This is an optimization exercise on Yosys and OpenROAD, whose aim is small area, not a production implementation.
The RTL was checked by simulation tests, not by an equivalence proof against the original design.
Some runs may be left out. An edit can pass the tests and still lose a function that they never use.

==> run_1/registers.png <==
Scale bar: 200 um. Other sequential cells in the stronger gray, the rest of the logic in the fainter gray.
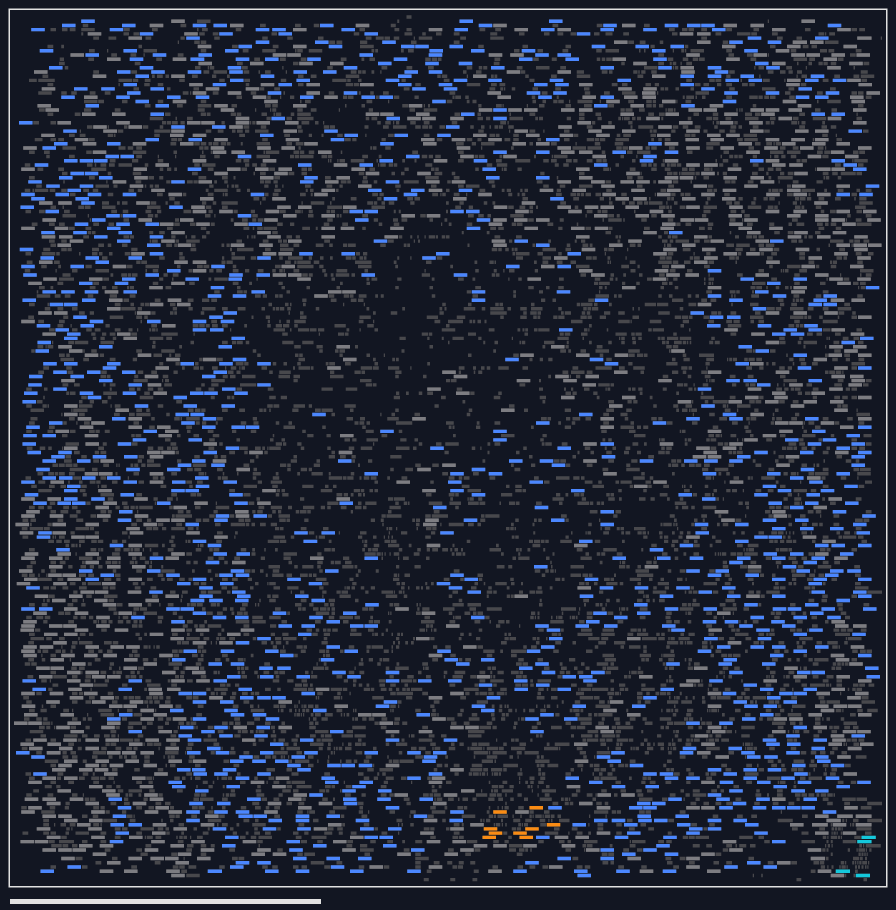
==> run_1/metal_stack.png <==
Scale bar: 200 um. Only two layers are drawn.
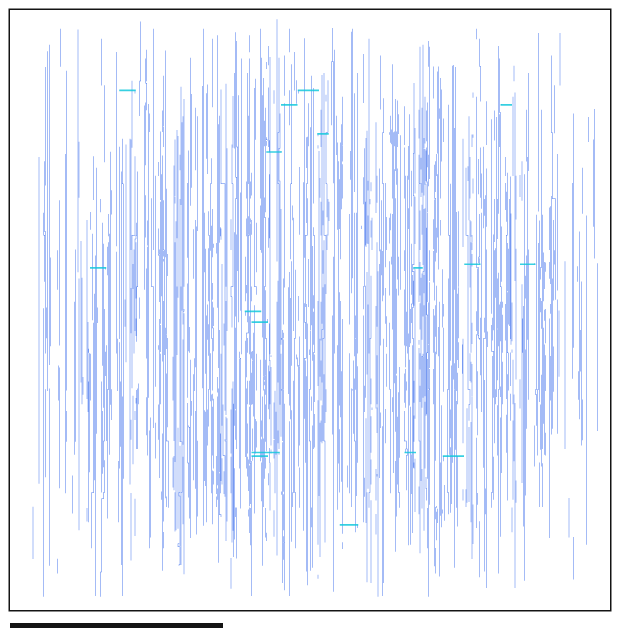
==> run_1/port_nets.png <==
Scale bar: 200 um.
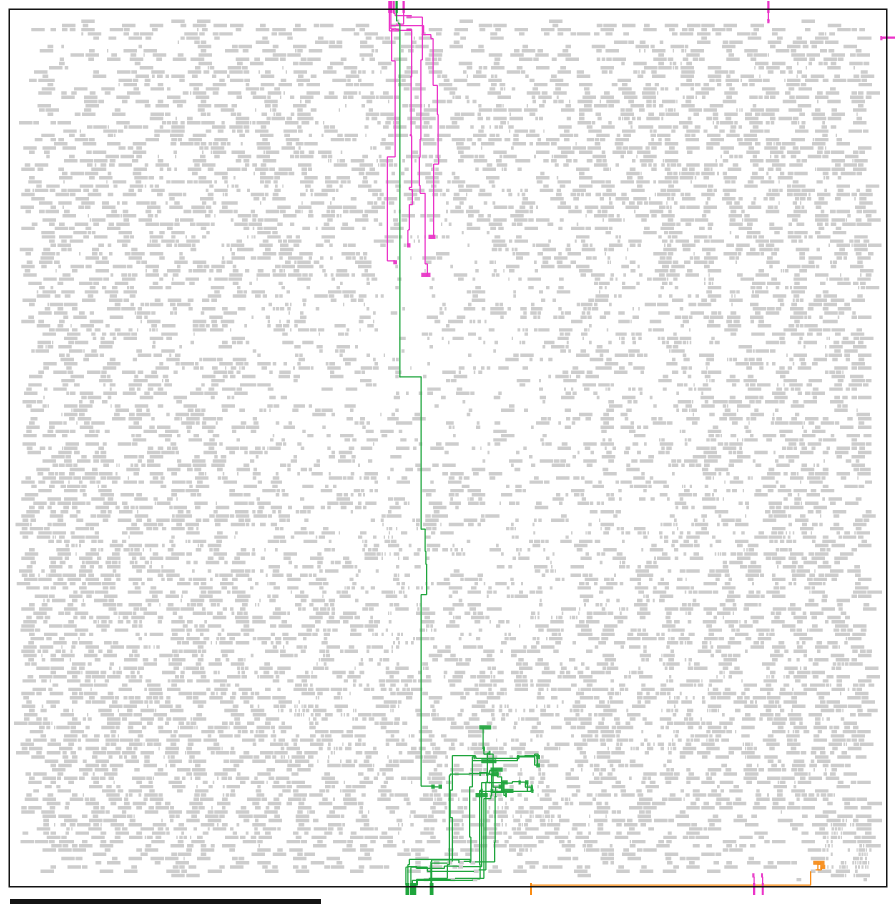
==> run_1/clock_map.png <==
Scale bar: 200 um.
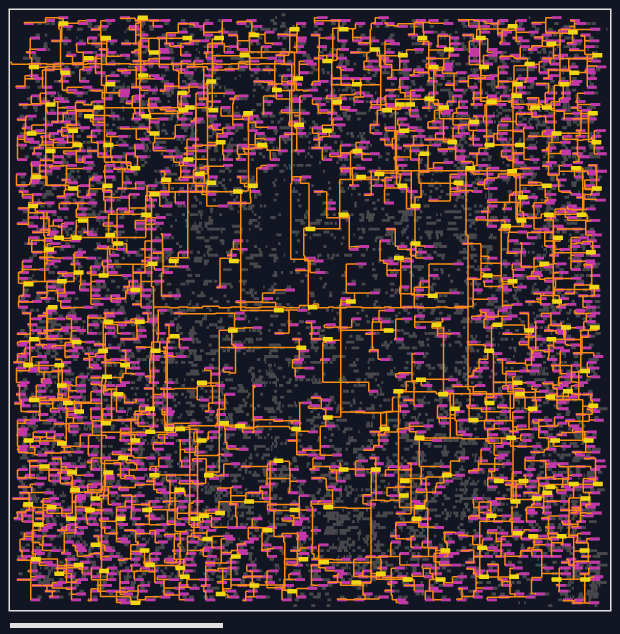
## config.mk

```make
export PLATFORM = sky130hd
export DESIGN_NAME = barcode39
export DESIGN_NICKNAME = barcode39
export VERILOG_FILES = /design/flow/design.v
export SDC_FILE = /design/flow/constraint.sdc
export NUM_CORES = 8
export LEC_CHECK = 0
export CAP_MARGIN = 50
export CORE_MARGIN = 2
export CORE_UTILIZATION = 30
export PLACE_DENSITY = 0.45
export SLEW_MARGIN = 50
```

## design.v

```verilog
module INTEL_8254(
    input clk,
    input rst,
    input CS,
    output wire [7:0] data,
    output reg OUT0,
    input wire GATE0
    );
    reg GATE0S, flag, FLAG;  
    reg [3:0] counter;  
    reg [3:0] capture;  
    reg [3:0] Toggles;  
    wire toggle = GATE0 ^ GATE0S;  
    wire flag_now = flag | toggle;  
    wire [3:0] Toggles_now = (Toggles < 10) ? Toggles + 4'd1 : (FLAG ? 4'd1 : Toggles);
    always @(posedge clk, negedge rst)  
        if(~rst) begin
            flag <= 0;
            capture <= 0;
            Toggles <= 4'hF;
        end
        else if(CS && toggle) begin
            capture <= counter;  
            flag <= 1;  
            Toggles <= Toggles_now;  
        end
    always @(posedge clk, negedge rst)  
        if(~rst) begin
            GATE0S <= 1;
            FLAG <= 0;
        end
        else if(CS) begin
            GATE0S <= GATE0;  
            FLAG <= flag_now;
        end
    always @(posedge clk, negedge rst)
        if(~rst) begin
            OUT0 <= 0;
            counter <= 1;
        end
        else if(CS)
            begin
                if(flag_now)
                    if(toggle)  
                            begin
                                if(FLAG & ~(Toggles_now%10 == 0))  
                                    OUT0 <= 1;  
                                else
                                    OUT0 <= 0;
                                counter <= 1;  
                            end
                        else
                            begin
                                OUT0 <= 0;  
                                counter <= counter + 1;  
                            end
            end
        else
            OUT0 <= 0;  
assign data = {4'b0000, capture};  
endmodule
module INTEL_8237(
input clk,
input rst,
output [8:0] Address,
output reg EOP,
output MEMW,
input  DREQ,
input  CS,
output BHE
);
reg [8:0] address;
assign MEMW = DREQ && CS;   
assign BHE  = MEMW && address[0];   
always @ (posedge clk or negedge rst)  
    begin
      if(!rst)
        begin
          address <= 0;
          EOP <= 0;
        end
      else if (DREQ == 1 && CS)
        begin
          address <= address + 1;  
          EOP <= (address == 98) ? 1:0;  
        end
    end
assign Address = address;  
endmodule
module RAM(
input clk,
input rst,
input wire MEMW,
input wire MEMR,
input [7:0] Address,
input [7:0] data_in,
output [7:0] data_out,
input CS
);
parameter size = 256,
          word = 16;
integer i;
reg [word/2-1:0]Mem[0:size-1];
always @ ( posedge clk or negedge rst )
begin
 if ( !rst )
   for ( i =0 ; i<size ; i = i + 1)
   begin
     Mem[i] <= 0;
   end
 else
 begin
  if ( MEMW == 1 && CS)
    Mem[Address] <= data_in;
 end
end
assign data_out = (MEMR && CS) ? Mem[Address]: 8'b0;
endmodule
module barcode39(
input clk,
input rst_n,
input scan_en,
input scan_bit,
input mem_rd,
input [8:0] rd_addr,
output [7:0] rd_data,
output eop
);
wire wDREQ, wMEMW, wBHE;
wire [7:0] data_timer_wire;
wire [8:0] dma_address;
wire [7:0] even_data, odd_data;
wire [8:0] wAddressBus = wMEMW ? dma_address : rd_addr;
wire wBHE_bus = wMEMW ? wBHE : rd_addr[0];
INTEL_8254 Timer(
.clk(clk),
.rst(rst_n),
.CS(scan_en),
.data(data_timer_wire),
.OUT0(wDREQ),
.GATE0(scan_bit));
INTEL_8237 DMA_Unit(
.clk(clk),
.rst(rst_n),
.Address(dma_address),
.MEMW(wMEMW),
.DREQ(wDREQ),
.CS(!mem_rd),
.EOP(eop),
.BHE(wBHE));
RAM EVEN(
.clk(clk),
.rst(rst_n),
.MEMW(wMEMW),
.MEMR(mem_rd),
.Address(wAddressBus[8:1]),
.data_in(data_timer_wire),
.data_out(even_data),
.CS(!wBHE_bus && wAddressBus[0] == 1'b0)
);
RAM ODD(
.clk(clk),
.rst(rst_n),
.MEMW(wMEMW),
.MEMR(mem_rd),
.Address(wAddressBus[8:1]),
.data_in(data_timer_wire),
.data_out(odd_data),
.CS(wBHE_bus && wAddressBus[0] == 1'b1)
);
assign rd_data = even_data | odd_data;
endmodule
```

## run.sh

```bash
#!/bin/bash
# synth_recipe.tcl (not shown) runs the flow's synth.tcl, then flattens the netlist and writes it again
# the make line also repeats each setting of config.mk as NAME=value (left out here)
make -C /OpenROAD-flow-scripts/flow DESIGN_CONFIG=/design/flow/config.mk WORK_HOME=/design/flow/orfs CLKGATE_MAP_FILE= SYNTH_SCRIPT=/design/flow/synth_recipe.tcl finish
```

## constraint.sdc

```tcl
create_clock -name core_clock -period 20.0 [get_ports {clk}]
set_input_delay 4.0000 -clock core_clock [delete_from_list [all_inputs] [get_ports {clk}]]
set_output_delay 4.0000 -clock core_clock [all_outputs]
set_load 0.01 [all_outputs]
```

==> flow_summary.toml, run 1 <==
[run_status]
run_status = "finished clean"

[worst_hold_path]
min_from = "ODD.Mem[243][2]"
hold_path.class = "reg2reg"
timing.hold.worst_path_depth = 1
timing.hold.worst_endpoint = "ODD.Mem[243][2]"

[setup_path]
crit_path_start_kind = "input pin"
r2r_end = "ODD.Mem[0][2]"
crit_path_max_fanout = 38
critical_path.endpoint_type = "output pin"
setup.worst_path.class = "in2out"
reg2reg_slack_ns = 14.34
rr_startpoint = "Timer.OUT0"
r2r.worst_path.cells = 14
critical_path_required_ns = 16.00
arrival_ns = 11.57

[route]
viasPerCell = 6.76
remaining_drc_errors = 0
postRouteAntennaNets = 0
postRouteWirelength_mm = 785
vias_after_detailed_routing = 82400
wire_per_inst_um = 64.5
detailed_router_iteration_count_before_antenna_repair = 6
drtIter0Drc = 13100

[global_route]
first_global_vias = 75700
grt_start_max_net_pins = 82
grt_pass1_wl_mm = 965
track_usage_pct = 48.6
antenna_violations_before_repair = 154
global_route.overflow_total = 0

[synth]
synth.distinct_cells = 64
async_flop_share_pct = 100
synthTopCellsByCount = "dfrtp_1 (2,068), mux2_2 (2,051), nand2_1 (411)"
edff_count_synth = 0
synth.top_cell.area_share_pct = 55.1
synth.yosys.seq_area_share_pct = 55.3
yosys_warnings = 4
synth.ff_latch_count = 2074
syn_area_sq_um = 93900
synth.largest_area_cell = "dfrtp_1"
synth_top_flop_cell = "dfrtp_1"
syn_area_per_cell_sq_um = 13.2
netlist_instances = 7129
post_synth_main_area_contributors = "dfrtp_1 (55%), mux2_2 (25%), a22o_1 (2.9%), a221oi_1 (2.8%), a22oi_1 (2.8%)"
synth.most_common_cell = "dfrtp_1"

[sta]
report.final.setup_viol = 0
final_critical_path_setup_slack_ns = 4.43
hold_viol = 0
fin_worst_skew_ns = 0.0616
timing.fmax_ghz = 0.0642
max_slew_margin_pct = 39.5
final_period_minus_worst_setup_slack_ns = 15.57
timing.final.max_slew_violations = 0
fin_tns_setup_ns = 0
final_min_period_over_clock_period_pct = 77.9
grt_setup_unrepaired = "no"
hold-worst-slack_ns = 0.504
max_slew.worst_pin.slew_ns = 0.907

[job]
maxCapViolCount = 0

[cells_and_area]
mostFrequentLayoutCell = "dfrtp_1"
layout.cell_area.non_filler_sq_um = 117000
fin_util_pct = 37.7
fin_nets = 7750
drive_above_1_share_pct = 48.3
area_growth_syn_to_layout_pct = 25.1
final-seq-area_sq_um = 51900
final.fill_count = 30000
multi_input_comb_area_sq_um = 43800
highest_count_cells_in_the_layout_ignoring_fill_and_taps = "dfrtp_1 (2,060), mux2_2 (2,050), buf_4 (584)"
instances_no_fill = 12200

[placed_design]
dp.final_hpwl_mm = 605
postPlaceCellArea_sq_um = 108000
placedCellCount = 11600
globalplace.congestion = 1.09
place.port_buffers = 18
placement.setup.worst_slack_ns = 4.76

[clocking]
cts_hold_buffers = 0
clkSlewWorstSetupHoldPaths_ns = 0.06
htree_num_levels = 5
clock_latency_reported_for_the_late_side_of_the_worst_skew_pair_ns = 0.95
clk_path_buf_depth = 4
post-cts-setup-buffers = 0
cts.repair.resized = 0
tritoncts = "yes"
cts_buffers = 263
clock-sinks = 2074
cts_root_buffer = "clkbuf_16"

[die]
die_width_um = 563
dieArea_sq_um = 317000
ioPinCount = 23
core_sq_um = 312000
num_rows = 205
die_y_um = 563
start_util_pct = 30.1
-- registers.png (at the start) --
legend:
  ODD.Mem:
    color: blue
    flops: 1,024
    where: all over the die
  DMA_Unit.address:
    color: orange
    flops: 9
    where: bottom center
  Timer.Toggles:
    color: cyan
    flops: 4
    where: lower right
not colored: 1,037

-- metal_stack.png (at the start) --
legend:
  met5:
    color: cyan
    wire_length: 235 um
  met4:
    color: blue
    wire_length: 79.0 mm

-- port_nets.png (at the start) --
legend:
  scan_bit:
    color: orange
    direction: input
    edge: bottom
    end_cells: 3
    wire: 201 um
  rd_addr:
    color: green
    direction: input
    edge: 8 bottom, 1 top
    end_cells: 27
    wire: 1,770 um
  rd_data:
    color: magenta
    direction: output
    edge: 5 top, 2 bottom, 1 right
    end_cells: 8
    wire: 764 um

-- clock_map.png (at the start) --
legend:
  cells driving clock nets:
    color: yellow
    count: 263
  clock wires:
    color: orange
    length: 34.4 mm
  flip-flops:
    color: magenta
    count: 2,074
flops lie: all over the die

==> run 1: sequential cells by signal, summed over array words and instances (netlist names) <==
register and count:
Timer.flag 1, Timer.GATE0S 1, ODD.Mem 1024, DMA_Unit.EOP 1
DMA_Unit.address 9, Timer.OUT0 1, Timer.counter 4, Timer.capture 4
EVEN.Mem 1024, Timer.Toggles 4, Timer.FLAG 1
==> run 1: routing by layer <==
layer  wire [um]  up-vias  part of all wire [%]  GRT usage, %
met3       92900     2003                    12          19.0
met5         234        -                 0.030             0
li1            -    28700                     -             -
met4       79000       34                    10          40.6
met1      306000    44800                    39          61.1
met2      307000     6836                    39          65.0
==> run 1: critical path, cell delays in order <==
cell and delay (ns):
clkdlybuf4s50_1 0.78, nand2b_4 0.35, buf_12 0.23, buf_16 0.19, mux2_8 0.62, buf_4 0.63
nor4_2 0.12, buf_4 0.32, a22o_1 0.28, a221oi_2 0.52, nand4_1 0.57, nor4_2 0.73
nand4_1 0.67, o32ai_1 0.50, o22ai_1 0.27, clkdlybuf4s50_1 0.58
==> run 1: final cells by class <==
cell class / instances / share of cell area, %
diodes: 114 / 0.243
clock buffers: 394 / 6.63
clock inverters: 69 / 0.917
inverters: 19 / 0.0607
multi-input cells: 4582 / 37.3
flip-flops and latches: 2074 / 44.2
well taps: 4140 / 4.41
repair buffers: 789 / 6.27
==> run 1: logic make-up (layout without fill, tap and decap cells) <==
family	Yosys count	count (layout)	synth area share (%)
buf+inv	476	1271	2.29
mux	2069	2069	24.8
simple gates	1378	1378	7.61
compound gates	1115	1115	9.78
other cells	1	118	0.00399
xor+xnor	9	9	0.0840
fa+ha+maj	7	7	0.0933
flops	2074	2074	55.3
==> run 1: worst max path at each step <==
stage	start	endpoint	slack (ns)
final	mem_rd	rd_data[2]	4.43
after global routing	mem_rd	rd_data[1]	4.63
after CTS	mem_rd	rd_data[2]	4.71
after detailed placement	mem_rd	rd_data[2]	4.76
after global placement	mem_rd	rd_data[1]	3.44
after floorplan	mem_rd	rd_data[1]	9.09
==> inputs of run 2 (changes only) <==
--- a/design.v
+++ b/design.v
@@ -64,25 +64,26 @@
 input rst,
 output [8:0] Address,
 output reg EOP,
+output reg Wrapped,
 output MEMW,
 input  DREQ,
-input  CS,
-output BHE
+input  CS
 );
 reg [8:0] address;
 assign MEMW = DREQ && CS;   
-assign BHE  = MEMW && address[0];   
 always @ (posedge clk or negedge rst)  
     begin
       if(!rst)
         begin
           address <= 0;
           EOP <= 0;
+          Wrapped <= 0;
         end
-      else if (DREQ == 1 && CS)
+      else if (MEMW)
         begin
           address <= address + 1;  
           EOP <= (address == 98) ? 1:0;  
+          if (&address) Wrapped <= 1;
         end
     end
 assign Address = address;  
@@ -90,31 +91,48 @@
 module RAM(
 input clk,
 input rst,
-input wire MEMW,
-input wire MEMR,
-input [7:0] Address,
-input [7:0] data_in,
-output [7:0] data_out,
-input CS
+input MEMW,             
+input [8:0] waddr,
+input [3:0] wdata,
+input [8:0] raddr,
+output [3:0] rdata      
 );
-parameter size = 256,
-          word = 16;
-integer i;
-reg [word/2-1:0]Mem[0:size-1];
-always @ ( posedge clk or negedge rst )
-begin
- if ( !rst )
-   for ( i =0 ; i<size ; i = i + 1)
-   begin
-     Mem[i] <= 0;
-   end
- else
- begin
-  if ( MEMW == 1 && CS)
-    Mem[Address] <= data_in;
- end
-end
-assign data_out = (MEMR && CS) ? Mem[Address]: 8'b0;
+reg [8:0] phase;        
+reg [8:0] head;         
+reg [2047:0] ring;
+reg [63:0] pb;          
+wire [8:0] d = head - phase - 9'd1;            
+wire [4:0] m = waddr[4:0] - head[4:0];         
+wire drain = (m != 5'd0) && (d[3:0] == 4'd0);  
+wire [3:0] hdata = pb[4*head[3:0] +: 4];
+always @(posedge clk or negedge rst)
+  if (!rst) begin
+    phase <= 0;
+    head <= 0;
+  end else begin
+    phase <= phase + 9'd1;
+    if (drain) head <= head + 9'd1;
+  end
+genvar g;
+generate
+  for (g = 0; g < 16; g = g + 1) begin : pbw
+    always @(posedge clk)
+      if (MEMW && waddr[3:0] == g) pb[4*g +: 4] <= wdata;
+  end
+  for (g = 0; g < 512; g = g + 1) begin : rw
+    if (g % 16 == 0) begin : ins
+      always @(posedge clk)
+        ring[4*g +: 4] <= (drain && d[8:4] == g/16) ? hdata : ring[4*((g+1)%512) +: 4];
+    end else begin : sh
+      always @(posedge clk)
+        ring[4*g +: 4] <= ring[4*((g+1)%512) +: 4];
+    end
+  end
+endgenerate
+wire [8:0] rpos = raddr - phase;
+wire [8:0] roff = raddr - head;
+wire pend = roff < {4'd0, m};
+assign rdata = pend ? pb[4*raddr[3:0] +: 4] : ring[4*rpos +: 4];
 endmodule
 module barcode39(
 input clk,
@@ -126,12 +144,10 @@
 output [7:0] rd_data,
 output eop
 );
-wire wDREQ, wMEMW, wBHE;
+wire wDREQ, wMEMW, wWrapped;
 wire [7:0] data_timer_wire;
 wire [8:0] dma_address;
-wire [7:0] even_data, odd_data;
-wire [8:0] wAddressBus = wMEMW ? dma_address : rd_addr;
-wire wBHE_bus = wMEMW ? wBHE : rd_addr[0];
+wire [3:0] mem_data;
 INTEL_8254 Timer(
 .clk(clk),
 .rst(rst_n),
@@ -143,30 +159,19 @@
 .clk(clk),
 .rst(rst_n),
 .Address(dma_address),
+.EOP(eop),
+.Wrapped(wWrapped),
 .MEMW(wMEMW),
 .DREQ(wDREQ),
-.CS(!mem_rd),
-.EOP(eop),
-.BHE(wBHE));
-RAM EVEN(
+.CS(!mem_rd));
+RAM Buffer(
 .clk(clk),
 .rst(rst_n),
 .MEMW(wMEMW),
-.MEMR(mem_rd),
-.Address(wAddressBus[8:1]),
-.data_in(data_timer_wire),
-.data_out(even_data),
-.CS(!wBHE_bus && wAddressBus[0] == 1'b0)
-);
-RAM ODD(
-.clk(clk),
-.rst(rst_n),
-.MEMW(wMEMW),
-.MEMR(mem_rd),
-.Address(wAddressBus[8:1]),
-.data_in(data_timer_wire),
-.data_out(odd_data),
-.CS(wBHE_bus && wAddressBus[0] == 1'b1)
-);
-assign rd_data = even_data | odd_data;
+.waddr(dma_address),
+.wdata(data_timer_wire[3:0]),
+.raddr(rd_addr),
+.rdata(mem_data));
+wire written = wWrapped || (rd_addr < dma_address);
+assign rd_data = {4'b0000, written ? mem_data : 4'b0000};
 endmodule
==> config.mk (replaced) <==
export PLATFORM = sky130hd
export DESIGN_NAME = barcode39
export DESIGN_NICKNAME = barcode39
export VERILOG_FILES = /design/flow/design.v
export SDC_FILE = /design/flow/constraint.sdc
export NUM_CORES = 8
export LEC_CHECK = 0
export ABC_AREA = 1
export CAP_MARGIN = 10
export CORE_MARGIN = 2
export CORE_UTILIZATION = 60
export PLACE_DENSITY = 0.7
export SLEW_MARGIN = 10
==> flow_summary.toml, run 2 <==
[run_status]
run_status = "finished clean"

[setup_path]
critical_path.endpoint_type = "output pin"
reg2reg_slack_ns = 14.88
arrival_ns = 11.07
crit_path_start_kind = "input pin"
critical_path.most_common_cell = "nand3_1"
critical-path-slowest-cell = "fa_4"
critical_path.cell_chain = "clkdlybuf4s50_1 > inv_1 > fa_4 > buf_12 > buf_4 > o21ai_0 > o21ai_0 > nand2_1 > nand3_1 > nand3_1 > nand3_1 > nand3_1 > nand3_1 > nand3_1 > nand3_1 > nand2_1 > inv_1 > clkdlybuf4s50_1"
setup.worst_path.class = "in2out"
cp_slowest_stage_delay_ns = 1.58
crit_path_max_fanout = 160
r2r.worst_path.cells = 10
critical_path_required_ns = 16.00
rr_startpoint = "Buffer.head[1]"
r2r_end = "Buffer.ring[1027]"

[sta]
grt_setup_unrepaired = "no"
final_critical_path_setup_slack_ns = 4.93
max_slew_margin_pct = 26.4
timing.final.max_slew_violations = 0
final_min_period_over_clock_period_pct = 75.4
max_slew.worst_pin.slew_ns = 1.10
hold-worst-slack_ns = 0.315
fin_tns_setup_ns = 0
report.final.setup_viol = 0
final_period_minus_worst_setup_slack_ns = 15.07
timing.fmax_ghz = 0.0664
hold_viol = 0

[clocking]
post-cts-setup-buffers = 0
cts_buffers = 202
clk_path_buf_depth = 3
cts.repair.resized = 0
htree_num_levels = 4
cts_hold_buffers = 0
tritoncts = "yes"
clock-sinks = 2157
cts_root_buffer = "clkbuf_16"
clkSlewWorstSetupHoldPaths_ns = 0.07

[synth]
async_flop_share_pct = 2.09
synth.yosys.seq_area_share_pct = 62.1
synth.top_cell.area_share_pct = 57.8
yosys_warnings = 3
synth.ff_latch_count = 2157
edff_count_synth = 64
syn_area_sq_um = 71000
post_synth_main_area_contributors = "dfxtp_1 (58%), nand2_1 (16%), nand3_1 (9.2%), o21ai_0 (2.8%), edfxtp_1 (2.7%)"
synthTopCellsByCount = "nand2_1 (3,085), dfxtp_1 (2,048), nand3_1 (1,311)"
synth.most_common_cell = "nand2_1"
synth_top_flop_cell = "dfxtp_1"
synth.distinct_cells = 47
netlist_instances = 8332
synth.largest_area_cell = "dfxtp_1"
syn_area_per_cell_sq_um = 8.52

[global_route]
track_usage_pct = 28.5
global_route.overflow_total = 0
first_global_vias = 51100
grt_pass1_wl_mm = 279
antenna_violations_before_repair = 2
grt_start_max_net_pins = 205

[cells_and_area]
drive_above_1_share_pct = 5.28
fin_nets = 8196
largestRegisters = "Buffer.ring x2048, Buffer.pb x64"
area_growth_syn_to_layout_pct = 10.6
instances_no_fill = 9829
max_flop_register = "Buffer.ring"
insertedDiodeCount = 0
highest_count_cells_in_the_layout_ignoring_fill_and_taps = "nand2_1 (3,083), dfxtp_1 (2,048), nand3_1 (1,311)"
layout.cell_area.non_filler_sq_um = 78500
fin_util_pct = 66.7
mostFrequentLayoutCell = "nand2_1"
largest_reg_flops = 2048

[die]
die_y_um = 348
ioPinCount = 23
num_rows = 126
start_util_pct = 60.3
dieArea_sq_um = 121000
die_width_um = 348
core_sq_um = 118000

[worst_hold_path]
hold_path.class = "reg2reg"
min_from = "Buffer.ring[1632]"
timing.hold.worst_endpoint = "Buffer.ring[1628]"
timing.hold.worst_path_depth = 0

[route]
postRouteAntennaNets = 0
vias_after_detailed_routing = 53100
postRouteWirelength_mm = 173
wire_per_inst_um = 17.6
drtIter0Drc = 5091
remaining_drc_errors = 0
detailed_router_iteration_count_before_antenna_repair = 6
viasPerCell = 5.40

[placed_design]
place.port_buffers = 18
postPlaceCellArea_sq_um = 71500
globalplace.congestion = 0.860
dp.final_hpwl_mm = 94.8
placedCellCount = 9459
placement.setup.worst_slack_ns = 5.02

[job]
maxCapViolCount = 0
==> run 2: cell types whose count changed after synthesis, moves of 123 or more <==
| cell | before | now |
|---|---|---|
| nand2_1 | 411 | 3085 |
| dfxtp_1 | 0 | 2048 |
| nand4_1 | 140 | 7 |
| nand3_1 | 73 | 1311 |
| a22oi_1 | 348 | 0 |
| nor4_1 | 224 | 3 |
| o21ai_0 | 35 | 401 |
| inv_1 | 19 | 207 |
| clkbuf_1 | 297 | 174 |
| mux2_2 | 2051 | 0 |
| a221oi_1 | 302 | 1 |
| a22o_1 | 307 | 0 |
| dfrtp_1 | 2068 | 39 |
==> run 2: worst max-delay path by stage <==
| stage | start | end | slack [ns] | depth (start not counted) |
|---|---|---|---|---|
| after global placement | rd_addr[1] | rd_data[2] | 4.98 | 18 |
| after CTS | rd_addr[1] | rd_data[2] | 5.01 | 18 |
| after floorplan | rd_addr[0] | rd_data[2] | 9.21 | 21 |
| final | rd_addr[1] | rd_data[2] | 4.93 | 18 |
| after detailed placement | rd_addr[1] | rd_data[2] | 5.02 | 18 |
| after global routing | rd_addr[1] | rd_data[2] | 4.66 | 18 |
==> run 2: per-layer routing <==
| metal | vias to the layer above | GRT usage (%) | wire length [um] |
|---|---|---|---|
| met5 | - | 0 | 0 |
| met4 | 0 | 9.81 | 4870 |
| met1 | 25000 | 39.5 | 78900 |
| met2 | 1539 | 45.8 | 78900 |
| met3 | 322 | 4.16 | 10400 |
| li1 | 26300 | - | - |
==> run 2: worst max-delay path: cells and delay by family <==
kind	cells	cell delay (ns)
fa+ha+maj	1	1.58
simple gates	9	1.30
compound gates	2	0.40
buf+inv	6	3.66
==> run 2: layout make-up <==
class                      count  area, sq um
inverter                     215          825
multi-input combinational   5478        24000
clock inverter                85         1010
timing repair buffer          73          713
tap                         1536         1920
clock buffer                 285         5970
sequential                  2157        44100
fill                        9558        39300
==> run 2: cells by family after synthesis <==
logic type	synth area share, %
AO/OA/AOI/OAI	4.01
XOR/XNOR	0.613
adder cells (fa/ha/maj)	1.01
buffers and inverters	4.33
flip-flops	62.1
other	0.00528
AND/OR/NAND/NOR	28.0
==> run_2/registers.png <==
Scale bar: 100 um. Other sequential cells in the stronger gray, the rest of the logic in the fainter gray.
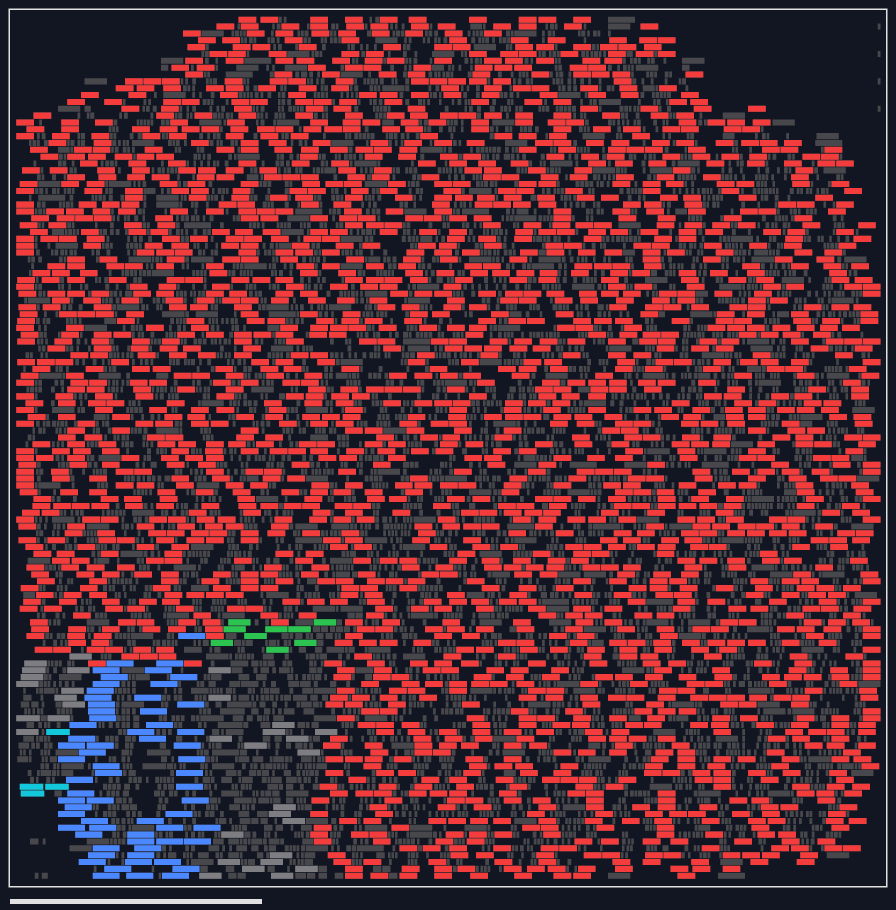
legend:
  Buffer.pb:
    color: blue
    flops: 64
    where: lower left
  Buffer.ring:
    color: red
    flops: 2,048
    where: all over the die
  Buffer.phase:
    color: green
    flops: 9
  Timer.Toggles:
    color: cyan
    flops: 4
    where: lower left
not colored: 32

==> run_2/clock_map.png <==
Scale bar: 100 um.
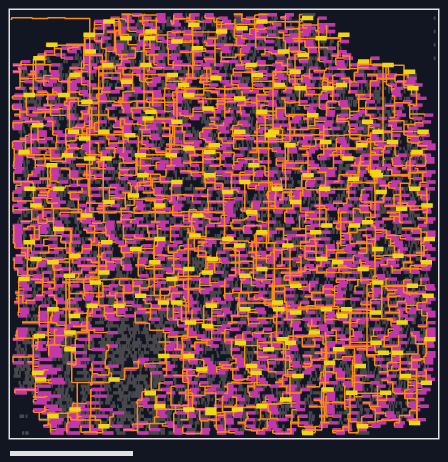
final clock skew: 0.0318 ns
clock latency reported for the late side of the worst-skew pair: 0.82 ns

==> inputs of run 3 (changes only) <==
==> config.mk (replaced) <==
export PLATFORM = sky130hd
export DESIGN_NAME = barcode39
export DESIGN_NICKNAME = barcode39
export VERILOG_FILES = /design/flow/design.v
export SDC_FILE = /design/flow/constraint.sdc
export NUM_CORES = 8
export LEC_CHECK = 0
export CAP_MARGIN = 50
export CORE_MARGIN = 2
export CORE_UTILIZATION = 30
export PLACE_DENSITY = 0.45
export SLEW_MARGIN = 50
==> flow_summary.toml, run 3 <==
[sta]
max_slew.worst_pin.slew_ns = 0.742
hold_viol = 0
timing.fmax_ghz = 0.0723
fin_tns_setup_ns = 0
report.final.setup_viol = 0
final_min_period_over_clock_period_pct = 69.1
grt_setup_unrepaired = "no"
max_slew_margin_pct = 50.6
final_period_minus_worst_setup_slack_ns = 13.83

[setup_path]
critical_path.cell_chain = "clkdlybuf4s50_1 > buf_4 > inv_1 > ha_4 > fa_4 > buf_12 > buf_16 > buf_4 > mux4_2 > mux4_2 > nand2_1 > nand3_1 > a21oi_1 > o31ai_1 > a41o_1 > clkdlybuf4s50_1"
cp-startpoint = "rd_addr[0]"
timing.critical_path.to = "rd_data[0]"
critical_path_required_ns = 16.00
path_delay_family = "buffers and inverters"
rr_startpoint = "Buffer.head[0]"
setup.worst_path.class = "in2out"
crit_cells = 16
reg2reg_slack_ns = 16.01
cp_slowest_stage_delay_ns = 0.90
critical-path-slowest-cell = "fa_4"
r2r.worst_path.cells = 11

[clocking]
clock-sinks = 2157
cts_hold_buffers = 0
clock_latency_reported_for_the_late_side_of_the_worst_skew_pair_ns = 0.85
tritoncts = "yes"
htree_num_levels = 4
clkSlewWorstSetupHoldPaths_ns = 0.06
cts.repair.resized = 0
cts_root_buffer = "clkbuf_16"
clk_path_buf_depth = 3
post-cts-setup-buffers = 0

[placed_design]
dp.final_hpwl_mm = 99.1
globalplace.congestion = 0.742
place.port_buffers = 18

[synth]
async_flop_share_pct = 2.09
post_synth_main_area_contributors = "dfxtp_1 (61%), mux4_2 (21%), edfxtp_1 (2.9%), mux2_2 (2.5%), dfrtp_1 (1.5%)"
synth.most_common_cell = "dfxtp_1"
syn_area_per_cell_sq_um = 16.5
synth_top_flop_cell = "dfxtp_1"
synth.top_cell.area_share_pct = 61.5
edff_count_synth = 64
netlist_instances = 4030
yosys_warnings = 3
synth.largest_area_cell = "dfxtp_1"

[cells_and_area]
mostFrequentLayoutCell = "dfxtp_1"
highest_count_cells_in_the_layout_ignoring_fill_and_taps = "dfxtp_1 (2,048), mux4_2 (608), nand2_1 (237)"
max_flop_register = "Buffer.ring"
largestRegisters = "Buffer.ring x2048, Buffer.pb x64"
fin_nets = 4194
drive_above_1_share_pct = 28.8
instances_no_fill = 7284
largest_reg_flops = 2048

[route]
remaining_drc_errors = 0
wire_per_inst_um = 21.4
drtIter0Drc = 2200
detailed_router_iteration_count_before_antenna_repair = 7
vias_after_detailed_routing = 33200

[die]
dieArea_sq_um = 226000
ioPinCount = 23
start_util_pct = 30.1
die_y_um = 475
core_sq_um = 222000

[global_route]
first_global_vias = 35400
antenna_violations_before_repair = 16

[run_status]
run_status = "finished clean"

[job]
maxCapViolCount = 0
==> run 3: area by class of cell <==
type | instances | area (sq um)
fill | 21100 | 144000
sequential | 2157 | 44100
multi-input combinational | 1622 | 21400
clock buffer | 330 | 6520
tap | 2975 | 3720
timing repair buffer | 79 | 1050
clock inverter | 71 | 962
inverter | 46 | 173
antenna | 4 | 10.0
==> run 3: cell families (layout without fill, tap and decap cells) <==
logic type | count (synthesis) | count (layout) | share of synthesized area [%]
fa+ha+maj | 55 | 55 | 1.08
flops | 2157 | 2157 | 66.1
mux | 823 | 823 | 24.3
compound gates | 175 | 175 | 2.05
xor+xnor | 50 | 50 | 0.696
buf+inv | 254 | 526 | 2.14
other cells | 1 | 8 | 0.00562
simple gates | 515 | 515 | 3.66
==> run 3: per-stage QoR <==
stage	util, %	setup slack (ns)	hold slack, ns	instance area, sq um
after floorplan	-	8.55	0.326	66700
after global placement	31.5	5.43	0.327	69900
after detailed placement	31.7	5.96	0.331	70300
after CTS	35.1	5.97	0.307	77800
after global routing	35.1	5.84	0.320	77900
final	35.1	6.17	0.316	77900
==> run 3: routing by layer <==
| layer | wire [um] | GRT usage, % | vias to the layer above |
|---|---|---|---|
| met5 | 41 | 0 | - |
| met2 | 69900 | 21.2 | 578 |
| met4 | 3810 | 4.25 | 6 |
| li1 | - | - | 15100 |
| met3 | 7080 | 2.76 | 241 |
| met1 | 75000 | 20.0 | 17200 |
==> run 3: worst min-delay path by stage <==
stage	startpoint	end	slack [ns]	cells past startpoint
detailed placement	Buffer.ring[726]	Buffer.ring[722]	0.33	0
CTS	Buffer.ring[1343]	Buffer.ring[1339]	0.31	0
floorplan	Buffer.ring[1012]	Buffer.ring[1008]	0.33	0
finish	Buffer.ring[1298]	Buffer.ring[1294]	0.32	0
global route	Buffer.ring[1039]	Buffer.ring[1035]	0.32	0
global placement	Buffer.ring[120]	Buffer.ring[116]	0.33	0
==> run 3: worst register-to-register path: stages, from the launching register on <==
cell and delay, ns:
dfrtp_1 0.42, buf_4 0.40, ha_1 0.22, inv_1 0.06, fa_1 0.40, a21o_1 0.19
a21oi_1 0.16, xnor2_1 0.15, a31o_2 0.41, a2111o_1 0.49, nor2_2 0.56, mux2_2 0.41
==> run_3/port_nets.png <==
Scale bar: 100 um.
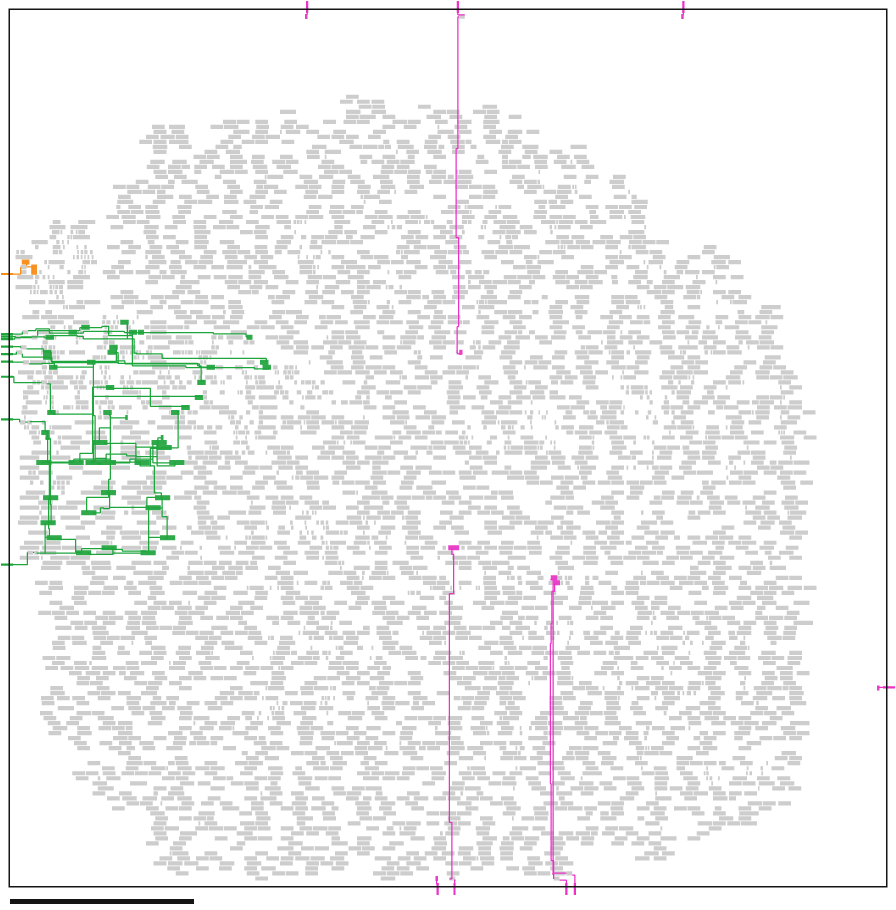
legend:
  rd_addr:
    color: green
    direction: input
    edge: left
    end_cells: 47
    wire: 1,850 um
  scan_bit:
    color: orange
    direction: input
    edge: left
    end_cells: 3
    wire: 18.0 um
  rd_data:
    color: magenta
    direction: output
    edge: 4 bottom, 3 top, 1 right
    end_cells: 8
    wire: 743 um

==> run_3/registers.png <==
Scale bar: 100 um. Other sequential cells in the stronger gray, the rest of the logic in the fainter gray.
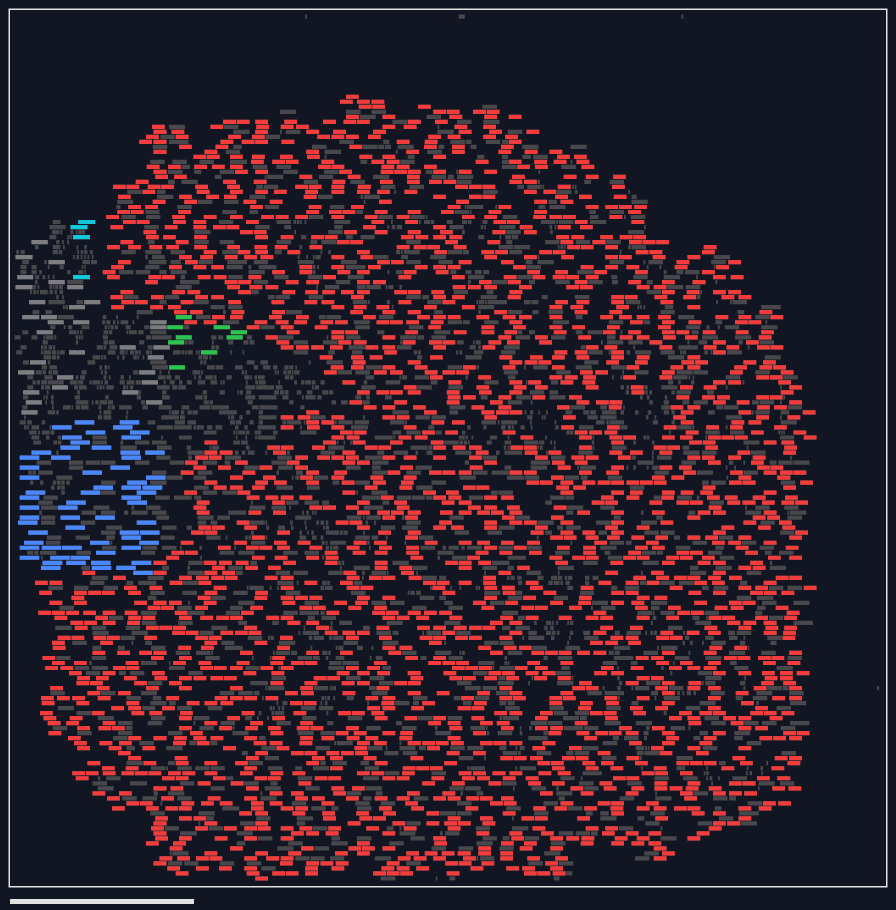
legend:
  Buffer.ring:
    color: red
    flops: 2,048
    where: all over the die
  Timer.Toggles:
    color: cyan
    flops: 4
    where: upper left
  Buffer.phase:
    color: green
    flops: 9
  Buffer.pb:
    color: blue
    flops: 64
    where: middle left
not colored: 32

==> inputs of run 4 (changes only) <==
--- a/design.v
+++ b/design.v
@@ -132,7 +132,56 @@
 wire [8:0] rpos = raddr - phase;
 wire [8:0] roff = raddr - head;
 wire pend = roff < {4'd0, m};
-assign rdata = pend ? pb[4*raddr[3:0] +: 4] : ring[4*rpos +: 4];
+wire [7:0] lsel = 8'd1 << rpos[2:0];
+wire [63:0] bseln = ~(64'd1 << rpos[8:3]);
+wire [3:0] rval;
+genvar b, k;
+generate
+  for (b = 0; b < 4; b = b + 1) begin : rb
+    wire [63:0] blk;
+    for (k = 0; k < 64; k = k + 1) begin : bk
+      wire [7:0] d;
+      assign d = {ring[4*(8*k+7)+b], ring[4*(8*k+6)+b], ring[4*(8*k+5)+b], ring[4*(8*k+4)+b],
+                  ring[4*(8*k+3)+b], ring[4*(8*k+2)+b], ring[4*(8*k+1)+b], ring[4*(8*k+0)+b]};
+      rd_blk u (.d(d), .s(lsel), .gn(bseln[k]), .y(blk[k]));
+    end
+    rd_or64 o (.a(blk), .y(rval[b]));
+  end
+endgenerate
+assign rdata = pend ? pb[4*raddr[3:0] +: 4] : rval;
+endmodule
+module rd_blk(
+input [7:0] d,
+input [7:0] s,
+input gn,
+output y
+);
+wire n0, n1;
+ao222n g0 (.a(d[2:0]), .s(s[2:0]), .y(n0));
+ao222n g1 (.a(d[5:3]), .s(s[5:3]), .y(n1));
+rd_tail g2 (.n0(n0), .n1(n1), .a(d[7:6]), .s(s[7:6]), .gn(gn), .y(y));
+endmodule
+module ao222n(input [2:0] a, input [2:0] s, output y);
+assign y = ~((a[0] & s[0]) | (a[1] & s[1]) | (a[2] & s[2]));
+endmodule
+module rd_tail(input n0, input n1, input [1:0] a, input [1:0] s, input gn, output y);
+assign y = ~((n0 & n1 & ~((a[0] & s[0]) | (a[1] & s[1]))) | gn);
+endmodule
+module rd_or64(
+input [63:0] a,
+output y
+);
+wire [3:0] l2;
+genvar i;
+generate
+  for (i = 0; i < 4; i = i + 1) begin : g
+    or16 u (.a(a[16*i +: 16]), .y(l2[i]));
+  end
+endgenerate
+assign y = |l2;
+endmodule
+module or16(input [15:0] a, output y);
+assign y = ~&{~|a[3:0], ~|a[7:4], ~|a[11:8], ~|a[15:12]};
 endmodule
 module barcode39(
 input clk,
==> config.mk (replaced) <==
export PLATFORM = sky130hd
export DESIGN_NAME = barcode39
export DESIGN_NICKNAME = barcode39
export VERILOG_FILES = /design/flow/design.v
export SDC_FILE = /design/flow/constraint.sdc
export NUM_CORES = 8
export LEC_CHECK = 0
export CAP_MARGIN = 10
export CORE_MARGIN = 2
export CORE_UTILIZATION = 60
export CTS_BUF_LIST = sky130_fd_sc_hd__clkbuf_8
export CTS_CLUSTER_DIAMETER = 80
export CTS_CLUSTER_SIZE = 12
export PLACE_DENSITY = 0.7
export SLEW_MARGIN = 10
export SYNTH_HIERARCHICAL = 1
==> flow_summary.toml, run 4 <==
[run_status]
run_status = "finished clean"

[placed_design]
globalplace.congestion = 0.829
place.port_buffers = 18
dp.final_hpwl_mm = 87.4
placement.setup.worst_slack_ns = 5.30
placedCellCount = 5360

[synth]
syn_area_sq_um = 59400
yosys_warnings = 9
netlist_instances = 4051
syn_area_per_cell_sq_um = 14.7

[sta]
timing.final.max_slew_violations = 0
report.final.setup_viol = 0
final_period_minus_worst_setup_slack_ns = 14.84
max_slew_margin_pct = 19.6
fin_tns_setup_ns = 0
final_min_period_over_clock_period_pct = 74.2
hold_viol = 0
final_critical_path_setup_slack_ns = 5.16
max_slew.worst_pin.slew_ns = 1.20
grt_setup_unrepaired = "no"
timing.fmax_ghz = 0.0674

[route]
viasPerCell = 6.62
postRouteWirelength_mm = 149
wire_per_inst_um = 26.7
remaining_drc_errors = 0
detailed_router_iteration_count_before_antenna_repair = 15
vias_after_detailed_routing = 37000
drtIter0Drc = 5740
postRouteAntennaNets = 0

[setup_path]
r2r.worst_path.cells = 9
crit_path_start_kind = "input pin"
critical-path-slowest-cell = "or4_1"
critical_path.cell_chain = "clkdlybuf4s50_1 > buf_4 > inv_1 > ha_1 > inv_1 > fa_1 > xnor2_1 > nor3_4 > buf_4 > buf_12 > buf_4 > a222oi_1 > a31oi_1 > nor4_1 > nand4_1 > or4_1 > mux2_2 > o221ai_1 > a21oi_1 > clkdlybuf4s50_1"
arrival_ns = 10.84
path_delay_family = "buffers and inverters"
rr_startpoint = "Buffer.head[3]"
critical_path.most_common_cell = "buf_4"
cp_slowest_stage_delay_ns = 0.80
setup.worst_path.class = "in2out"
r2r_end = "Buffer.ring[322]"
reg2reg_slack_ns = 15.48
crit_path_max_fanout = 127
cp-startpoint = "rd_addr[0]"
crit_buf_inv = 8
critical_path_required_ns = 16.00
critical_path.endpoint_type = "output pin"

[clocking]
cts_root_buffer = "clkbuf_8"
tritoncts = "yes"
clkSlewWorstSetupHoldPaths_ns = 0.08
htree_num_levels = 4
clk_path_buf_depth = 3
cts.repair.resized = 0
clock-sinks = 2157
cts_buffers = 197
cts_hold_buffers = 0
post-cts-setup-buffers = 0

[cells_and_area]
area_growth_syn_to_layout_pct = 8.58
final.fill_count = 7138
max_flop_register = "Buffer.ring"
instances_no_fill = 5590
highest_count_cells_in_the_layout_ignoring_fill_and_taps = "dfxtp_1 (2,048), a222oi_1 (512), a31oi_1 (258)"
largest_reg_flops = 2048
fin_nets = 4339
multi_input_comb_area_sq_um = 15100
final-seq-area_sq_um = 44100
mostFrequentLayoutCell = "dfxtp_1"
largestRegisters = "Buffer.ring x2048, Buffer.pb x64"
drive_above_1_share_pct = 10.9

[global_route]
grt_start_max_net_pins = 151
first_global_vias = 36700
antenna_violations_before_repair = 10
grt_pass1_wl_mm = 226
global_route.overflow_total = 0

[worst_hold_path]
timing.hold.worst_path_depth = 0
timing.hold.worst_endpoint = "Buffer.ring[1045]"
min_from = "Buffer.ring[1049]"
hold_path.class = "reg2reg"

[die]
dieArea_sq_um = 101000
num_rows = 115
ioPinCount = 23
die_width_um = 319
start_util_pct = 60.4
core_sq_um = 98300
die_y_um = 319

[job]
maxCapViolCount = 0
run 4: cell types whose count changed in the layout (fill, tap and decap cells not counted), sizes merged, moves of 22 or more:
cell	before	now
a222oi	1	512
a22oi	8	257
a31oi	5	262
buf	61	39
clkbuf	331	199
clkinv	42	2
mux2i	57	2
mux4	620	36
nand2	242	131
nand3	62	16
nor4	9	67
run 4: area by class of cell:
class                      instances  share of cell area (%)
clock inverter                    28                   0.295
inverter                          45                   0.262
sequential                      2157                    68.3
timing repair buffer              56                   0.889
multi-input combinational       1815                    23.5
antenna                            3                  0.0116
tap                             1287                    2.50
clock buffer                     199                    4.25
run 4: how the worst max path moves through the flow:
stage | endpoint | cells after the start
after global routing | rd_data[1] | 20
after detailed placement | rd_data[1] | 20
after global placement | rd_data[3] | 20
after CTS | rd_data[1] | 20
final | rd_data[1] | 20
after floorplan | rd_data[0] | 16
run 4: metal layers:
metal | routed length [um] | track usage [%]
met5 | 20 | 0
met1 | 65800 | 42.2
met4 | 4480 | 9.96
met3 | 13700 | 6.08
met2 | 65400 | 43.1
run 4: per-stage QoR:
step	cell area (sq um)	util (%)	hold slack (ns)
floorplan	59400	-	0.330
global placement	61500	62.6	0.332
detailed placement	61500	62.6	0.334
CTS	64500	65.6	0.312
global route	64500	65.6	0.319
finish	64500	65.6	0.312
==> run_4/final_congestion.png <==
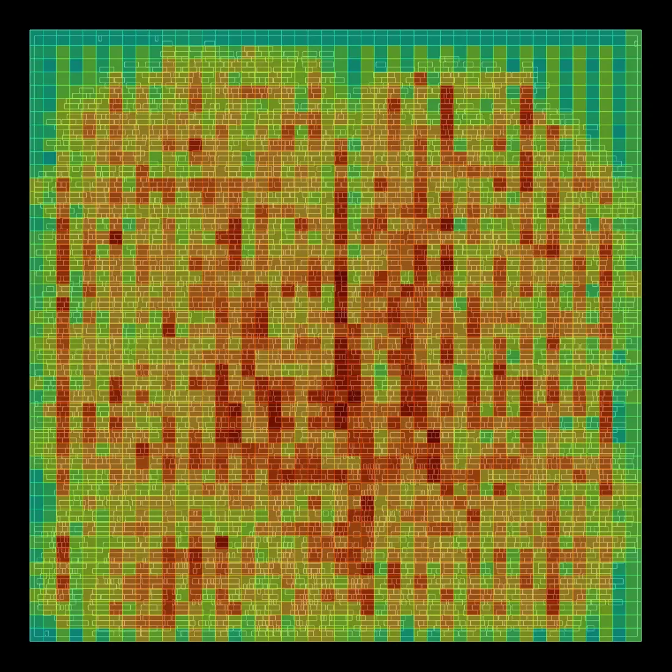
overall fraction of global-route tracks in use: 29.0%
met3 Use GR: 6.08%
met2 track utilization from global routing: 43.1%
utilization after layout: 65.6%

==> run_4/clock_map.png <==
Scale bar: 100 um.
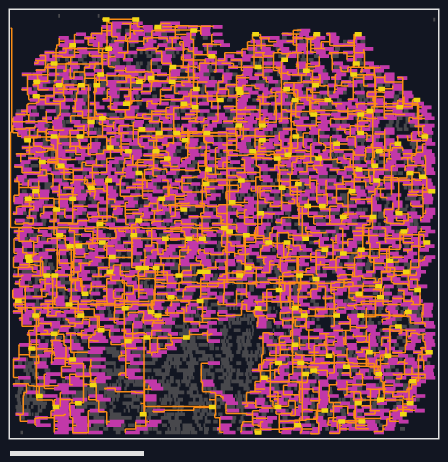
clock latency reported for the late side of the worst-skew pair: 0.92 ns
final clock skew: 0.0575 ns

## Run 5: files that changed since run 4, shown whole
==> design.v <==
module INTEL_8254(
    input clk,
    input rst,
    input CS,
    output [3:0] WIDTH,   
    output WSTB,          
    output reg OUT0,
    input wire GATE0
    );
    reg GATE0S;           
    reg flag;             
    reg [3:0] elem;       
    reg [3:0] counter;    
    wire toggle = GATE0 ^ GATE0S;
    always @(posedge clk, negedge rst)
        if (~rst) begin
            GATE0S <= 1;
            flag <= 0;
            elem <= 0;
            OUT0 <= 0;
        end
        else if (CS) begin
            GATE0S <= GATE0;
            if (toggle) begin
                flag <= 1;
                OUT0 <= flag && (elem != 4'd0);  
                elem <= (elem == 4'd9) ? 4'd0 : elem + 4'd1;
            end
            else
                OUT0 <= 0;
        end
        else
            OUT0 <= 0;  
    always @(posedge clk)
        if (CS)
            counter <= toggle ? 4'd1 : counter + 4'd1;
    assign WIDTH = counter;
    assign WSTB = CS && toggle;
endmodule
module INTEL_8237(
input clk,
input rst,
output [8:0] Address,
output [3:0] NextLow,   
output reg EOP,
output reg Wrapped,
output MEMW,
input  DREQ,
input  CS
);
reg [8:0] address;
assign MEMW = DREQ && CS;   
assign NextLow = address[3:0] + {3'b000, MEMW};
always @ (posedge clk or negedge rst)  
    begin
      if(!rst)
        begin
          address <= 0;
          EOP <= 0;
          Wrapped <= 0;
        end
      else if (MEMW)
        begin
          address <= address + 1;  
          EOP <= (address == 98) ? 1:0;  
          if (&address) Wrapped <= 1;
        end
    end
assign Address = address;  
endmodule
module RAM(
input clk,
input rst,
input MEMW,             
input [8:0] waddr,
input stage,            
input [3:0] slot,
input [3:0] wdata,
input [8:0] raddr,
output [3:0] rdata      
);
reg [8:0] phase;        
reg [8:0] head;         
reg [2047:0] ring;
reg [63:0] pb;          
wire [8:0] d = head - phase - 9'd1;            
wire [4:0] m = waddr[4:0] - head[4:0];         
wire drain = (m != 5'd0) && (d[3:0] == 4'd0);  
wire [3:0] hdata = pb[4*head[3:0] +: 4];
wire [31:0] insel = {31'd0, drain} << d[8:4];    
always @(posedge clk or negedge rst)
  if (!rst) begin
    phase <= 0;
    head <= 0;
  end else begin
    phase <= phase + 9'd1;
    if (drain) head <= head + 9'd1;
  end
genvar g, b;
generate
  for (g = 0; g < 16; g = g + 1) begin : pbw
    always @(posedge clk)
      if (stage && slot == g) pb[4*g +: 4] <= wdata;
  end
  for (g = 0; g < 512; g = g + 1) begin : rw
    if (g % 16 == 0) begin : ins
      wire [3:0] nx;
      for (b = 0; b < 4; b = b + 1) begin : ib
        ins_mux u (.s(insel[g/16]), .sn(~insel[g/16]), .h(hdata[b]), .r(ring[4*((g+1)%512)+b]), .y(nx[b]));
      end
      always @(posedge clk)
        ring[4*g +: 4] <= nx;
    end else begin : sh
      always @(posedge clk)
        ring[4*g +: 4] <= ring[4*((g+1)%512) +: 4];
    end
  end
endgenerate
wire [8:0] rpos = raddr - phase;
wire [8:0] roff = raddr - head;
wire pend = roff < {4'd0, m};
wire [7:0] lsel = 8'd1 << rpos[2:0];
wire [7:0] psel = 8'd1 << raddr[2:0];
wire [63:0] bseln = ~({63'd0, ~pend} << rpos[8:3]);
wire [1:0] pseln = ~({1'b0, pend} << raddr[3]);
genvar k;
generate
  for (b = 0; b < 4; b = b + 1) begin : rb
    wire [65:0] blk;
    for (k = 0; k < 64; k = k + 1) begin : bk
      wire [7:0] dd;
      for (g = 0; g < 8; g = g + 1) begin : bd
        assign dd[g] = ring[4*(8*k+g)+b];
      end
      rd_blk u (.d(dd), .s(lsel), .gn(bseln[k]), .y(blk[k]));
    end
    for (k = 0; k < 2; k = k + 1) begin : pk
      wire [7:0] dd;
      for (g = 0; g < 8; g = g + 1) begin : pd
        assign dd[g] = pb[4*(8*k+g)+b];
      end
      rd_blk u (.d(dd), .s(psel), .gn(pseln[k]), .y(blk[64+k]));
    end
    wire [3:0] l2;
    for (k = 0; k < 4; k = k + 1) begin : ok
      or16 u (.a(blk[16*k +: 16]), .y(l2[k]));
    end
    assign rdata[b] = |{l2, blk[65:64]};
  end
endgenerate
endmodule
module ins_mux(input s, input sn, input h, input r, output y);
assign y = (s & h) | (sn & r);
endmodule
module rd_blk(
input [7:0] d,
input [7:0] s,
input gn,
output y
);
wire n0, n1;
ao222n g0 (.a(d[2:0]), .s(s[2:0]), .y(n0));
ao222n g1 (.a(d[5:3]), .s(s[5:3]), .y(n1));
rd_tail g2 (.n0(n0), .n1(n1), .a(d[7:6]), .s(s[7:6]), .gn(gn), .y(y));
endmodule
module ao222n(input [2:0] a, input [2:0] s, output y);
assign y = ~((a[0] & s[0]) | (a[1] & s[1]) | (a[2] & s[2]));
endmodule
module rd_tail(input n0, input n1, input [1:0] a, input [1:0] s, input gn, output y);
assign y = ~((n0 & n1 & ~((a[0] & s[0]) | (a[1] & s[1]))) | gn);
endmodule
module or16(input [15:0] a, output y);
assign y = ~&{~|a[3:0], ~|a[7:4], ~|a[11:8], ~|a[15:12]};
endmodule
module barcode39(
input clk,
input rst_n,
input scan_en,
input scan_bit,
input mem_rd,
input [8:0] rd_addr,
output [7:0] rd_data,
output eop
);
wire wDREQ, wMEMW, wWrapped, wWSTB;
wire [3:0] wWIDTH, wNextLow;
wire [8:0] dma_address;
wire [3:0] mem_data;
INTEL_8254 Timer(
.clk(clk),
.rst(rst_n),
.CS(scan_en),
.WIDTH(wWIDTH),
.WSTB(wWSTB),
.OUT0(wDREQ),
.GATE0(scan_bit));
INTEL_8237 DMA_Unit(
.clk(clk),
.rst(rst_n),
.Address(dma_address),
.NextLow(wNextLow),
.EOP(eop),
.Wrapped(wWrapped),
.MEMW(wMEMW),
.DREQ(wDREQ),
.CS(!mem_rd));
RAM Buffer(
.clk(clk),
.rst(rst_n),
.MEMW(wMEMW),
.waddr(dma_address),
.stage(wWSTB),
.slot(wNextLow),
.wdata(wWIDTH),
.raddr(rd_addr),
.rdata(mem_data));
wire written = mem_rd && (wWrapped || (rd_addr < dma_address));
assign rd_data = {4'b0000, written ? mem_data : 4'b0000};
endmodule
==> config.mk <==
export PLATFORM = sky130hd
export DESIGN_NAME = barcode39
export DESIGN_NICKNAME = barcode39
export VERILOG_FILES = /design/flow/design.v
export SDC_FILE = /design/flow/constraint.sdc
export NUM_CORES = 8
export LEC_CHECK = 0
export CAP_MARGIN = 10
export CORE_MARGIN = 2
export CORE_UTILIZATION = 60
export CTS_BUF_LIST = sky130_fd_sc_hd__clkbuf_16
export CTS_CLUSTER_DIAMETER = 120
export CTS_CLUSTER_SIZE = 30
export PLACE_DENSITY = 0.7
export SLEW_MARGIN = 10
export SYNTH_HIERARCHICAL = 1
==> flow_summary.toml, run 5 <==
[run_status]
run_status = "finished clean"

[cells_and_area]
layout.cell_area.non_filler_sq_um = 63400
largestRegisters = "Buffer.ring x2048, Buffer.pb x64"
largest_reg_flops = 2048
max_flop_register = "Buffer.ring"
mostFrequentLayoutCell = "dfxtp_1"
area_growth_syn_to_layout_pct = 7.26
insertedDiodeCount = 0
highest_count_cells_in_the_layout_ignoring_fill_and_taps = "dfxtp_1 (2,048), a222oi_1 (528), a22oi_1 (265), a31oi_1 (265), a22o_1 (131)"
fin_nets = 4242
drive_above_1_share_pct = 4.87

[sta]
max_slew.worst_pin.slew_ns = 1.24
hold_viol = 0
max_slew_margin_pct = 16.8
fin_tns_setup_ns = 0
final_period_minus_worst_setup_slack_ns = 14.66
grt_setup_unrepaired = "no"
fin_worst_skew_ns = 0.0282
timing.final.max_slew_violations = 0
timing.fmax_ghz = 0.0682
report.final.setup_viol = 0
final_min_period_over_clock_period_pct = 73.3

[global_route]
global_route.overflow_total = 0
first_global_vias = 36000
track_usage_pct = 28.6
antenna_violations_before_repair = 0
grt_start_max_net_pins = 133
grt_pass1_wl_mm = 225

[synth]
synth.distinct_cells = 80
yosys_warnings = 9
syn_area_per_cell_sq_um = 14.6
synthTopCellsByCount = "dfxtp_1 (2,048), a222oi_1 (528), a22oi_1 (265), a31oi_1 (265), a22o_1 (131)"
async_flop_share_pct = 1.67
synth_top_flop_cell = "dfxtp_1"
synth.ff_latch_count = 2152
synth.largest_area_cell = "dfxtp_1"
edff_count_synth = 68
synth.most_common_cell = "dfxtp_1"
synth.yosys.seq_area_share_pct = 74.4
synth.top_cell.area_share_pct = 69.4
netlist_instances = 4059
syn_area_sq_um = 59100
post_synth_main_area_contributors = "dfxtp_1 (69%), a222oi_1 (8.9%), edfxtp_1 (3.5%), a22oi_1 (3.4%), a31oi_1 (2.8%)"

[placed_design]
place.port_buffers = 18
postPlaceCellArea_sq_um = 61200
globalplace.congestion = 0.838
dp.final_hpwl_mm = 89.4

[setup_path]
reg2reg_slack_ns = 15.48
r2r.worst_path.cells = 8
critical_path.endpoint_type = "output pin"
critical_path_required_ns = 16.00
arrival_ns = 10.66
crit_path_start_kind = "input pin"
path_delay_family = "buffers and inverters"
critical-path-slowest-cell = "nor4_2"
critical_path.cell_chain = "clkdlybuf4s50_1 > inv_1 > ha_1 > inv_1 > fa_1 > xor2_1 > nor2_4 > buf_4 > buf_4 > buf_12 > a222oi_1 > a31oi_1 > nor4_1 > nand4_1 > nor4_2 > nand2_1 > a21boi_1 > clkdlybuf4s50_1"
cp_slowest_stage_delay_ns = 0.71
crit_cells = 18
crit_path_max_fanout = 132
setup.worst_path.class = "in2out"
crit_buf_inv = 7

[route]
wire_per_inst_um = 27.1
postRouteWirelength_mm = 148
postRouteAntennaNets = 0
vias_after_detailed_routing = 37000
viasPerCell = 6.76
remaining_drc_errors = 0
drtIter0Drc = 5589
detailed_router_iteration_count_before_antenna_repair = 11

[die]
start_util_pct = 60.3
dieArea_sq_um = 101000
die_y_um = 318
die_width_um = 318
num_rows = 115
core_sq_um = 98000
ioPinCount = 23

[clocking]
post-cts-setup-buffers = 0
cts.repair.resized = 0
cts_hold_buffers = 0
tritoncts = "yes"
clk_path_buf_depth = 3
cts_root_buffer = "clkbuf_16"
clock_latency_reported_for_the_late_side_of_the_worst_skew_pair_ns = 0.69
htree_num_levels = 3
clock-sinks = 2152
cts_buffers = 81
clkSlewWorstSetupHoldPaths_ns = 0.11

[worst_hold_path]
hold_path.class = "reg2reg"
timing.hold.worst_path_depth = 0

[job]
maxCapViolCount = 0
run 5: worst paths after layout:
kind | start | to
worst max-delay path | rd_addr[0] | rd_data[2]
worst min-delay path | Buffer.ring[600] | Buffer.ring[596]
worst max register to register | Buffer.head[1] | Buffer.ring[834]
worst min register to register | Buffer.ring[600] | Buffer.ring[596]
max in group asynchronous | rst_n | Buffer.head[2]
min in group asynchronous | rst_n | Buffer.phase[7]
run 5: through the flow:
stage	setup slack [ns]	util, %	instances	hold slack (ns)
2_1_floorplan	1.76	-	4062	0.330
3_3_place_gp	5.48	62.4	5381	0.332
3_5_place_dp	5.45	62.4	5381	0.334
4_1_cts	5.42	64.7	5475	0.346
5_1_grt	5.12	64.7	5475	0.347
6_report	5.34	64.7	5475	0.342
run 5: final cells by class:
type	instances	area [sq um]
Tap cell	1287	1610
Fill cell	7286	34600
Timing Repair Buffer	62	606
Clock inverter	10	85.1
Multi-Input combinational cell	1841	14900
Inverter	39	146
Clock buffer	84	2100
Sequential cell	2152	43900
run 5: logic make-up after synthesis:
family | count (synthesis) | synth area share [%]
xor gates and xnor gates | 58 | 0.923
adders and majority gates | 51 | 1.13
muxes | 22 | 0.807
and+or+nand+nor | 417 | 3.82
other | 1 | 0.00635
DFF | 2152 | 74.4
AOI/OAI and AO/OA | 1289 | 18.3
buffers and inverters | 69 | 0.597
run 5: layer usage:
metal | wire, um | vias to the layer above | part of all wire [%] | global-route usage, %
met5 | 0 | - | 0 | 0
met4 | 4380 | 0 | 3.0 | 8.28
met3 | 11400 | 228 | 7.7 | 3.32
met2 | 67500 | 1634 | 46 | 44.8
met1 | 65100 | 18500 | 44 | 42.2
li1 | - | 16600 | - | -
run 5: Yosys stat by module (local to each module, per instance), excerpt:
module | cells inside | times used | cell area [sq um]
rd_tail | 2 | 264 | 13.8
RAM | 2664 | 1 | 47200
or16 | 5 | 16 | 31.3
barcode39 | 41 | 1 | 300
ins_mux | 1 | 128 | 8.76
INTEL_8237 | 51 | 1 | 559
INTEL_8254 | 39 | 1 | 503
==> run_5/port_nets.png <==
Scale bar: 100 um.
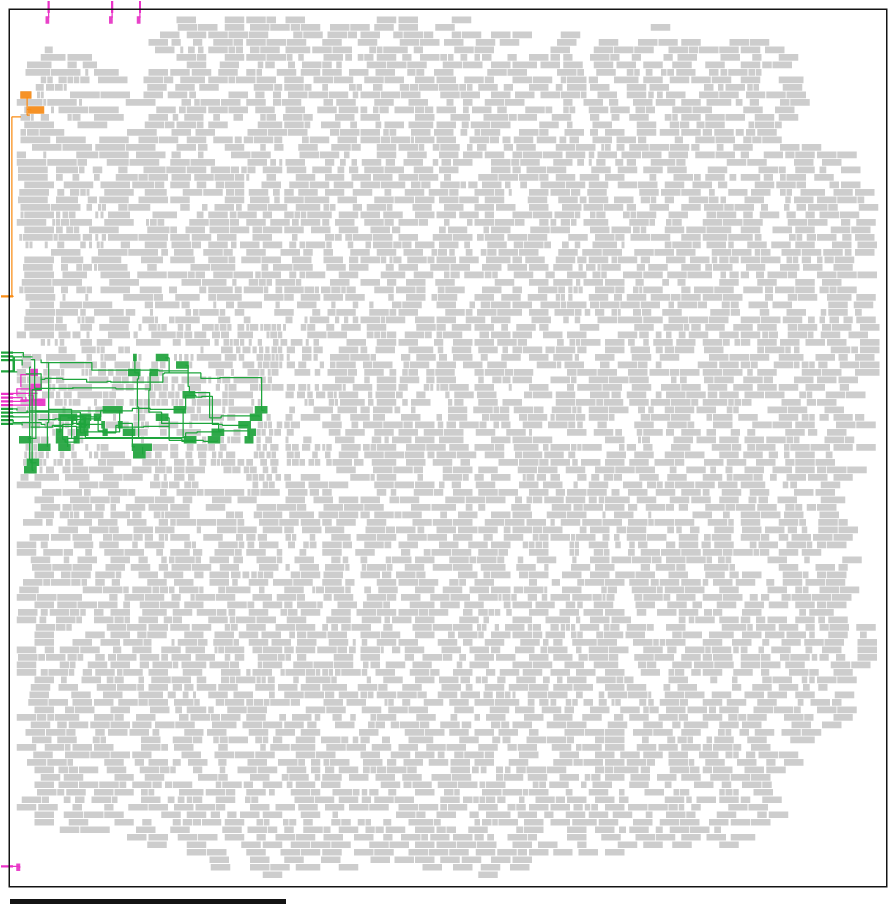
legend:
  scan_bit:
    color: orange
    direction: input
    edge: left
    end_cells: 2
    wire: 79.0 um
  rd_addr:
    color: green
    direction: input
    edge: left
    end_cells: 39
    wire: 1,050 um
  rd_data:
    color: magenta
    direction: output
    edge: 5 left, 3 top
    end_cells: 8
    wire: 79.1 um

==> run_5/metal_stack.png <==
Scale bar: 100 um. Only two layers are drawn.
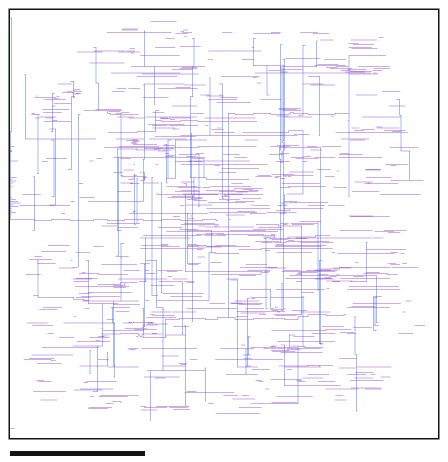
legend:
  met3:
    color: purple
    wire_length: 11,400 um
  met4:
    color: blue
    wire_length: 4,380 um

==> inputs of run 6 (changes only) <==
--- a/design.v
+++ b/design.v
@@ -83,10 +83,10 @@
 reg [8:0] head;         
 reg [2047:0] ring;
 reg [63:0] pb;          
-wire [8:0] d = head - phase - 9'd1;            
+wire [8:0] d = head + ~phase;                  
 wire [4:0] m = waddr[4:0] - head[4:0];         
 wire drain = (m != 5'd0) && (d[3:0] == 4'd0);  
-wire [3:0] hdata = pb[4*head[3:0] +: 4];
+wire [3:0] hdata;
 wire [31:0] insel = {31'd0, drain} << d[8:4];    
 always @(posedge clk or negedge rst)
   if (!rst) begin
@@ -116,36 +116,49 @@
     end
   end
 endgenerate
-wire [8:0] rpos = raddr - phase;
-wire [8:0] roff = raddr - head;
-wire pend = roff < {4'd0, m};
-wire [7:0] lsel = 8'd1 << rpos[2:0];
+wire [8:0] q = raddr + ~phase;
+wire [3:0] qoff = q[3:0] - d[3:0];
+wire pend = (q[8:4] == d[8:4]) && (q[3:0] >= d[3:0]) && ({1'b0, qoff} < m);
+wire [7:0] lsel = 8'd1 << q[2:0];
+wire [7:0] mseln = ~(8'd1 << q[5:3]);
+wire [7:0] hseln = ~({7'd0, ~pend} << q[8:6]);
 wire [7:0] psel = 8'd1 << raddr[2:0];
-wire [63:0] bseln = ~({63'd0, ~pend} << rpos[8:3]);
 wire [1:0] pseln = ~({1'b0, pend} << raddr[3]);
-genvar k;
+wire [7:0] hsel = 8'd1 << head[2:0];
+wire [1:0] hseln2 = ~(2'd1 << head[3]);
+genvar k, j;
 generate
   for (b = 0; b < 4; b = b + 1) begin : rb
-    wire [65:0] blk;
-    for (k = 0; k < 64; k = k + 1) begin : bk
-      wire [7:0] dd;
-      for (g = 0; g < 8; g = g + 1) begin : bd
-        assign dd[g] = ring[4*(8*k+g)+b];
-      end
-      rd_blk u (.d(dd), .s(lsel), .gn(bseln[k]), .y(blk[k]));
-    end
+    wire [7:0] grp;
+    for (j = 0; j < 8; j = j + 1) begin : gj
+      wire [7:0] blk;
+      for (k = 0; k < 8; k = k + 1) begin : bk
+        wire [7:0] dd;
+        for (g = 0; g < 8; g = g + 1) begin : bd
+          assign dd[g] = ring[4*((64*j+8*k+g+1)%512)+b];
+        end
+        rd_blk u (.d(dd), .s(lsel), .gn(mseln[k]), .y(blk[k]));
+      end
+      rd_grp u (.y(blk), .gn(hseln[j]), .g(grp[j]));
+    end
+    wire [1:0] pblk;
     for (k = 0; k < 2; k = k + 1) begin : pk
       wire [7:0] dd;
       for (g = 0; g < 8; g = g + 1) begin : pd
         assign dd[g] = pb[4*(8*k+g)+b];
       end
-      rd_blk u (.d(dd), .s(psel), .gn(pseln[k]), .y(blk[64+k]));
-    end
-    wire [3:0] l2;
-    for (k = 0; k < 4; k = k + 1) begin : ok
-      or16 u (.a(blk[16*k +: 16]), .y(l2[k]));
-    end
-    assign rdata[b] = |{l2, blk[65:64]};
+      rd_blk u (.d(dd), .s(psel), .gn(pseln[k]), .y(pblk[k]));
+    end
+    assign rdata[b] = |{grp, pblk};
+    wire [1:0] hblk;
+    for (k = 0; k < 2; k = k + 1) begin : hk
+      wire [7:0] dd;
+      for (g = 0; g < 8; g = g + 1) begin : hd
+        assign dd[g] = pb[4*(8*k+g)+b];
+      end
+      rd_blk u (.d(dd), .s(hsel), .gn(hseln2[k]), .y(hblk[k]));
+    end
+    assign hdata[b] = |hblk;
   end
 endgenerate
 endmodule
@@ -169,8 +182,8 @@
 module rd_tail(input n0, input n1, input [1:0] a, input [1:0] s, input gn, output y);
 assign y = ~((n0 & n1 & ~((a[0] & s[0]) | (a[1] & s[1]))) | gn);
 endmodule
-module or16(input [15:0] a, output y);
-assign y = ~&{~|a[3:0], ~|a[7:4], ~|a[11:8], ~|a[15:12]};
+module rd_grp(input [7:0] y, input gn, output g);
+assign g = ~((~|y[3:0] & ~|y[7:4]) | gn);
 endmodule
 module barcode39(
 input clk,
==> flow_summary.toml, run 6 <==
[run_status]
run_status = "finished with violations"
checkFailReasons = "capacitance limit, slew limit"

[cells_and_area]
max_flop_register = "Buffer.ring"
drive_above_1_share_pct = 4.66
insertedDiodeCount = 0
mostFrequentLayoutCell = "dfxtp_1"
highest_count_cells_in_the_layout_ignoring_fill_and_taps = "dfxtp_1 (2,048), a222oi_1 (544), a22oi_1 (272), a31oi_1 (272), a22o_1 (129)"
fin_nets = 4197
area_growth_syn_to_layout_pct = 7.67
largest_reg_flops = 2048
fin_util_pct = 65.0
largestRegisters = "Buffer.ring x2048, Buffer.pb x64"

[setup_path]
cp_slowest_stage_delay_ns = 1.11
reg2reg_slack_ns = 15.54
path_delay_family = "compound AO/OA/AOI/OAI gates"
critical-path-slowest-cell = "nor4_1"
arrival_ns = 11.68
crit_path_start_kind = "input pin"
crit_buf_inv = 4
critical_path.cell_chain = "clkdlybuf4s50_1 > ha_1 > inv_1 > fa_1 > inv_1 > ha_1 > a221o_1 > o21ai_0 > xnor2_1 > ha_1 > o211ai_1 > a21oi_1 > a211o_1 > a2bb2oi_1 > nand4_4 > o311ai_1 > a21oi_1 > nor4_1 > nand3_1 > a21boi_2 > clkdlybuf4s50_1"
crit_cells = 21
critical_path_required_ns = 16.00
critical_path.most_common_cell = "ha_1"
r2r.worst_path.cells = 10
crit_path_max_fanout = 11
critical_path.endpoint_type = "output pin"
setup.worst_path.class = "in2out"

[synth]
synth.top_cell.area_share_pct = 70.3
synth.largest_area_cell = "dfxtp_1"
netlist_instances = 3990
synth.distinct_cells = 82
syn_area_per_cell_sq_um = 14.6
post_synth_main_area_contributors = "dfxtp_1 (70%), a222oi_1 (9.3%), a22oi_1 (3.5%), edfxtp_1 (3.5%), a31oi_1 (2.9%)"
edff_count_synth = 68
synth.most_common_cell = "dfxtp_1"
main_combinational_cell_family_by_area_after_synthesis = "compound AO/OA/AOI/OAI gates"
synthXorXnorAreaFrac_pct = 0.959
synthTopCellsByCount = "dfxtp_1 (2,048), a222oi_1 (544), a22oi_1 (272), a31oi_1 (272), a22o_1 (129)"
async_flop_share_pct = 1.67
synth_simple_gate_area_share_pct = 3.18
synth_top_flop_cell = "dfxtp_1"
synth.yosys.seq_area_share_pct = 75.3
syn_area_sq_um = 58300
synth_mux_area_share_pct = 0.101
yosys_warnings = 9
synth.ff_latch_count = 2152
post_synth_fa_ha_maj_area_fraction_pct = 1.10
synth_compound_gate_area_share_pct = 18.9

[route]
drtIter0Drc = 5521
postRouteAntennaNets = 0
remaining_drc_errors = 0
wire_per_inst_um = 27.0
detailed_router_iteration_count_before_antenna_repair = 14
viasPerCell = 6.71
vias_after_detailed_routing = 36400
postRouteWirelength_mm = 146

[job]
maxCapViolCount = 2

[worst_hold_path]
hold_path.class = "reg2reg"
timing.hold.worst_path_depth = 0

[clocking]
clock_latency_reported_for_the_late_side_of_the_worst_skew_pair_ns = 0.70
htree_num_levels = 3
tritoncts = "yes"
clk_path_buf_depth = 3
clock-sinks = 2152
cts_hold_buffers = 0
cts_root_buffer = "clkbuf_16"
cts_buffers = 81
clkSlewWorstSetupHoldPaths_ns = 0.11
cts.repair.resized = 0
post-cts-setup-buffers = 0

[sta]
hold-worst-slack_ns = 0.335
grt_setup_unrepaired = "no"
report.final.setup_viol = 0
hold_viol = 0
final_period_minus_worst_setup_slack_ns = 15.68
fin_worst_skew_ns = 0.0292
final_min_period_over_clock_period_pct = 78.4
timing.fmax_ghz = 0.0638
timing.final.max_slew_violations = 2
max_slew.worst_pin.slew_ns = 1.54
max_slew_margin_pct = -3.58
fin_tns_setup_ns = 0

[die]
die_y_um = 316
start_util_pct = 60.4
dieArea_sq_um = 99700
ioPinCount = 23
core_sq_um = 96600
die_width_um = 316
num_rows = 114

[global_route]
first_global_vias = 36200
track_usage_pct = 28.9
antenna_violations_before_repair = 2
grt_pass1_wl_mm = 221
grt_start_max_net_pins = 133
global_route.overflow_total = 0

[placed_design]
place.port_buffers = 18
globalplace.congestion = 0.876
dp.final_hpwl_mm = 83.7
## run 6: changes by cell type in the layout (fill, tap and decap cells not counted), sizes merged, moves of 8 or more
cell / delta
nand2: +19
nand4: -22
a222oi: +16
a21oi: +30
and2: -11
nand2b: -10
o311ai: +8
nand3: -63
mux4: -20
o211ai: -8
or2: -11
o21ai: -10
buf: +9
## run 6: area by class of cell
type | instances | area [sq um]
Clock buffer | 83 | 2080
Clock inverter | 11 | 61.3
Fill cell | 6982 | 33800
Inverter | 40 | 150
Multi-Input combinational cell | 1787 | 14300
Sequential cell | 2152 | 43900
Tap cell | 1276 | 1600
Timing Repair Buffer | 72 | 711
## run 6: final timing paths
kind / startpoint / end
setup / recovery: rd_addr[0] / rd_data[3]
hold / removal: Buffer.ring[866] / Buffer.ring[862]
setup reg to reg: Buffer.head[0] / Buffer.ring[578]
hold reg to reg: Buffer.ring[866] / Buffer.ring[862]
max in group asynchronous: rst_n / Timer.GATE0S
min in group asynchronous: rst_n / DMA_Unit.Wrapped
## run 6: metal layers
metal | part of all wire (%) | global-route usage, %
met1 | 43 | 40.0
met2 | 45 | 45.1
met3 | 8.8 | 5.86
met4 | 4.0 | 10.9
met5 | 0.013 | 0
## run 6: logic make-up after synthesis
kind of cell / after synthesis
DFF: 2152
AOI/OAI and AO/OA: 1325
and+or+nand+nor: 346
xor gates and xnor gates: 58
buffers and inverters: 54
adders and majority gates: 49
muxes: 5
other: 1
## run 6: stage by stage
stage | instance area, sq um | worst slack (ns) | std cells
final | 62800 | 4.32 | 5421
after detailed placement | 60700 | 4.67 | 5327
after global routing | 62800 | 4.19 | 5421
after CTS | 62800 | 4.69 | 5421
after floorplan | 58400 | 1.75 | 3993
after global placement | 60700 | 4.84 | 5327
==> run_6/metal_stack.png <==
Scale bar: 100 um. Only two layers are drawn.
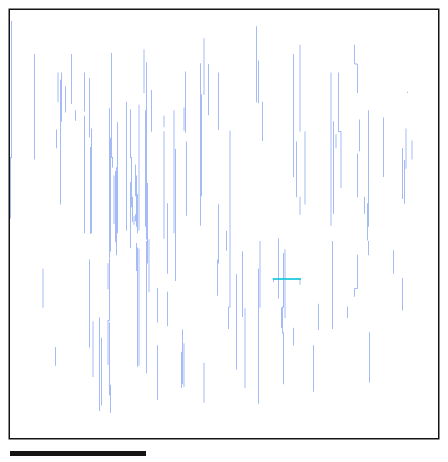
legend:
  met5:
    color: cyan
    wire_length: 19.3 um
  met4:
    color: blue
    wire_length: 5,830 um

==> run_6/registers.png <==
Scale bar: 100 um. Other sequential cells in the stronger gray, the rest of the logic in the fainter gray.
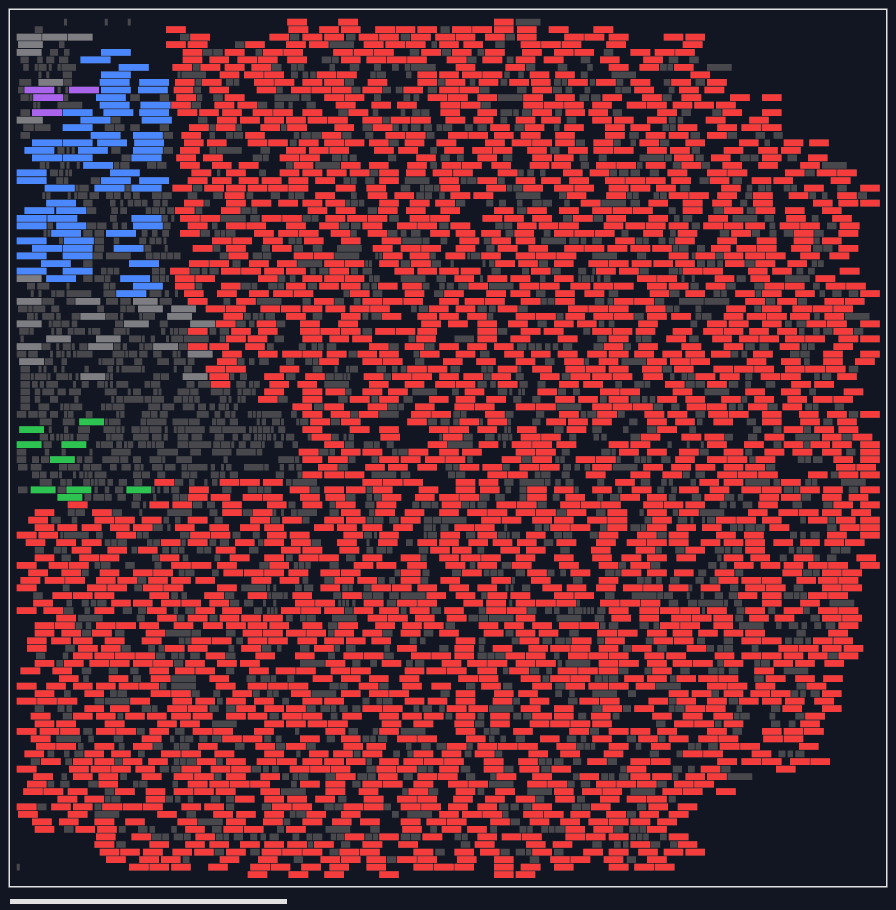
legend:
  Timer.counter:
    color: purple
    flops: 4
    where: upper left
  Buffer.ring:
    color: red
    flops: 2,048
    where: all over the die
  Buffer.phase:
    color: green
    flops: 9
    where: middle left
  Buffer.pb:
    color: blue
    flops: 64
    where: upper left

==> inputs of run 7 (changes only) <==
--- a/config.mk
+++ b/config.mk
@@ -5,12 +5,12 @@
 export SDC_FILE = /design/flow/constraint.sdc
 export NUM_CORES = 8
 export LEC_CHECK = 0
-export CAP_MARGIN = 10
+export CAP_MARGIN = 30
 export CORE_MARGIN = 2
 export CORE_UTILIZATION = 60
 export CTS_BUF_LIST = sky130_fd_sc_hd__clkbuf_16
 export CTS_CLUSTER_DIAMETER = 120
 export CTS_CLUSTER_SIZE = 30
 export PLACE_DENSITY = 0.7
-export SLEW_MARGIN = 10
+export SLEW_MARGIN = 30
 export SYNTH_HIERARCHICAL = 1
==> flow_summary.toml, run 7 <==
[placed_design]
dp.final_hpwl_mm = 83.8
place.port_buffers = 18
placement.setup.worst_slack_ns = 4.86

[setup_path]
r2r.worst_path.cells = 9
critical_path.endpoint_type = "output pin"
cp_slowest_stage_delay_ns = 0.90
critical_path_required_ns = 16.00
rr_startpoint = "Buffer.phase[3]"
critical-path-slowest-cell = "o311ai_1"
r2r_end = "Buffer.ring[643]"
critical_path.most_common_cell = "ha_1"
crit_path_start_kind = "input pin"
arrival_ns = 11.03
setup.worst_path.class = "in2out"
critical_path.cell_chain = "clkdlybuf4s50_1 > ha_1 > inv_1 > fa_1 > inv_1 > ha_1 > a221o_1 > o21ai_0 > xnor2_1 > ha_1 > o211ai_1 > a21oi_1 > a211o_1 > a2bb2oi_1 > nand4_4 > o311ai_1 > a21oi_1 > nor4_2 > nand3_1 > a21boi_2 > clkdlybuf4s50_1"
crit_path_max_fanout = 11
reg2reg_slack_ns = 15.76

[cells_and_area]
max_flop_register = "Buffer.ring"
fin_nets = 4197
largestRegisters = "Buffer.ring x2048, Buffer.pb x64"
area_growth_syn_to_layout_pct = 7.83
largest_reg_flops = 2048
mostFrequentLayoutCell = "dfxtp_1"
drive_above_1_share_pct = 4.95

[sta]
final_critical_path_setup_slack_ns = 4.97
fin_worst_skew_ns = 0.0232
hold_viol = 0
max_slew.worst_pin.slew_ns = 1.05
timing.final.max_slew_violations = 0
fin_tns_setup_ns = 0
hold-worst-slack_ns = 0.339
timing.fmax_ghz = 0.0665
max_slew_margin_pct = 29.9
grt_setup_unrepaired = "no"
final_min_period_over_clock_period_pct = 75.2
final_period_minus_worst_setup_slack_ns = 15.03

[synth]
synth.yosys.seq_area_share_pct = 75.3
post_synth_main_area_contributors = "dfxtp_1 (70%), a222oi_1 (9.3%), a22oi_1 (3.5%), edfxtp_1 (3.5%), a31oi_1 (2.9%)"
synth.top_cell.area_share_pct = 70.3
synth.distinct_cells = 82
synth.largest_area_cell = "dfxtp_1"
synthTopCellsByCount = "dfxtp_1 (2,048), a222oi_1 (544), a22oi_1 (272), a31oi_1 (272), a22o_1 (129)"
syn_area_sq_um = 58300
async_flop_share_pct = 1.67
yosys_warnings = 9
synth.most_common_cell = "dfxtp_1"
netlist_instances = 3990
synth.ff_latch_count = 2152
syn_area_per_cell_sq_um = 14.6
synth_top_flop_cell = "dfxtp_1"

[worst_hold_path]
min_from = "Buffer.ring[980]"
timing.hold.worst_path_depth = 0
timing.hold.worst_endpoint = "Buffer.ring[976]"
hold_path.class = "reg2reg"

[job]
maxCapViolCount = 0

[global_route]
track_usage_pct = 28.9
first_global_vias = 36300
grt_pass1_wl_mm = 222
global_route.overflow_total = 0
antenna_violations_before_repair = 0
grt_start_max_net_pins = 133

[route]
detailed_router_iteration_count_before_antenna_repair = 13
drtIter0Drc = 5216
wire_per_inst_um = 27.0
vias_after_detailed_routing = 36600
remaining_drc_errors = 0
postRouteWirelength_mm = 147
viasPerCell = 6.75
postRouteAntennaNets = 0

[run_status]
run_status = "finished clean"

[clocking]
cts.repair.resized = 0
post-cts-setup-buffers = 0
clk_path_buf_depth = 3
cts_root_buffer = "clkbuf_16"
tritoncts = "yes"
htree_num_levels = 3
cts_buffers = 81
clock_latency_reported_for_the_late_side_of_the_worst_skew_pair_ns = 0.70
cts_hold_buffers = 0
clkSlewWorstSetupHoldPaths_ns = 0.11
clock-sinks = 2152

[die]
core_sq_um = 96600
dieArea_sq_um = 99700
ioPinCount = 23
die_y_um = 316
start_util_pct = 60.4
num_rows = 114
die_width_um = 316
## run 7: worst max-delay path: cells and delay by family
| kind | cells | cell delay [ns] |
|---|---|---|
| buffers and inverters | 4 | 1.42 |
| AOI/OAI and AO/OA | 9 | 2.50 |
| and+or+nand+nor | 3 | 1.41 |
| xor gates and xnor gates | 1 | 0.15 |
| adders and majority gates | 4 | 1.54 |
## run 7: metrics by stage
step	utilization [%]	std cells	cell area, sq um
after CTS	65.1	5421	62900
after global placement	62.8	5327	60700
after floorplan	-	3993	58400
final	65.1	5423	62900
after detailed placement	62.9	5327	60700
after global routing	65.1	5421	62900
## run 7: area by class of cell
cell class,instances,area (sq um)
Sequential cell,2152,43900
Inverter,40,150
Antenna cell,2,5.00
Tap cell,1276,1600
Multi-Input combinational cell,1787,14300
Clock buffer,84,2100
Timing Repair Buffer,72,711
Fill cell,6960,33700
Clock inverter,10,60.1
## run 7: layer usage
layer	vias to the layer above	global-route usage (%)	share of wire (%)
met5	-	0	0
met4	0	9.93	3.5
met3	266	5.12	8.1
met2	1554	45.6	45
met1	18300	40.6	43
li1	16500	-	-
## run 7: how the worst max path moves through the flow
stage / slack (ns) / startpoint / cells past startpoint / endpoint
after floorplan: 1.75 / rd_addr[0] / 13 / rd_data[0]
after global placement: 4.84 / rd_addr[0] / 21 / rd_data[3]
after detailed placement: 4.86 / rd_addr[0] / 21 / rd_data[3]
after CTS: 4.84 / rd_addr[0] / 21 / rd_data[3]
after global routing: 4.72 / rd_addr[0] / 21 / rd_data[3]
final: 4.97 / rd_addr[0] / 21 / rd_data[3]
## run 7: logic make-up (layout without fill, tap and decap cells)
kind of cell	after synthesis	in the layout	synth area share, %
AOI/OAI and AO/OA	1325	1325	18.9
xor gates and xnor gates	58	58	0.959
adders and majority gates	49	49	1.10
buffers and inverters	54	206	0.397
DFF	2152	2152	75.3
muxes	5	5	0.101
other	1	6	0.00643
and+or+nand+nor	346	346	3.18
## run 7: modules after synthesis (local to each module, per instance), a selection
module,area [sq um],copies in the design,cells
ao222n,10.0,544,1
rd_tail,13.8,272,2
ins_mux,8.76,128,1
RAM,46100,1,2547
barcode39,300,1,41
rd_grp,17.5,32,3
INTEL_8254,503,1,39
INTEL_8237,559,1,51
==> run_7/clock_map.png <==
Scale bar: 100 um.
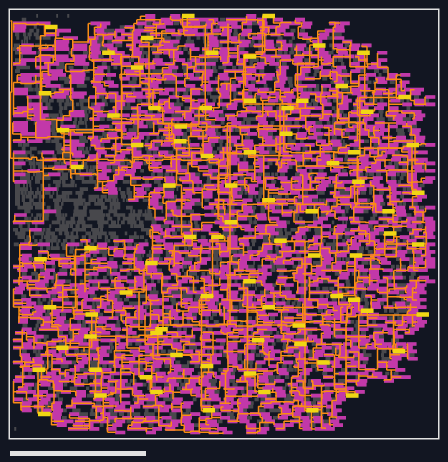
legend:
  flip-flops:
    color: magenta
    count: 2,152
  clock wires:
    color: orange
    length: 17,900 um
  cells driving clock nets:
    color: yellow
    count: 81
flops lie: all over the die
routed clock nets: 82

==> run_7/registers.png <==
Scale bar: 100 um. Other sequential cells in the stronger gray, the rest of the logic in the fainter gray.
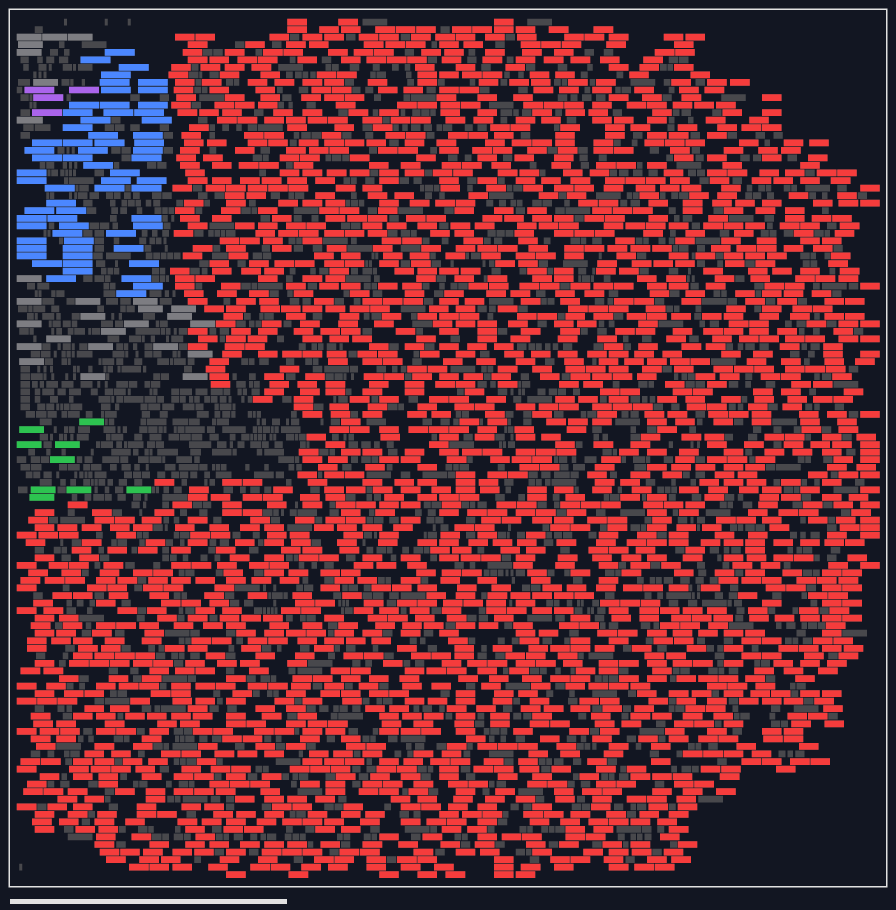
utilization after layout: 65.1%
area used by sequential logic in the layout: 43,900 sq um

==> inputs of run 8 (changes only) <==
--- a/config.mk
+++ b/config.mk
@@ -9,8 +9,8 @@
 export CORE_MARGIN = 2
 export CORE_UTILIZATION = 60
 export CTS_BUF_LIST = sky130_fd_sc_hd__clkbuf_16
-export CTS_CLUSTER_DIAMETER = 120
-export CTS_CLUSTER_SIZE = 30
+export CTS_CLUSTER_DIAMETER = 100
+export CTS_CLUSTER_SIZE = 28
 export PLACE_DENSITY = 0.7
 export SLEW_MARGIN = 30
 export SYNTH_HIERARCHICAL = 1
==> flow_summary.toml, run 8 <==
[clocking]
clkSlewWorstSetupHoldPaths_ns = 0.11
cts.repair.resized = 0
cts_hold_buffers = 0
clk_path_buf_depth = 3
clock_latency_reported_for_the_late_side_of_the_worst_skew_pair_ns = 0.72
tritoncts = "yes"
cts_root_buffer = "clkbuf_16"

[setup_path]
critical_path_required_ns = 16.00
critical-path-slowest-cell = "o311ai_1"
r2r.worst_path.cells = 9
crit_buf_inv = 4
critical_path.cell_chain = "clkdlybuf4s50_1 > ha_1 > inv_1 > fa_1 > inv_1 > ha_1 > a221o_1 > o21ai_0 > xnor2_1 > ha_1 > o211ai_1 > a21oi_1 > a211o_1 > a2bb2oi_1 > nand4_4 > o311ai_1 > a21oi_1 > nor4_2 > nand3_1 > a21boi_2 > clkdlybuf4s50_1"
crit_path_max_fanout = 11
crit_path_start_kind = "input pin"
r2r_end = "Buffer.ring[643]"
setup.worst_path.class = "in2out"
crit_cells = 21
rr_startpoint = "Buffer.phase[3]"

[sta]
timing.final.max_slew_violations = 0
fin_worst_skew_ns = 0.0338
timing.fmax_ghz = 0.0664
final_critical_path_setup_slack_ns = 4.94
final_min_period_over_clock_period_pct = 75.3
max_slew_margin_pct = 32.2
max_slew.worst_pin.slew_ns = 1.01
final_period_minus_worst_setup_slack_ns = 15.06
hold_viol = 0

[placed_design]
globalplace.congestion = 0.876
placement.setup.worst_slack_ns = 4.86
place.port_buffers = 18
dp.final_hpwl_mm = 83.8

[die]
start_util_pct = 60.4
dieArea_sq_um = 99700
ioPinCount = 23
die_y_um = 316
num_rows = 114

[synth]
synthTopCellsByCount = "dfxtp_1 (2,048), a222oi_1 (544), a22oi_1 (272), a31oi_1 (272), a22o_1 (129)"
yosys_warnings = 9
synth.most_common_cell = "dfxtp_1"
edff_count_synth = 68
synth.top_cell.area_share_pct = 70.3
post_synth_main_area_contributors = "dfxtp_1 (70%), a222oi_1 (9.3%), a22oi_1 (3.5%), edfxtp_1 (3.5%), a31oi_1 (2.9%)"
synth.largest_area_cell = "dfxtp_1"
netlist_instances = 3990
async_flop_share_pct = 1.67

[cells_and_area]
multi_input_comb_area_sq_um = 14300
mostFrequentLayoutCell = "dfxtp_1"
final-seq-area_sq_um = 43900
highest_count_cells_in_the_layout_ignoring_fill_and_taps = "dfxtp_1 (2,048), a222oi_1 (544), a22oi_1 (272), a31oi_1 (272), a22o_1 (129)"
largestRegisters = "Buffer.ring x2048, Buffer.pb x64"
final.fill_count = 6943
max_flop_register = "Buffer.ring"
instances_no_fill = 5434

[route]
vias_after_detailed_routing = 36700
drtIter0Drc = 5503
postRouteAntennaNets = 0
wire_per_inst_um = 27.0
postRouteWirelength_mm = 147
remaining_drc_errors = 0

[global_route]
grt_use_met3_pct = 5.27
global_route.overflow_total = 0
grt_start_max_net_pins = 133
grt_pass1_wl_mm = 222

[run_status]
run_status = "finished clean"

[job]
maxCapViolCount = 0
run 8: changes by cell type in the layout (fill, tap and decap cells not counted), sizes merged:
cell    before  now
clkinv       2    5
diode        2    1
clkbuf      84   90
inv         48   51
run 8: modules after synthesis, one instance, submodules excluded, a selection:
module | times used | cells | flip-flops and latches | area, sq um
INTEL_8254 | 1 | 39 | 11 | 503
rd_tail | 272 | 2 | 0 | 13.8
ins_mux | 128 | 1 | 0 | 8.76
barcode39 | 1 | 41 | 0 | 300
ao222n | 544 | 1 | 0 | 10.0
rd_grp | 32 | 3 | 0 | 17.5
INTEL_8237 | 1 | 51 | 11 | 559
RAM | 1 | 2547 | 2130 | 46100
run 8: area by class of cell:
cell class / instances / area share (%)
well taps: 1276 / 2.53
clock inverters: 16 / 0.277
diodes: 1 / 0.00396
multi-input cells: 1787 / 22.7
repair buffers: 72 / 1.13
inverters: 40 / 0.238
clock buffers: 90 / 3.57
flip-flops and latches: 2152 / 69.6
run 8: metal layers:
| metal | vias up | share of wire [%] |
|---|---|---|
| met2 | 1596 | 45 |
| met1 | 18400 | 43 |
| met5 | - | 0 |
| li1 | 16500 | - |
| met4 | 0 | 3.8 |
| met3 | 265 | 8.5 |
run 8: kinds of logic after synthesis:
family,count (synthesis),synth area share (%)
mux,5,0.101
simple gates,346,3.18
other cells,1,0.00643
fa+ha+maj,49,1.10
xor+xnor,58,0.959
compound gates,1325,18.9
flops,2152,75.3
buf+inv,54,0.397
run 8: through the flow:
step | hold slack, ns | instance area [sq um]
floorplan | 0.330 | 58400
global placement | 0.331 | 60700
detailed placement | 0.335 | 60700
CTS | 0.340 | 63100
global route | 0.343 | 63200
finish | 0.333 | 63200
run 8: worst min-delay path by stage:
stage / to / slack, ns / cells after the start
4_1_cts: Buffer.ring[1170] / 0.34 / 0
2_1_floorplan: Buffer.ring[1004] / 0.33 / 0
3_3_place_gp: Buffer.ring[622] / 0.33 / 0
3_5_place_dp: Buffer.ring[1038] / 0.33 / 0
5_1_grt: Buffer.ring[627] / 0.34 / 0
6_report: Buffer.ring[1170] / 0.33 / 0
==> run_8/port_nets.png <==
Scale bar: 100 um.
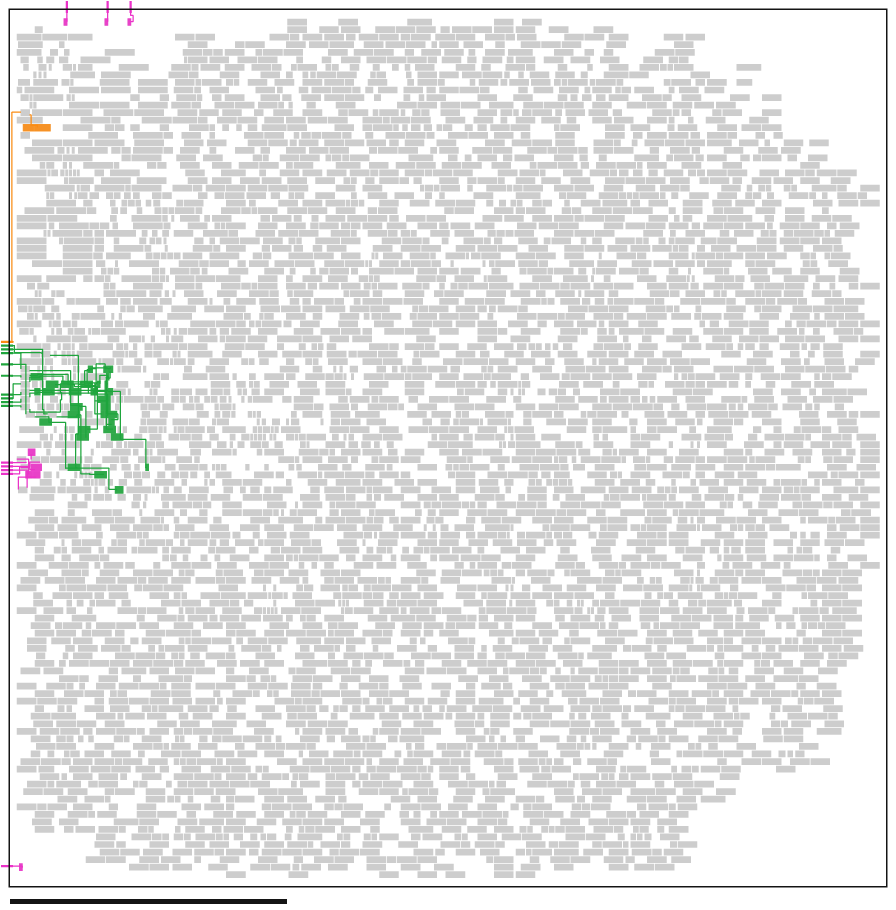
legend:
  rd_addr:
    color: green
    direction: input
    edge: left
    end_cells: 31
    wire: 637 um
  scan_bit:
    color: orange
    direction: input
    edge: left
    end_cells: 2
    wire: 94.3 um
  rd_data:
    color: magenta
    direction: output
    edge: 5 left, 3 top
    end_cells: 8
    wire: 85.0 um

==> run_8/final_congestion.png <==
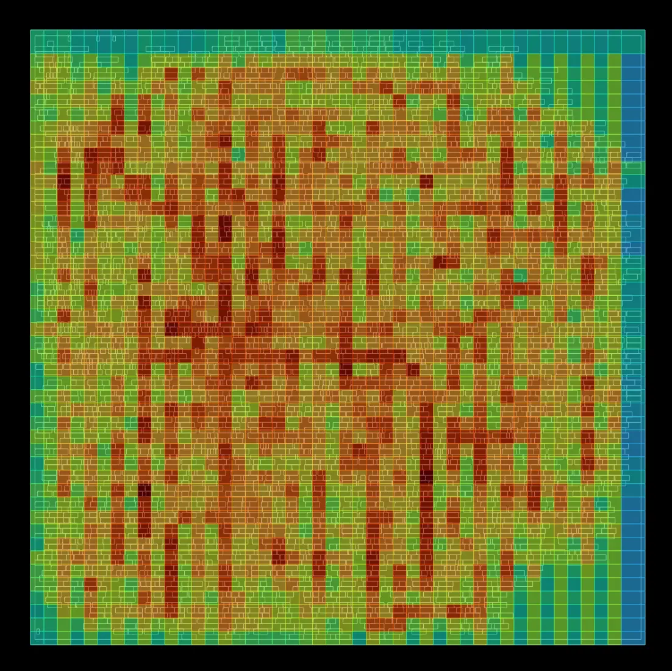
overall fraction of global-route tracks in use: 29.0%
met2 track utilization from global routing: 45.2%
utilization after layout: 65.4%
met1 capacity usage during global routing: 40.6%
most congested layer reported by global routing: met2

==> inputs of run 9 (changes only) <==
--- a/design.v
+++ b/design.v
@@ -49,8 +49,11 @@
 input  CS
 );
 reg [8:0] address;
+wire [8:0] address_inc;
+wire carry;
+inc9 ainc (.a(address), .e(MEMW), .y(address_inc), .co(carry));  
 assign MEMW = DREQ && CS;   
-assign NextLow = address[3:0] + {3'b000, MEMW};
+assign NextLow = address_inc[3:0];
 always @ (posedge clk or negedge rst)  
     begin
       if(!rst)
@@ -59,11 +62,12 @@
           EOP <= 0;
           Wrapped <= 0;
         end
-      else if (MEMW)
+      else
         begin
-          address <= address + 1;  
-          EOP <= (address == 98) ? 1:0;  
-          if (&address) Wrapped <= 1;
+          address <= address_inc;  
+          if (MEMW)
+            EOP <= (address == 98) ? 1:0;  
+          if (carry) Wrapped <= 1;
         end
     end
 assign Address = address;  
@@ -83,18 +87,23 @@
 reg [8:0] head;         
 reg [2047:0] ring;
 reg [63:0] pb;          
-wire [8:0] d = head + ~phase;                  
+wire [8:0] nphase = ~phase;
+wire [8:0] d;                                  
+add9 dadd (.a(head), .b(nphase), .y(d));
 wire [4:0] m = waddr[4:0] - head[4:0];         
 wire drain = (m != 5'd0) && (d[3:0] == 4'd0);  
 wire [3:0] hdata;
 wire [31:0] insel = {31'd0, drain} << d[8:4];    
+wire [8:0] phase_inc, head_inc;
+inc9 pinc (.a(phase), .e(1'b1), .y(phase_inc), .co());
+inc9 hinc (.a(head), .e(drain), .y(head_inc), .co());
 always @(posedge clk or negedge rst)
   if (!rst) begin
     phase <= 0;
     head <= 0;
   end else begin
-    phase <= phase + 9'd1;
-    if (drain) head <= head + 9'd1;
+    phase <= phase_inc;
+    head <= head_inc;
   end
 genvar g, b;
 generate
@@ -116,7 +125,8 @@
     end
   end
 endgenerate
-wire [8:0] q = raddr + ~phase;
+wire [8:0] q;
+add9 qadd (.a(raddr), .b(nphase), .y(q));
 wire [3:0] qoff = q[3:0] - d[3:0];
 wire pend = (q[8:4] == d[8:4]) && (q[3:0] >= d[3:0]) && ({1'b0, qoff} < m);
 wire [7:0] lsel = 8'd1 << q[2:0];
@@ -184,6 +194,33 @@
 endmodule
 module rd_grp(input [7:0] y, input gn, output g);
 assign g = ~((~|y[3:0] & ~|y[7:4]) | gn);
+endmodule
+module add9(input [8:0] a, input [8:0] b, output [8:0] y);
+wire [8:0] c;
+ha1 h0 (.a(a[0]), .b(b[0]), .s(y[0]), .co(c[0]));
+genvar i;
+generate
+  for (i = 1; i < 9; i = i + 1) begin : f
+    fa1 u (.a(a[i]), .b(b[i]), .ci(c[i-1]), .s(y[i]), .co(c[i]));
+  end
+endgenerate
+endmodule
+module inc9(input [8:0] a, input e, output [8:0] y, output co);
+wire [9:0] c;
+assign c[0] = e;
+genvar i;
+generate
+  for (i = 0; i < 9; i = i + 1) begin : h
+    ha1 u (.a(a[i]), .b(c[i]), .s(y[i]), .co(c[i+1]));
+  end
+endgenerate
+assign co = c[9];
+endmodule
+module fa1(input a, input b, input ci, output s, output co);
+assign {co, s} = a + b + ci;
+endmodule
+module ha1(input a, input b, output s, output co);
+assign {co, s} = a + b;
 endmodule
 module barcode39(
 input clk,
@@ -227,6 +264,18 @@
 .wdata(wWIDTH),
 .raddr(rd_addr),
 .rdata(mem_data));
-wire written = mem_rd && (wWrapped || (rd_addr < dma_address));
+wire below;
+lt9 cmp (.a(rd_addr), .b(dma_address), .y(below));
+wire written = mem_rd && (wWrapped || below);
 assign rd_data = {4'b0000, written ? mem_data : 4'b0000};
 endmodule
+module lt9(input [8:0] a, input [8:0] b, output y);
+reg r;
+integer i;
+always @* begin
+  r = 1'b0;
+  for (i = 0; i < 9; i = i + 1)
+    r = (~a[i] & b[i]) | (~(a[i] & ~b[i]) & r);
+end
+assign y = r;
+endmodule
--- a/config.mk
+++ b/config.mk
@@ -9,8 +9,8 @@
 export CORE_MARGIN = 2
 export CORE_UTILIZATION = 60
 export CTS_BUF_LIST = sky130_fd_sc_hd__clkbuf_16
-export CTS_CLUSTER_DIAMETER = 100
-export CTS_CLUSTER_SIZE = 28
+export CTS_CLUSTER_DIAMETER = 120
+export CTS_CLUSTER_SIZE = 30
 export PLACE_DENSITY = 0.7
 export SLEW_MARGIN = 30
 export SYNTH_HIERARCHICAL = 1
==> flow_summary.toml, run 9 <==
[run_status]
run_status = "finished clean"

[sta]
timing.final.max_slew_violations = 0
hold_viol = 0
final_period_minus_worst_setup_slack_ns = 15.81
fin_tns_setup_ns = 0
grt_setup_unrepaired = "no"
report.final.setup_viol = 0
max_slew.worst_pin.slew_ns = 1.03

[synth]
synth.yosys.seq_area_share_pct = 76.3
post_synth_fa_ha_maj_area_fraction_pct = 1.55
synth_simple_gate_area_share_pct = 2.83
yosys_warnings = 10
synth.top_cell.area_share_pct = 71.2
syn_area_per_cell_sq_um = 15.0
synthXorXnorAreaFrac_pct = 0.258
synth.most_common_cell = "dfxtp_1"
synth_mux_area_share_pct = 0.0391
synthTopCellsByCount = "dfxtp_1 (2,048), a222oi_1 (544), a22oi_1 (273)"
async_flop_share_pct = 1.67
synth.ff_latch_count = 2152

[die]
start_util_pct = 60.6
dieArea_sq_um = 98500
ioPinCount = 23

[setup_path]
critical_path.cell_chain = "clkdlybuf4s50_1 > ha_1 > fa_1 > fa_1 > fa_1 > fa_1 > fa_1 > fa_1 > fa_1 > fa_1 > xnor2_1 > nand3_1 > nor3_1 > o211ai_2 > nand4b_1 > a21oi_1 > nor4_1 > nand3_1 > o211a_1 > clkdlybuf4s50_1"
cp_slowest_stage_delay_ns = 0.91
arrival_ns = 11.81
rr_startpoint = "Buffer.head[0]"
crit_path_max_fanout = 10
r2r_end = "Buffer.ring[1282]"
r2r.worst_path.cells = 13
critical_path.endpoint_type = "output pin"
critical_path_required_ns = 16.00

[placed_design]
dp.final_hpwl_mm = 82.6
placement.setup.worst_slack_ns = 4.40
place.port_buffers = 18

[global_route]
first_global_vias = 35800
grt_start_max_net_pins = 131
antenna_violations_before_repair = 2
track_usage_pct = 28.9

[clocking]
post-cts-setup-buffers = 0
clock-sinks = 2152
clk_path_buf_depth = 3
cts_hold_buffers = 0

[route]
drtIter0Drc = 5304
postRouteAntennaNets = 0
wire_per_inst_um = 27.5
detailed_router_iteration_count_before_antenna_repair = 12

[cells_and_area]
drive_above_1_share_pct = 4.95
area_growth_syn_to_layout_pct = 7.90
max_flop_register = "Buffer.ring"
largest_reg_flops = 2048
fin_nets = 4059
highest_count_cells_in_the_layout_ignoring_fill_and_taps = "dfxtp_1 (2,048), a222oi_1 (544), a22oi_1 (273)"

[worst_hold_path]
timing.hold.worst_endpoint = "Buffer.ring[2020]"
timing.hold.worst_path_depth = 0
[run 9: cell types whose count changed after synthesis, sizes merged, moves of 8 or more]
cell	delta
fa	+14
o311ai	-8
a21oi	-9
nor3	+24
xnor2	-24
xor2	-15
nand3	+18
nor2	-52
nand4	-8
nand2	-53
[run 9: worst max-delay path by stage]
stage                     startpoint    endpoint  slack, ns  cells after the start
final                     rd_addr[0]  rd_data[1]       4.19                     20
after global routing      rd_addr[0]  rd_data[1]       3.99                     20
after CTS                 rd_addr[0]  rd_data[1]       4.36                     20
after detailed placement  rd_addr[0]  rd_data[1]       4.40                     20
after global placement    rd_addr[0]  rd_data[2]       4.37                     20
after floorplan           rd_addr[0]  rd_data[0]       2.52                     11
[run 9: modules after synthesis (local to each module, per instance), a selection]
module / area (sq um) / cells inside
ha1: 12.5 / 1
rd_tail: 13.8 / 2
lt9: 149 / 21
INTEL_8254: 484 / 39
ins_mux: 8.76 / 1
barcode39: 77.6 / 10
ao222n: 10.0 / 1
RAM: 45000 / 2405
rd_grp: 17.5 / 3
INTEL_8237: 329 / 19
fa1: 20.0 / 1
[run 9: cells by family (layout without fill, tap and decap cells)]
logic type,count (synthesis),after routing
AND/OR/NAND/NOR,284,284
flip-flops,2152,2152
AO/OA/AOI/OAI,1277,1277
XOR/XNOR,17,17
multiplexers,2,2
buffers and inverters,56,202
adder cells (fa/ha/maj),61,61
other,2,7
[run 9: layout make-up]
cell class / instances / share of cell area (%)
Tap cell: 1265 / 2.55
Timing Repair Buffer: 73 / 1.17
Clock buffer: 85 / 3.42
Inverter: 32 / 0.193
Sequential cell: 2152 / 70.7
Clock inverter: 12 / 0.0966
Multi-Input combinational cell: 1646 / 21.9
Antenna cell: 2 / 0.00805
[run 9: metal layers]
layer / share of wire [%] / wire (um) / track usage, % / vias up
met5: 0.0090 / 13 / 0 / -
met3: 7.5 / 10800 / 4.58 / 261
met1: 43 / 62200 / 39.9 / 17800
met4: 3.6 / 5210 / 10.3 / 2
met2: 46 / 66400 / 46.5 / 1472
li1: - / - / - / 15900
==> run_9/clock_map.png <==
Scale bar: 100 um.
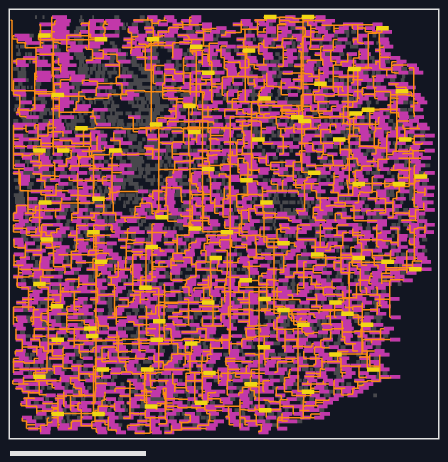
legend:
  cells driving clock nets:
    color: yellow
    count: 81
  clock wires:
    color: orange
    length: 17,600 um
  flip-flops:
    color: magenta
    count: 2,152
flops lie: all over the die

==> run_9/metal_stack.png <==
Scale bar: 100 um. Only two layers are drawn.
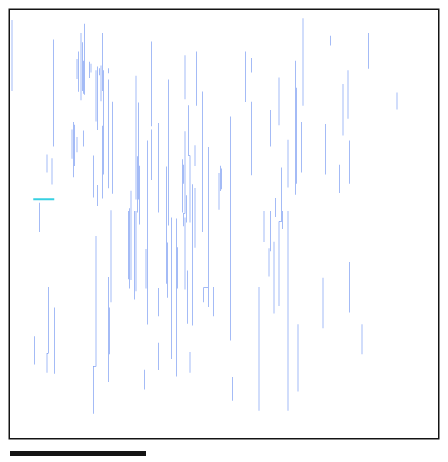
legend:
  met5:
    color: cyan
    wire_length: 13.8 um
  met4:
    color: blue
    wire_length: 5,210 um


## Gallery

Routing congestion map.
shot_01.png
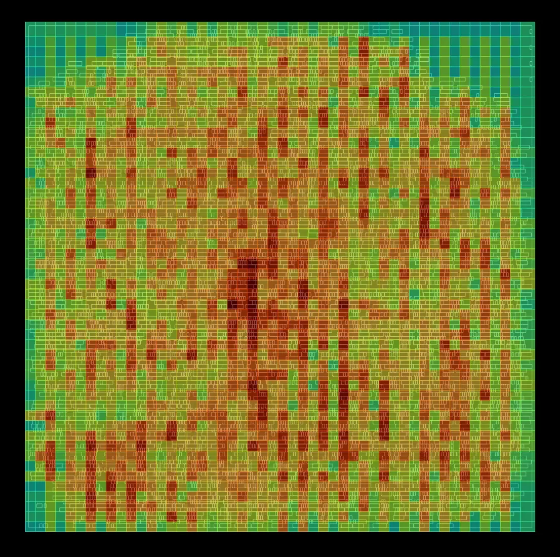
shot_02.png
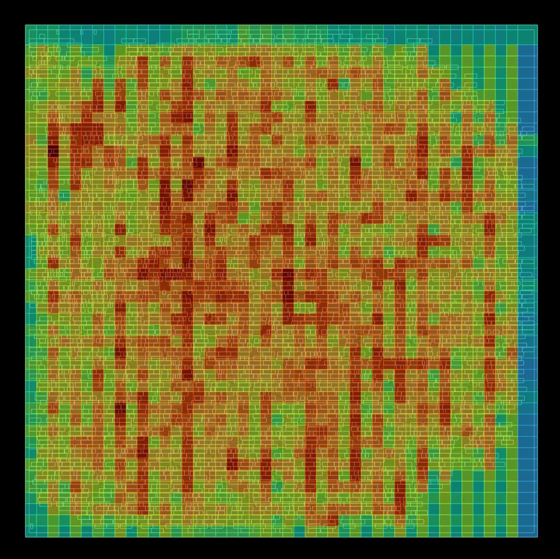
shot_03.png
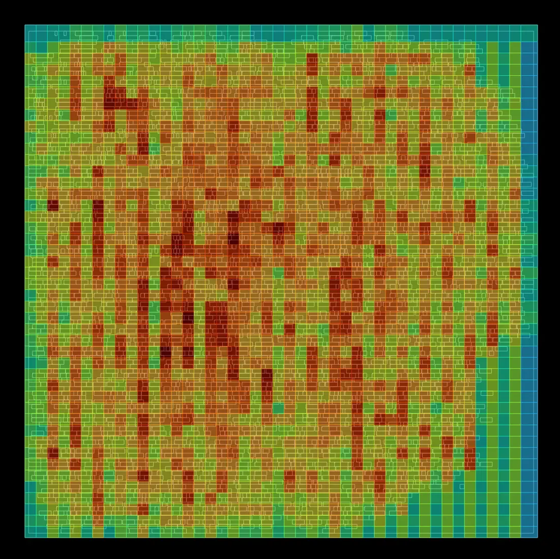
shot_04.png
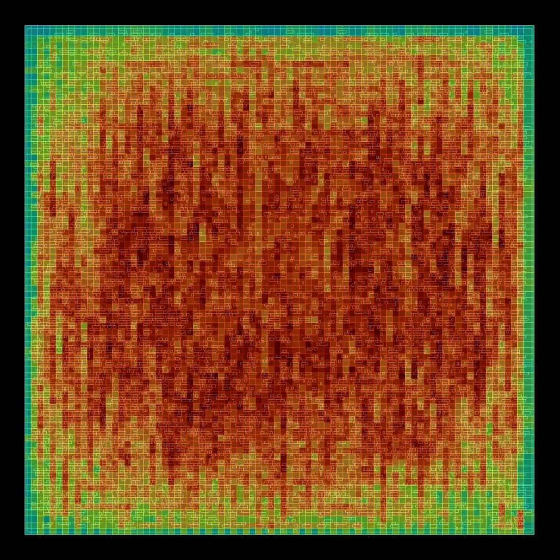
shot_05.png
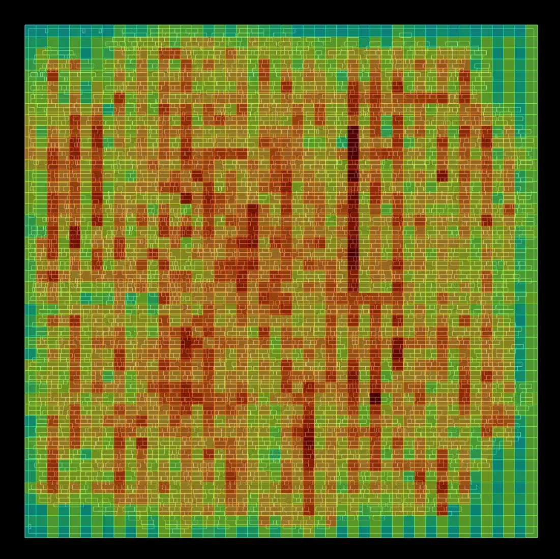
shot_06.png
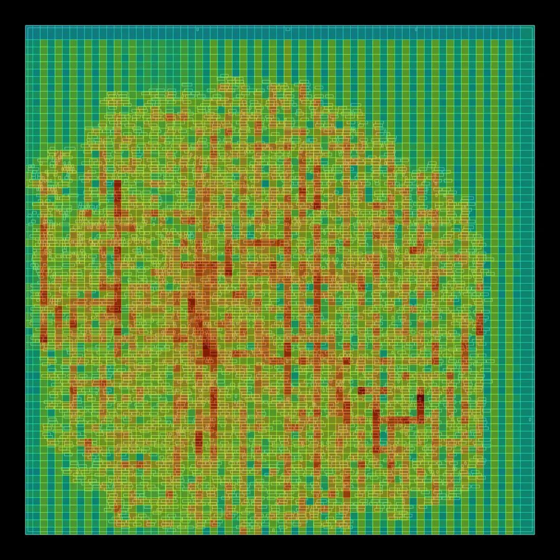
| from | picture |
|---|---|
| run 2 | shot_01.png |
| run 1 | shot_04.png |
| run 3 | shot_06.png |
| run 7 | shot_02.png |
| run 5 | shot_05.png |
| run 9 | shot_03.png |


==> notes/layouts.md <==
Pictures saved along the way, in no particular order.

Routed clock nets over the placement.
Scale bar: 100 um.
Plate I
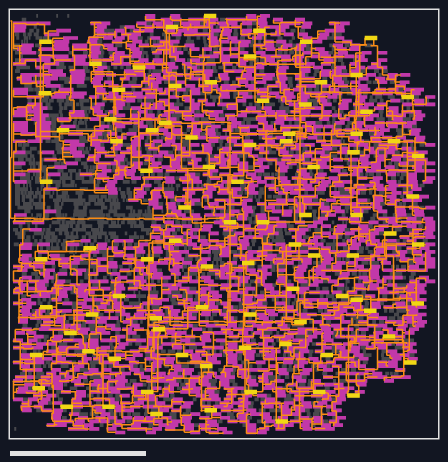
Plate II
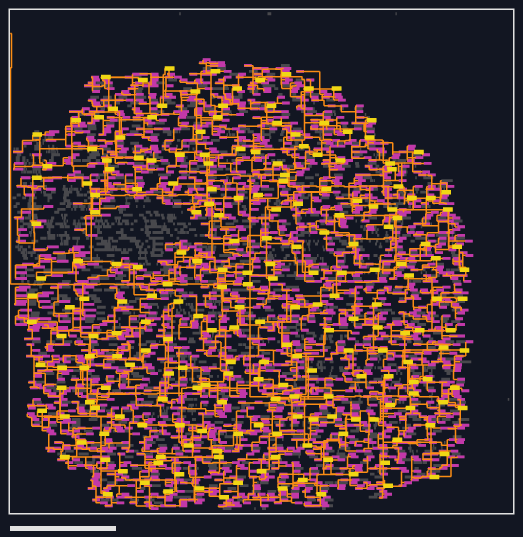
Of these, largest die: Plate II
Plate II -> run 3
Plate I -> run 8

Key to Plate I:
legend:
  cells driving clock nets:
    color: yellow
    count: 88
  flip-flops:
    color: magenta
    count: 2,152
  clock wires:
    color: orange
    length: 18,100 um
routed clock nets: 89
flops lie: all over the die

what the ideal ports hide:
In the flow no input, the clock included, has a driving cell. The finished layouts below were timed again as built, in two steps.
Step 1, drivers: a clkbuf_16 drives clk and a buf_2 each remaining input, both assumed.
Step 2, shift: input delay + t, output delay - t, t = (earliest + latest rising clock arrival at the registers) / 2. This alone moves slack from input paths to output paths.
Three values: ideal, step 1, step 2; two values: the first two.
run | t, ns | slack for setup (ns) | hold WS [ns] | latest minus earliest clock arrival (ns) | worst data-port slew with drivers (ns)
run 1 | 1.043 | 4.428 / 4.383 / 4.383 | 0.504 / 0.504 / 0.504 | 0.070 / 0.071 | 0.15
run 2 | 0.885 | 4.930 / 4.907 / 4.907 | 0.315 / 0.315 / 0.315 | 0.032 / 0.032 | 0.04
run 3 | 0.906 | 6.171 / 6.143 / 6.143 | 0.316 / 0.316 / 0.316 | 0.043 / 0.044 | 0.03
run 4 | 0.955 | 5.163 / 5.142 / 5.142 | 0.312 / 0.312 / 0.312 | 0.058 / 0.058 | 0.03
run 5 | 0.750 | 5.341 / 5.320 / 5.320 | 0.342 / 0.342 / 0.342 | 0.030 / 0.031 | 0.06
run 6 | 0.757 | 4.324 / 4.300 / 4.300 | 0.335 / 0.335 / 0.335 | 0.032 / 0.032 | 0.07
run 7 | 0.761 | 4.970 / 4.947 / 4.947 | 0.339 / 0.339 / 0.339 | 0.031 / 0.032 | 0.07
run 8 | 0.769 | 4.938 / 4.915 / 4.915 | 0.333 / 0.333 / 0.333 | 0.042 / 0.042 | 0.07
run 9 | 0.756 | 4.193 / 4.157 / 4.157 | 0.335 / 0.335 / 0.335 | 0.040 / 0.039 | 0.07
For run 1, which loses most, drivers alone change the setup slack by -0.045 ns; drivers and shift together by -0.045 ns.
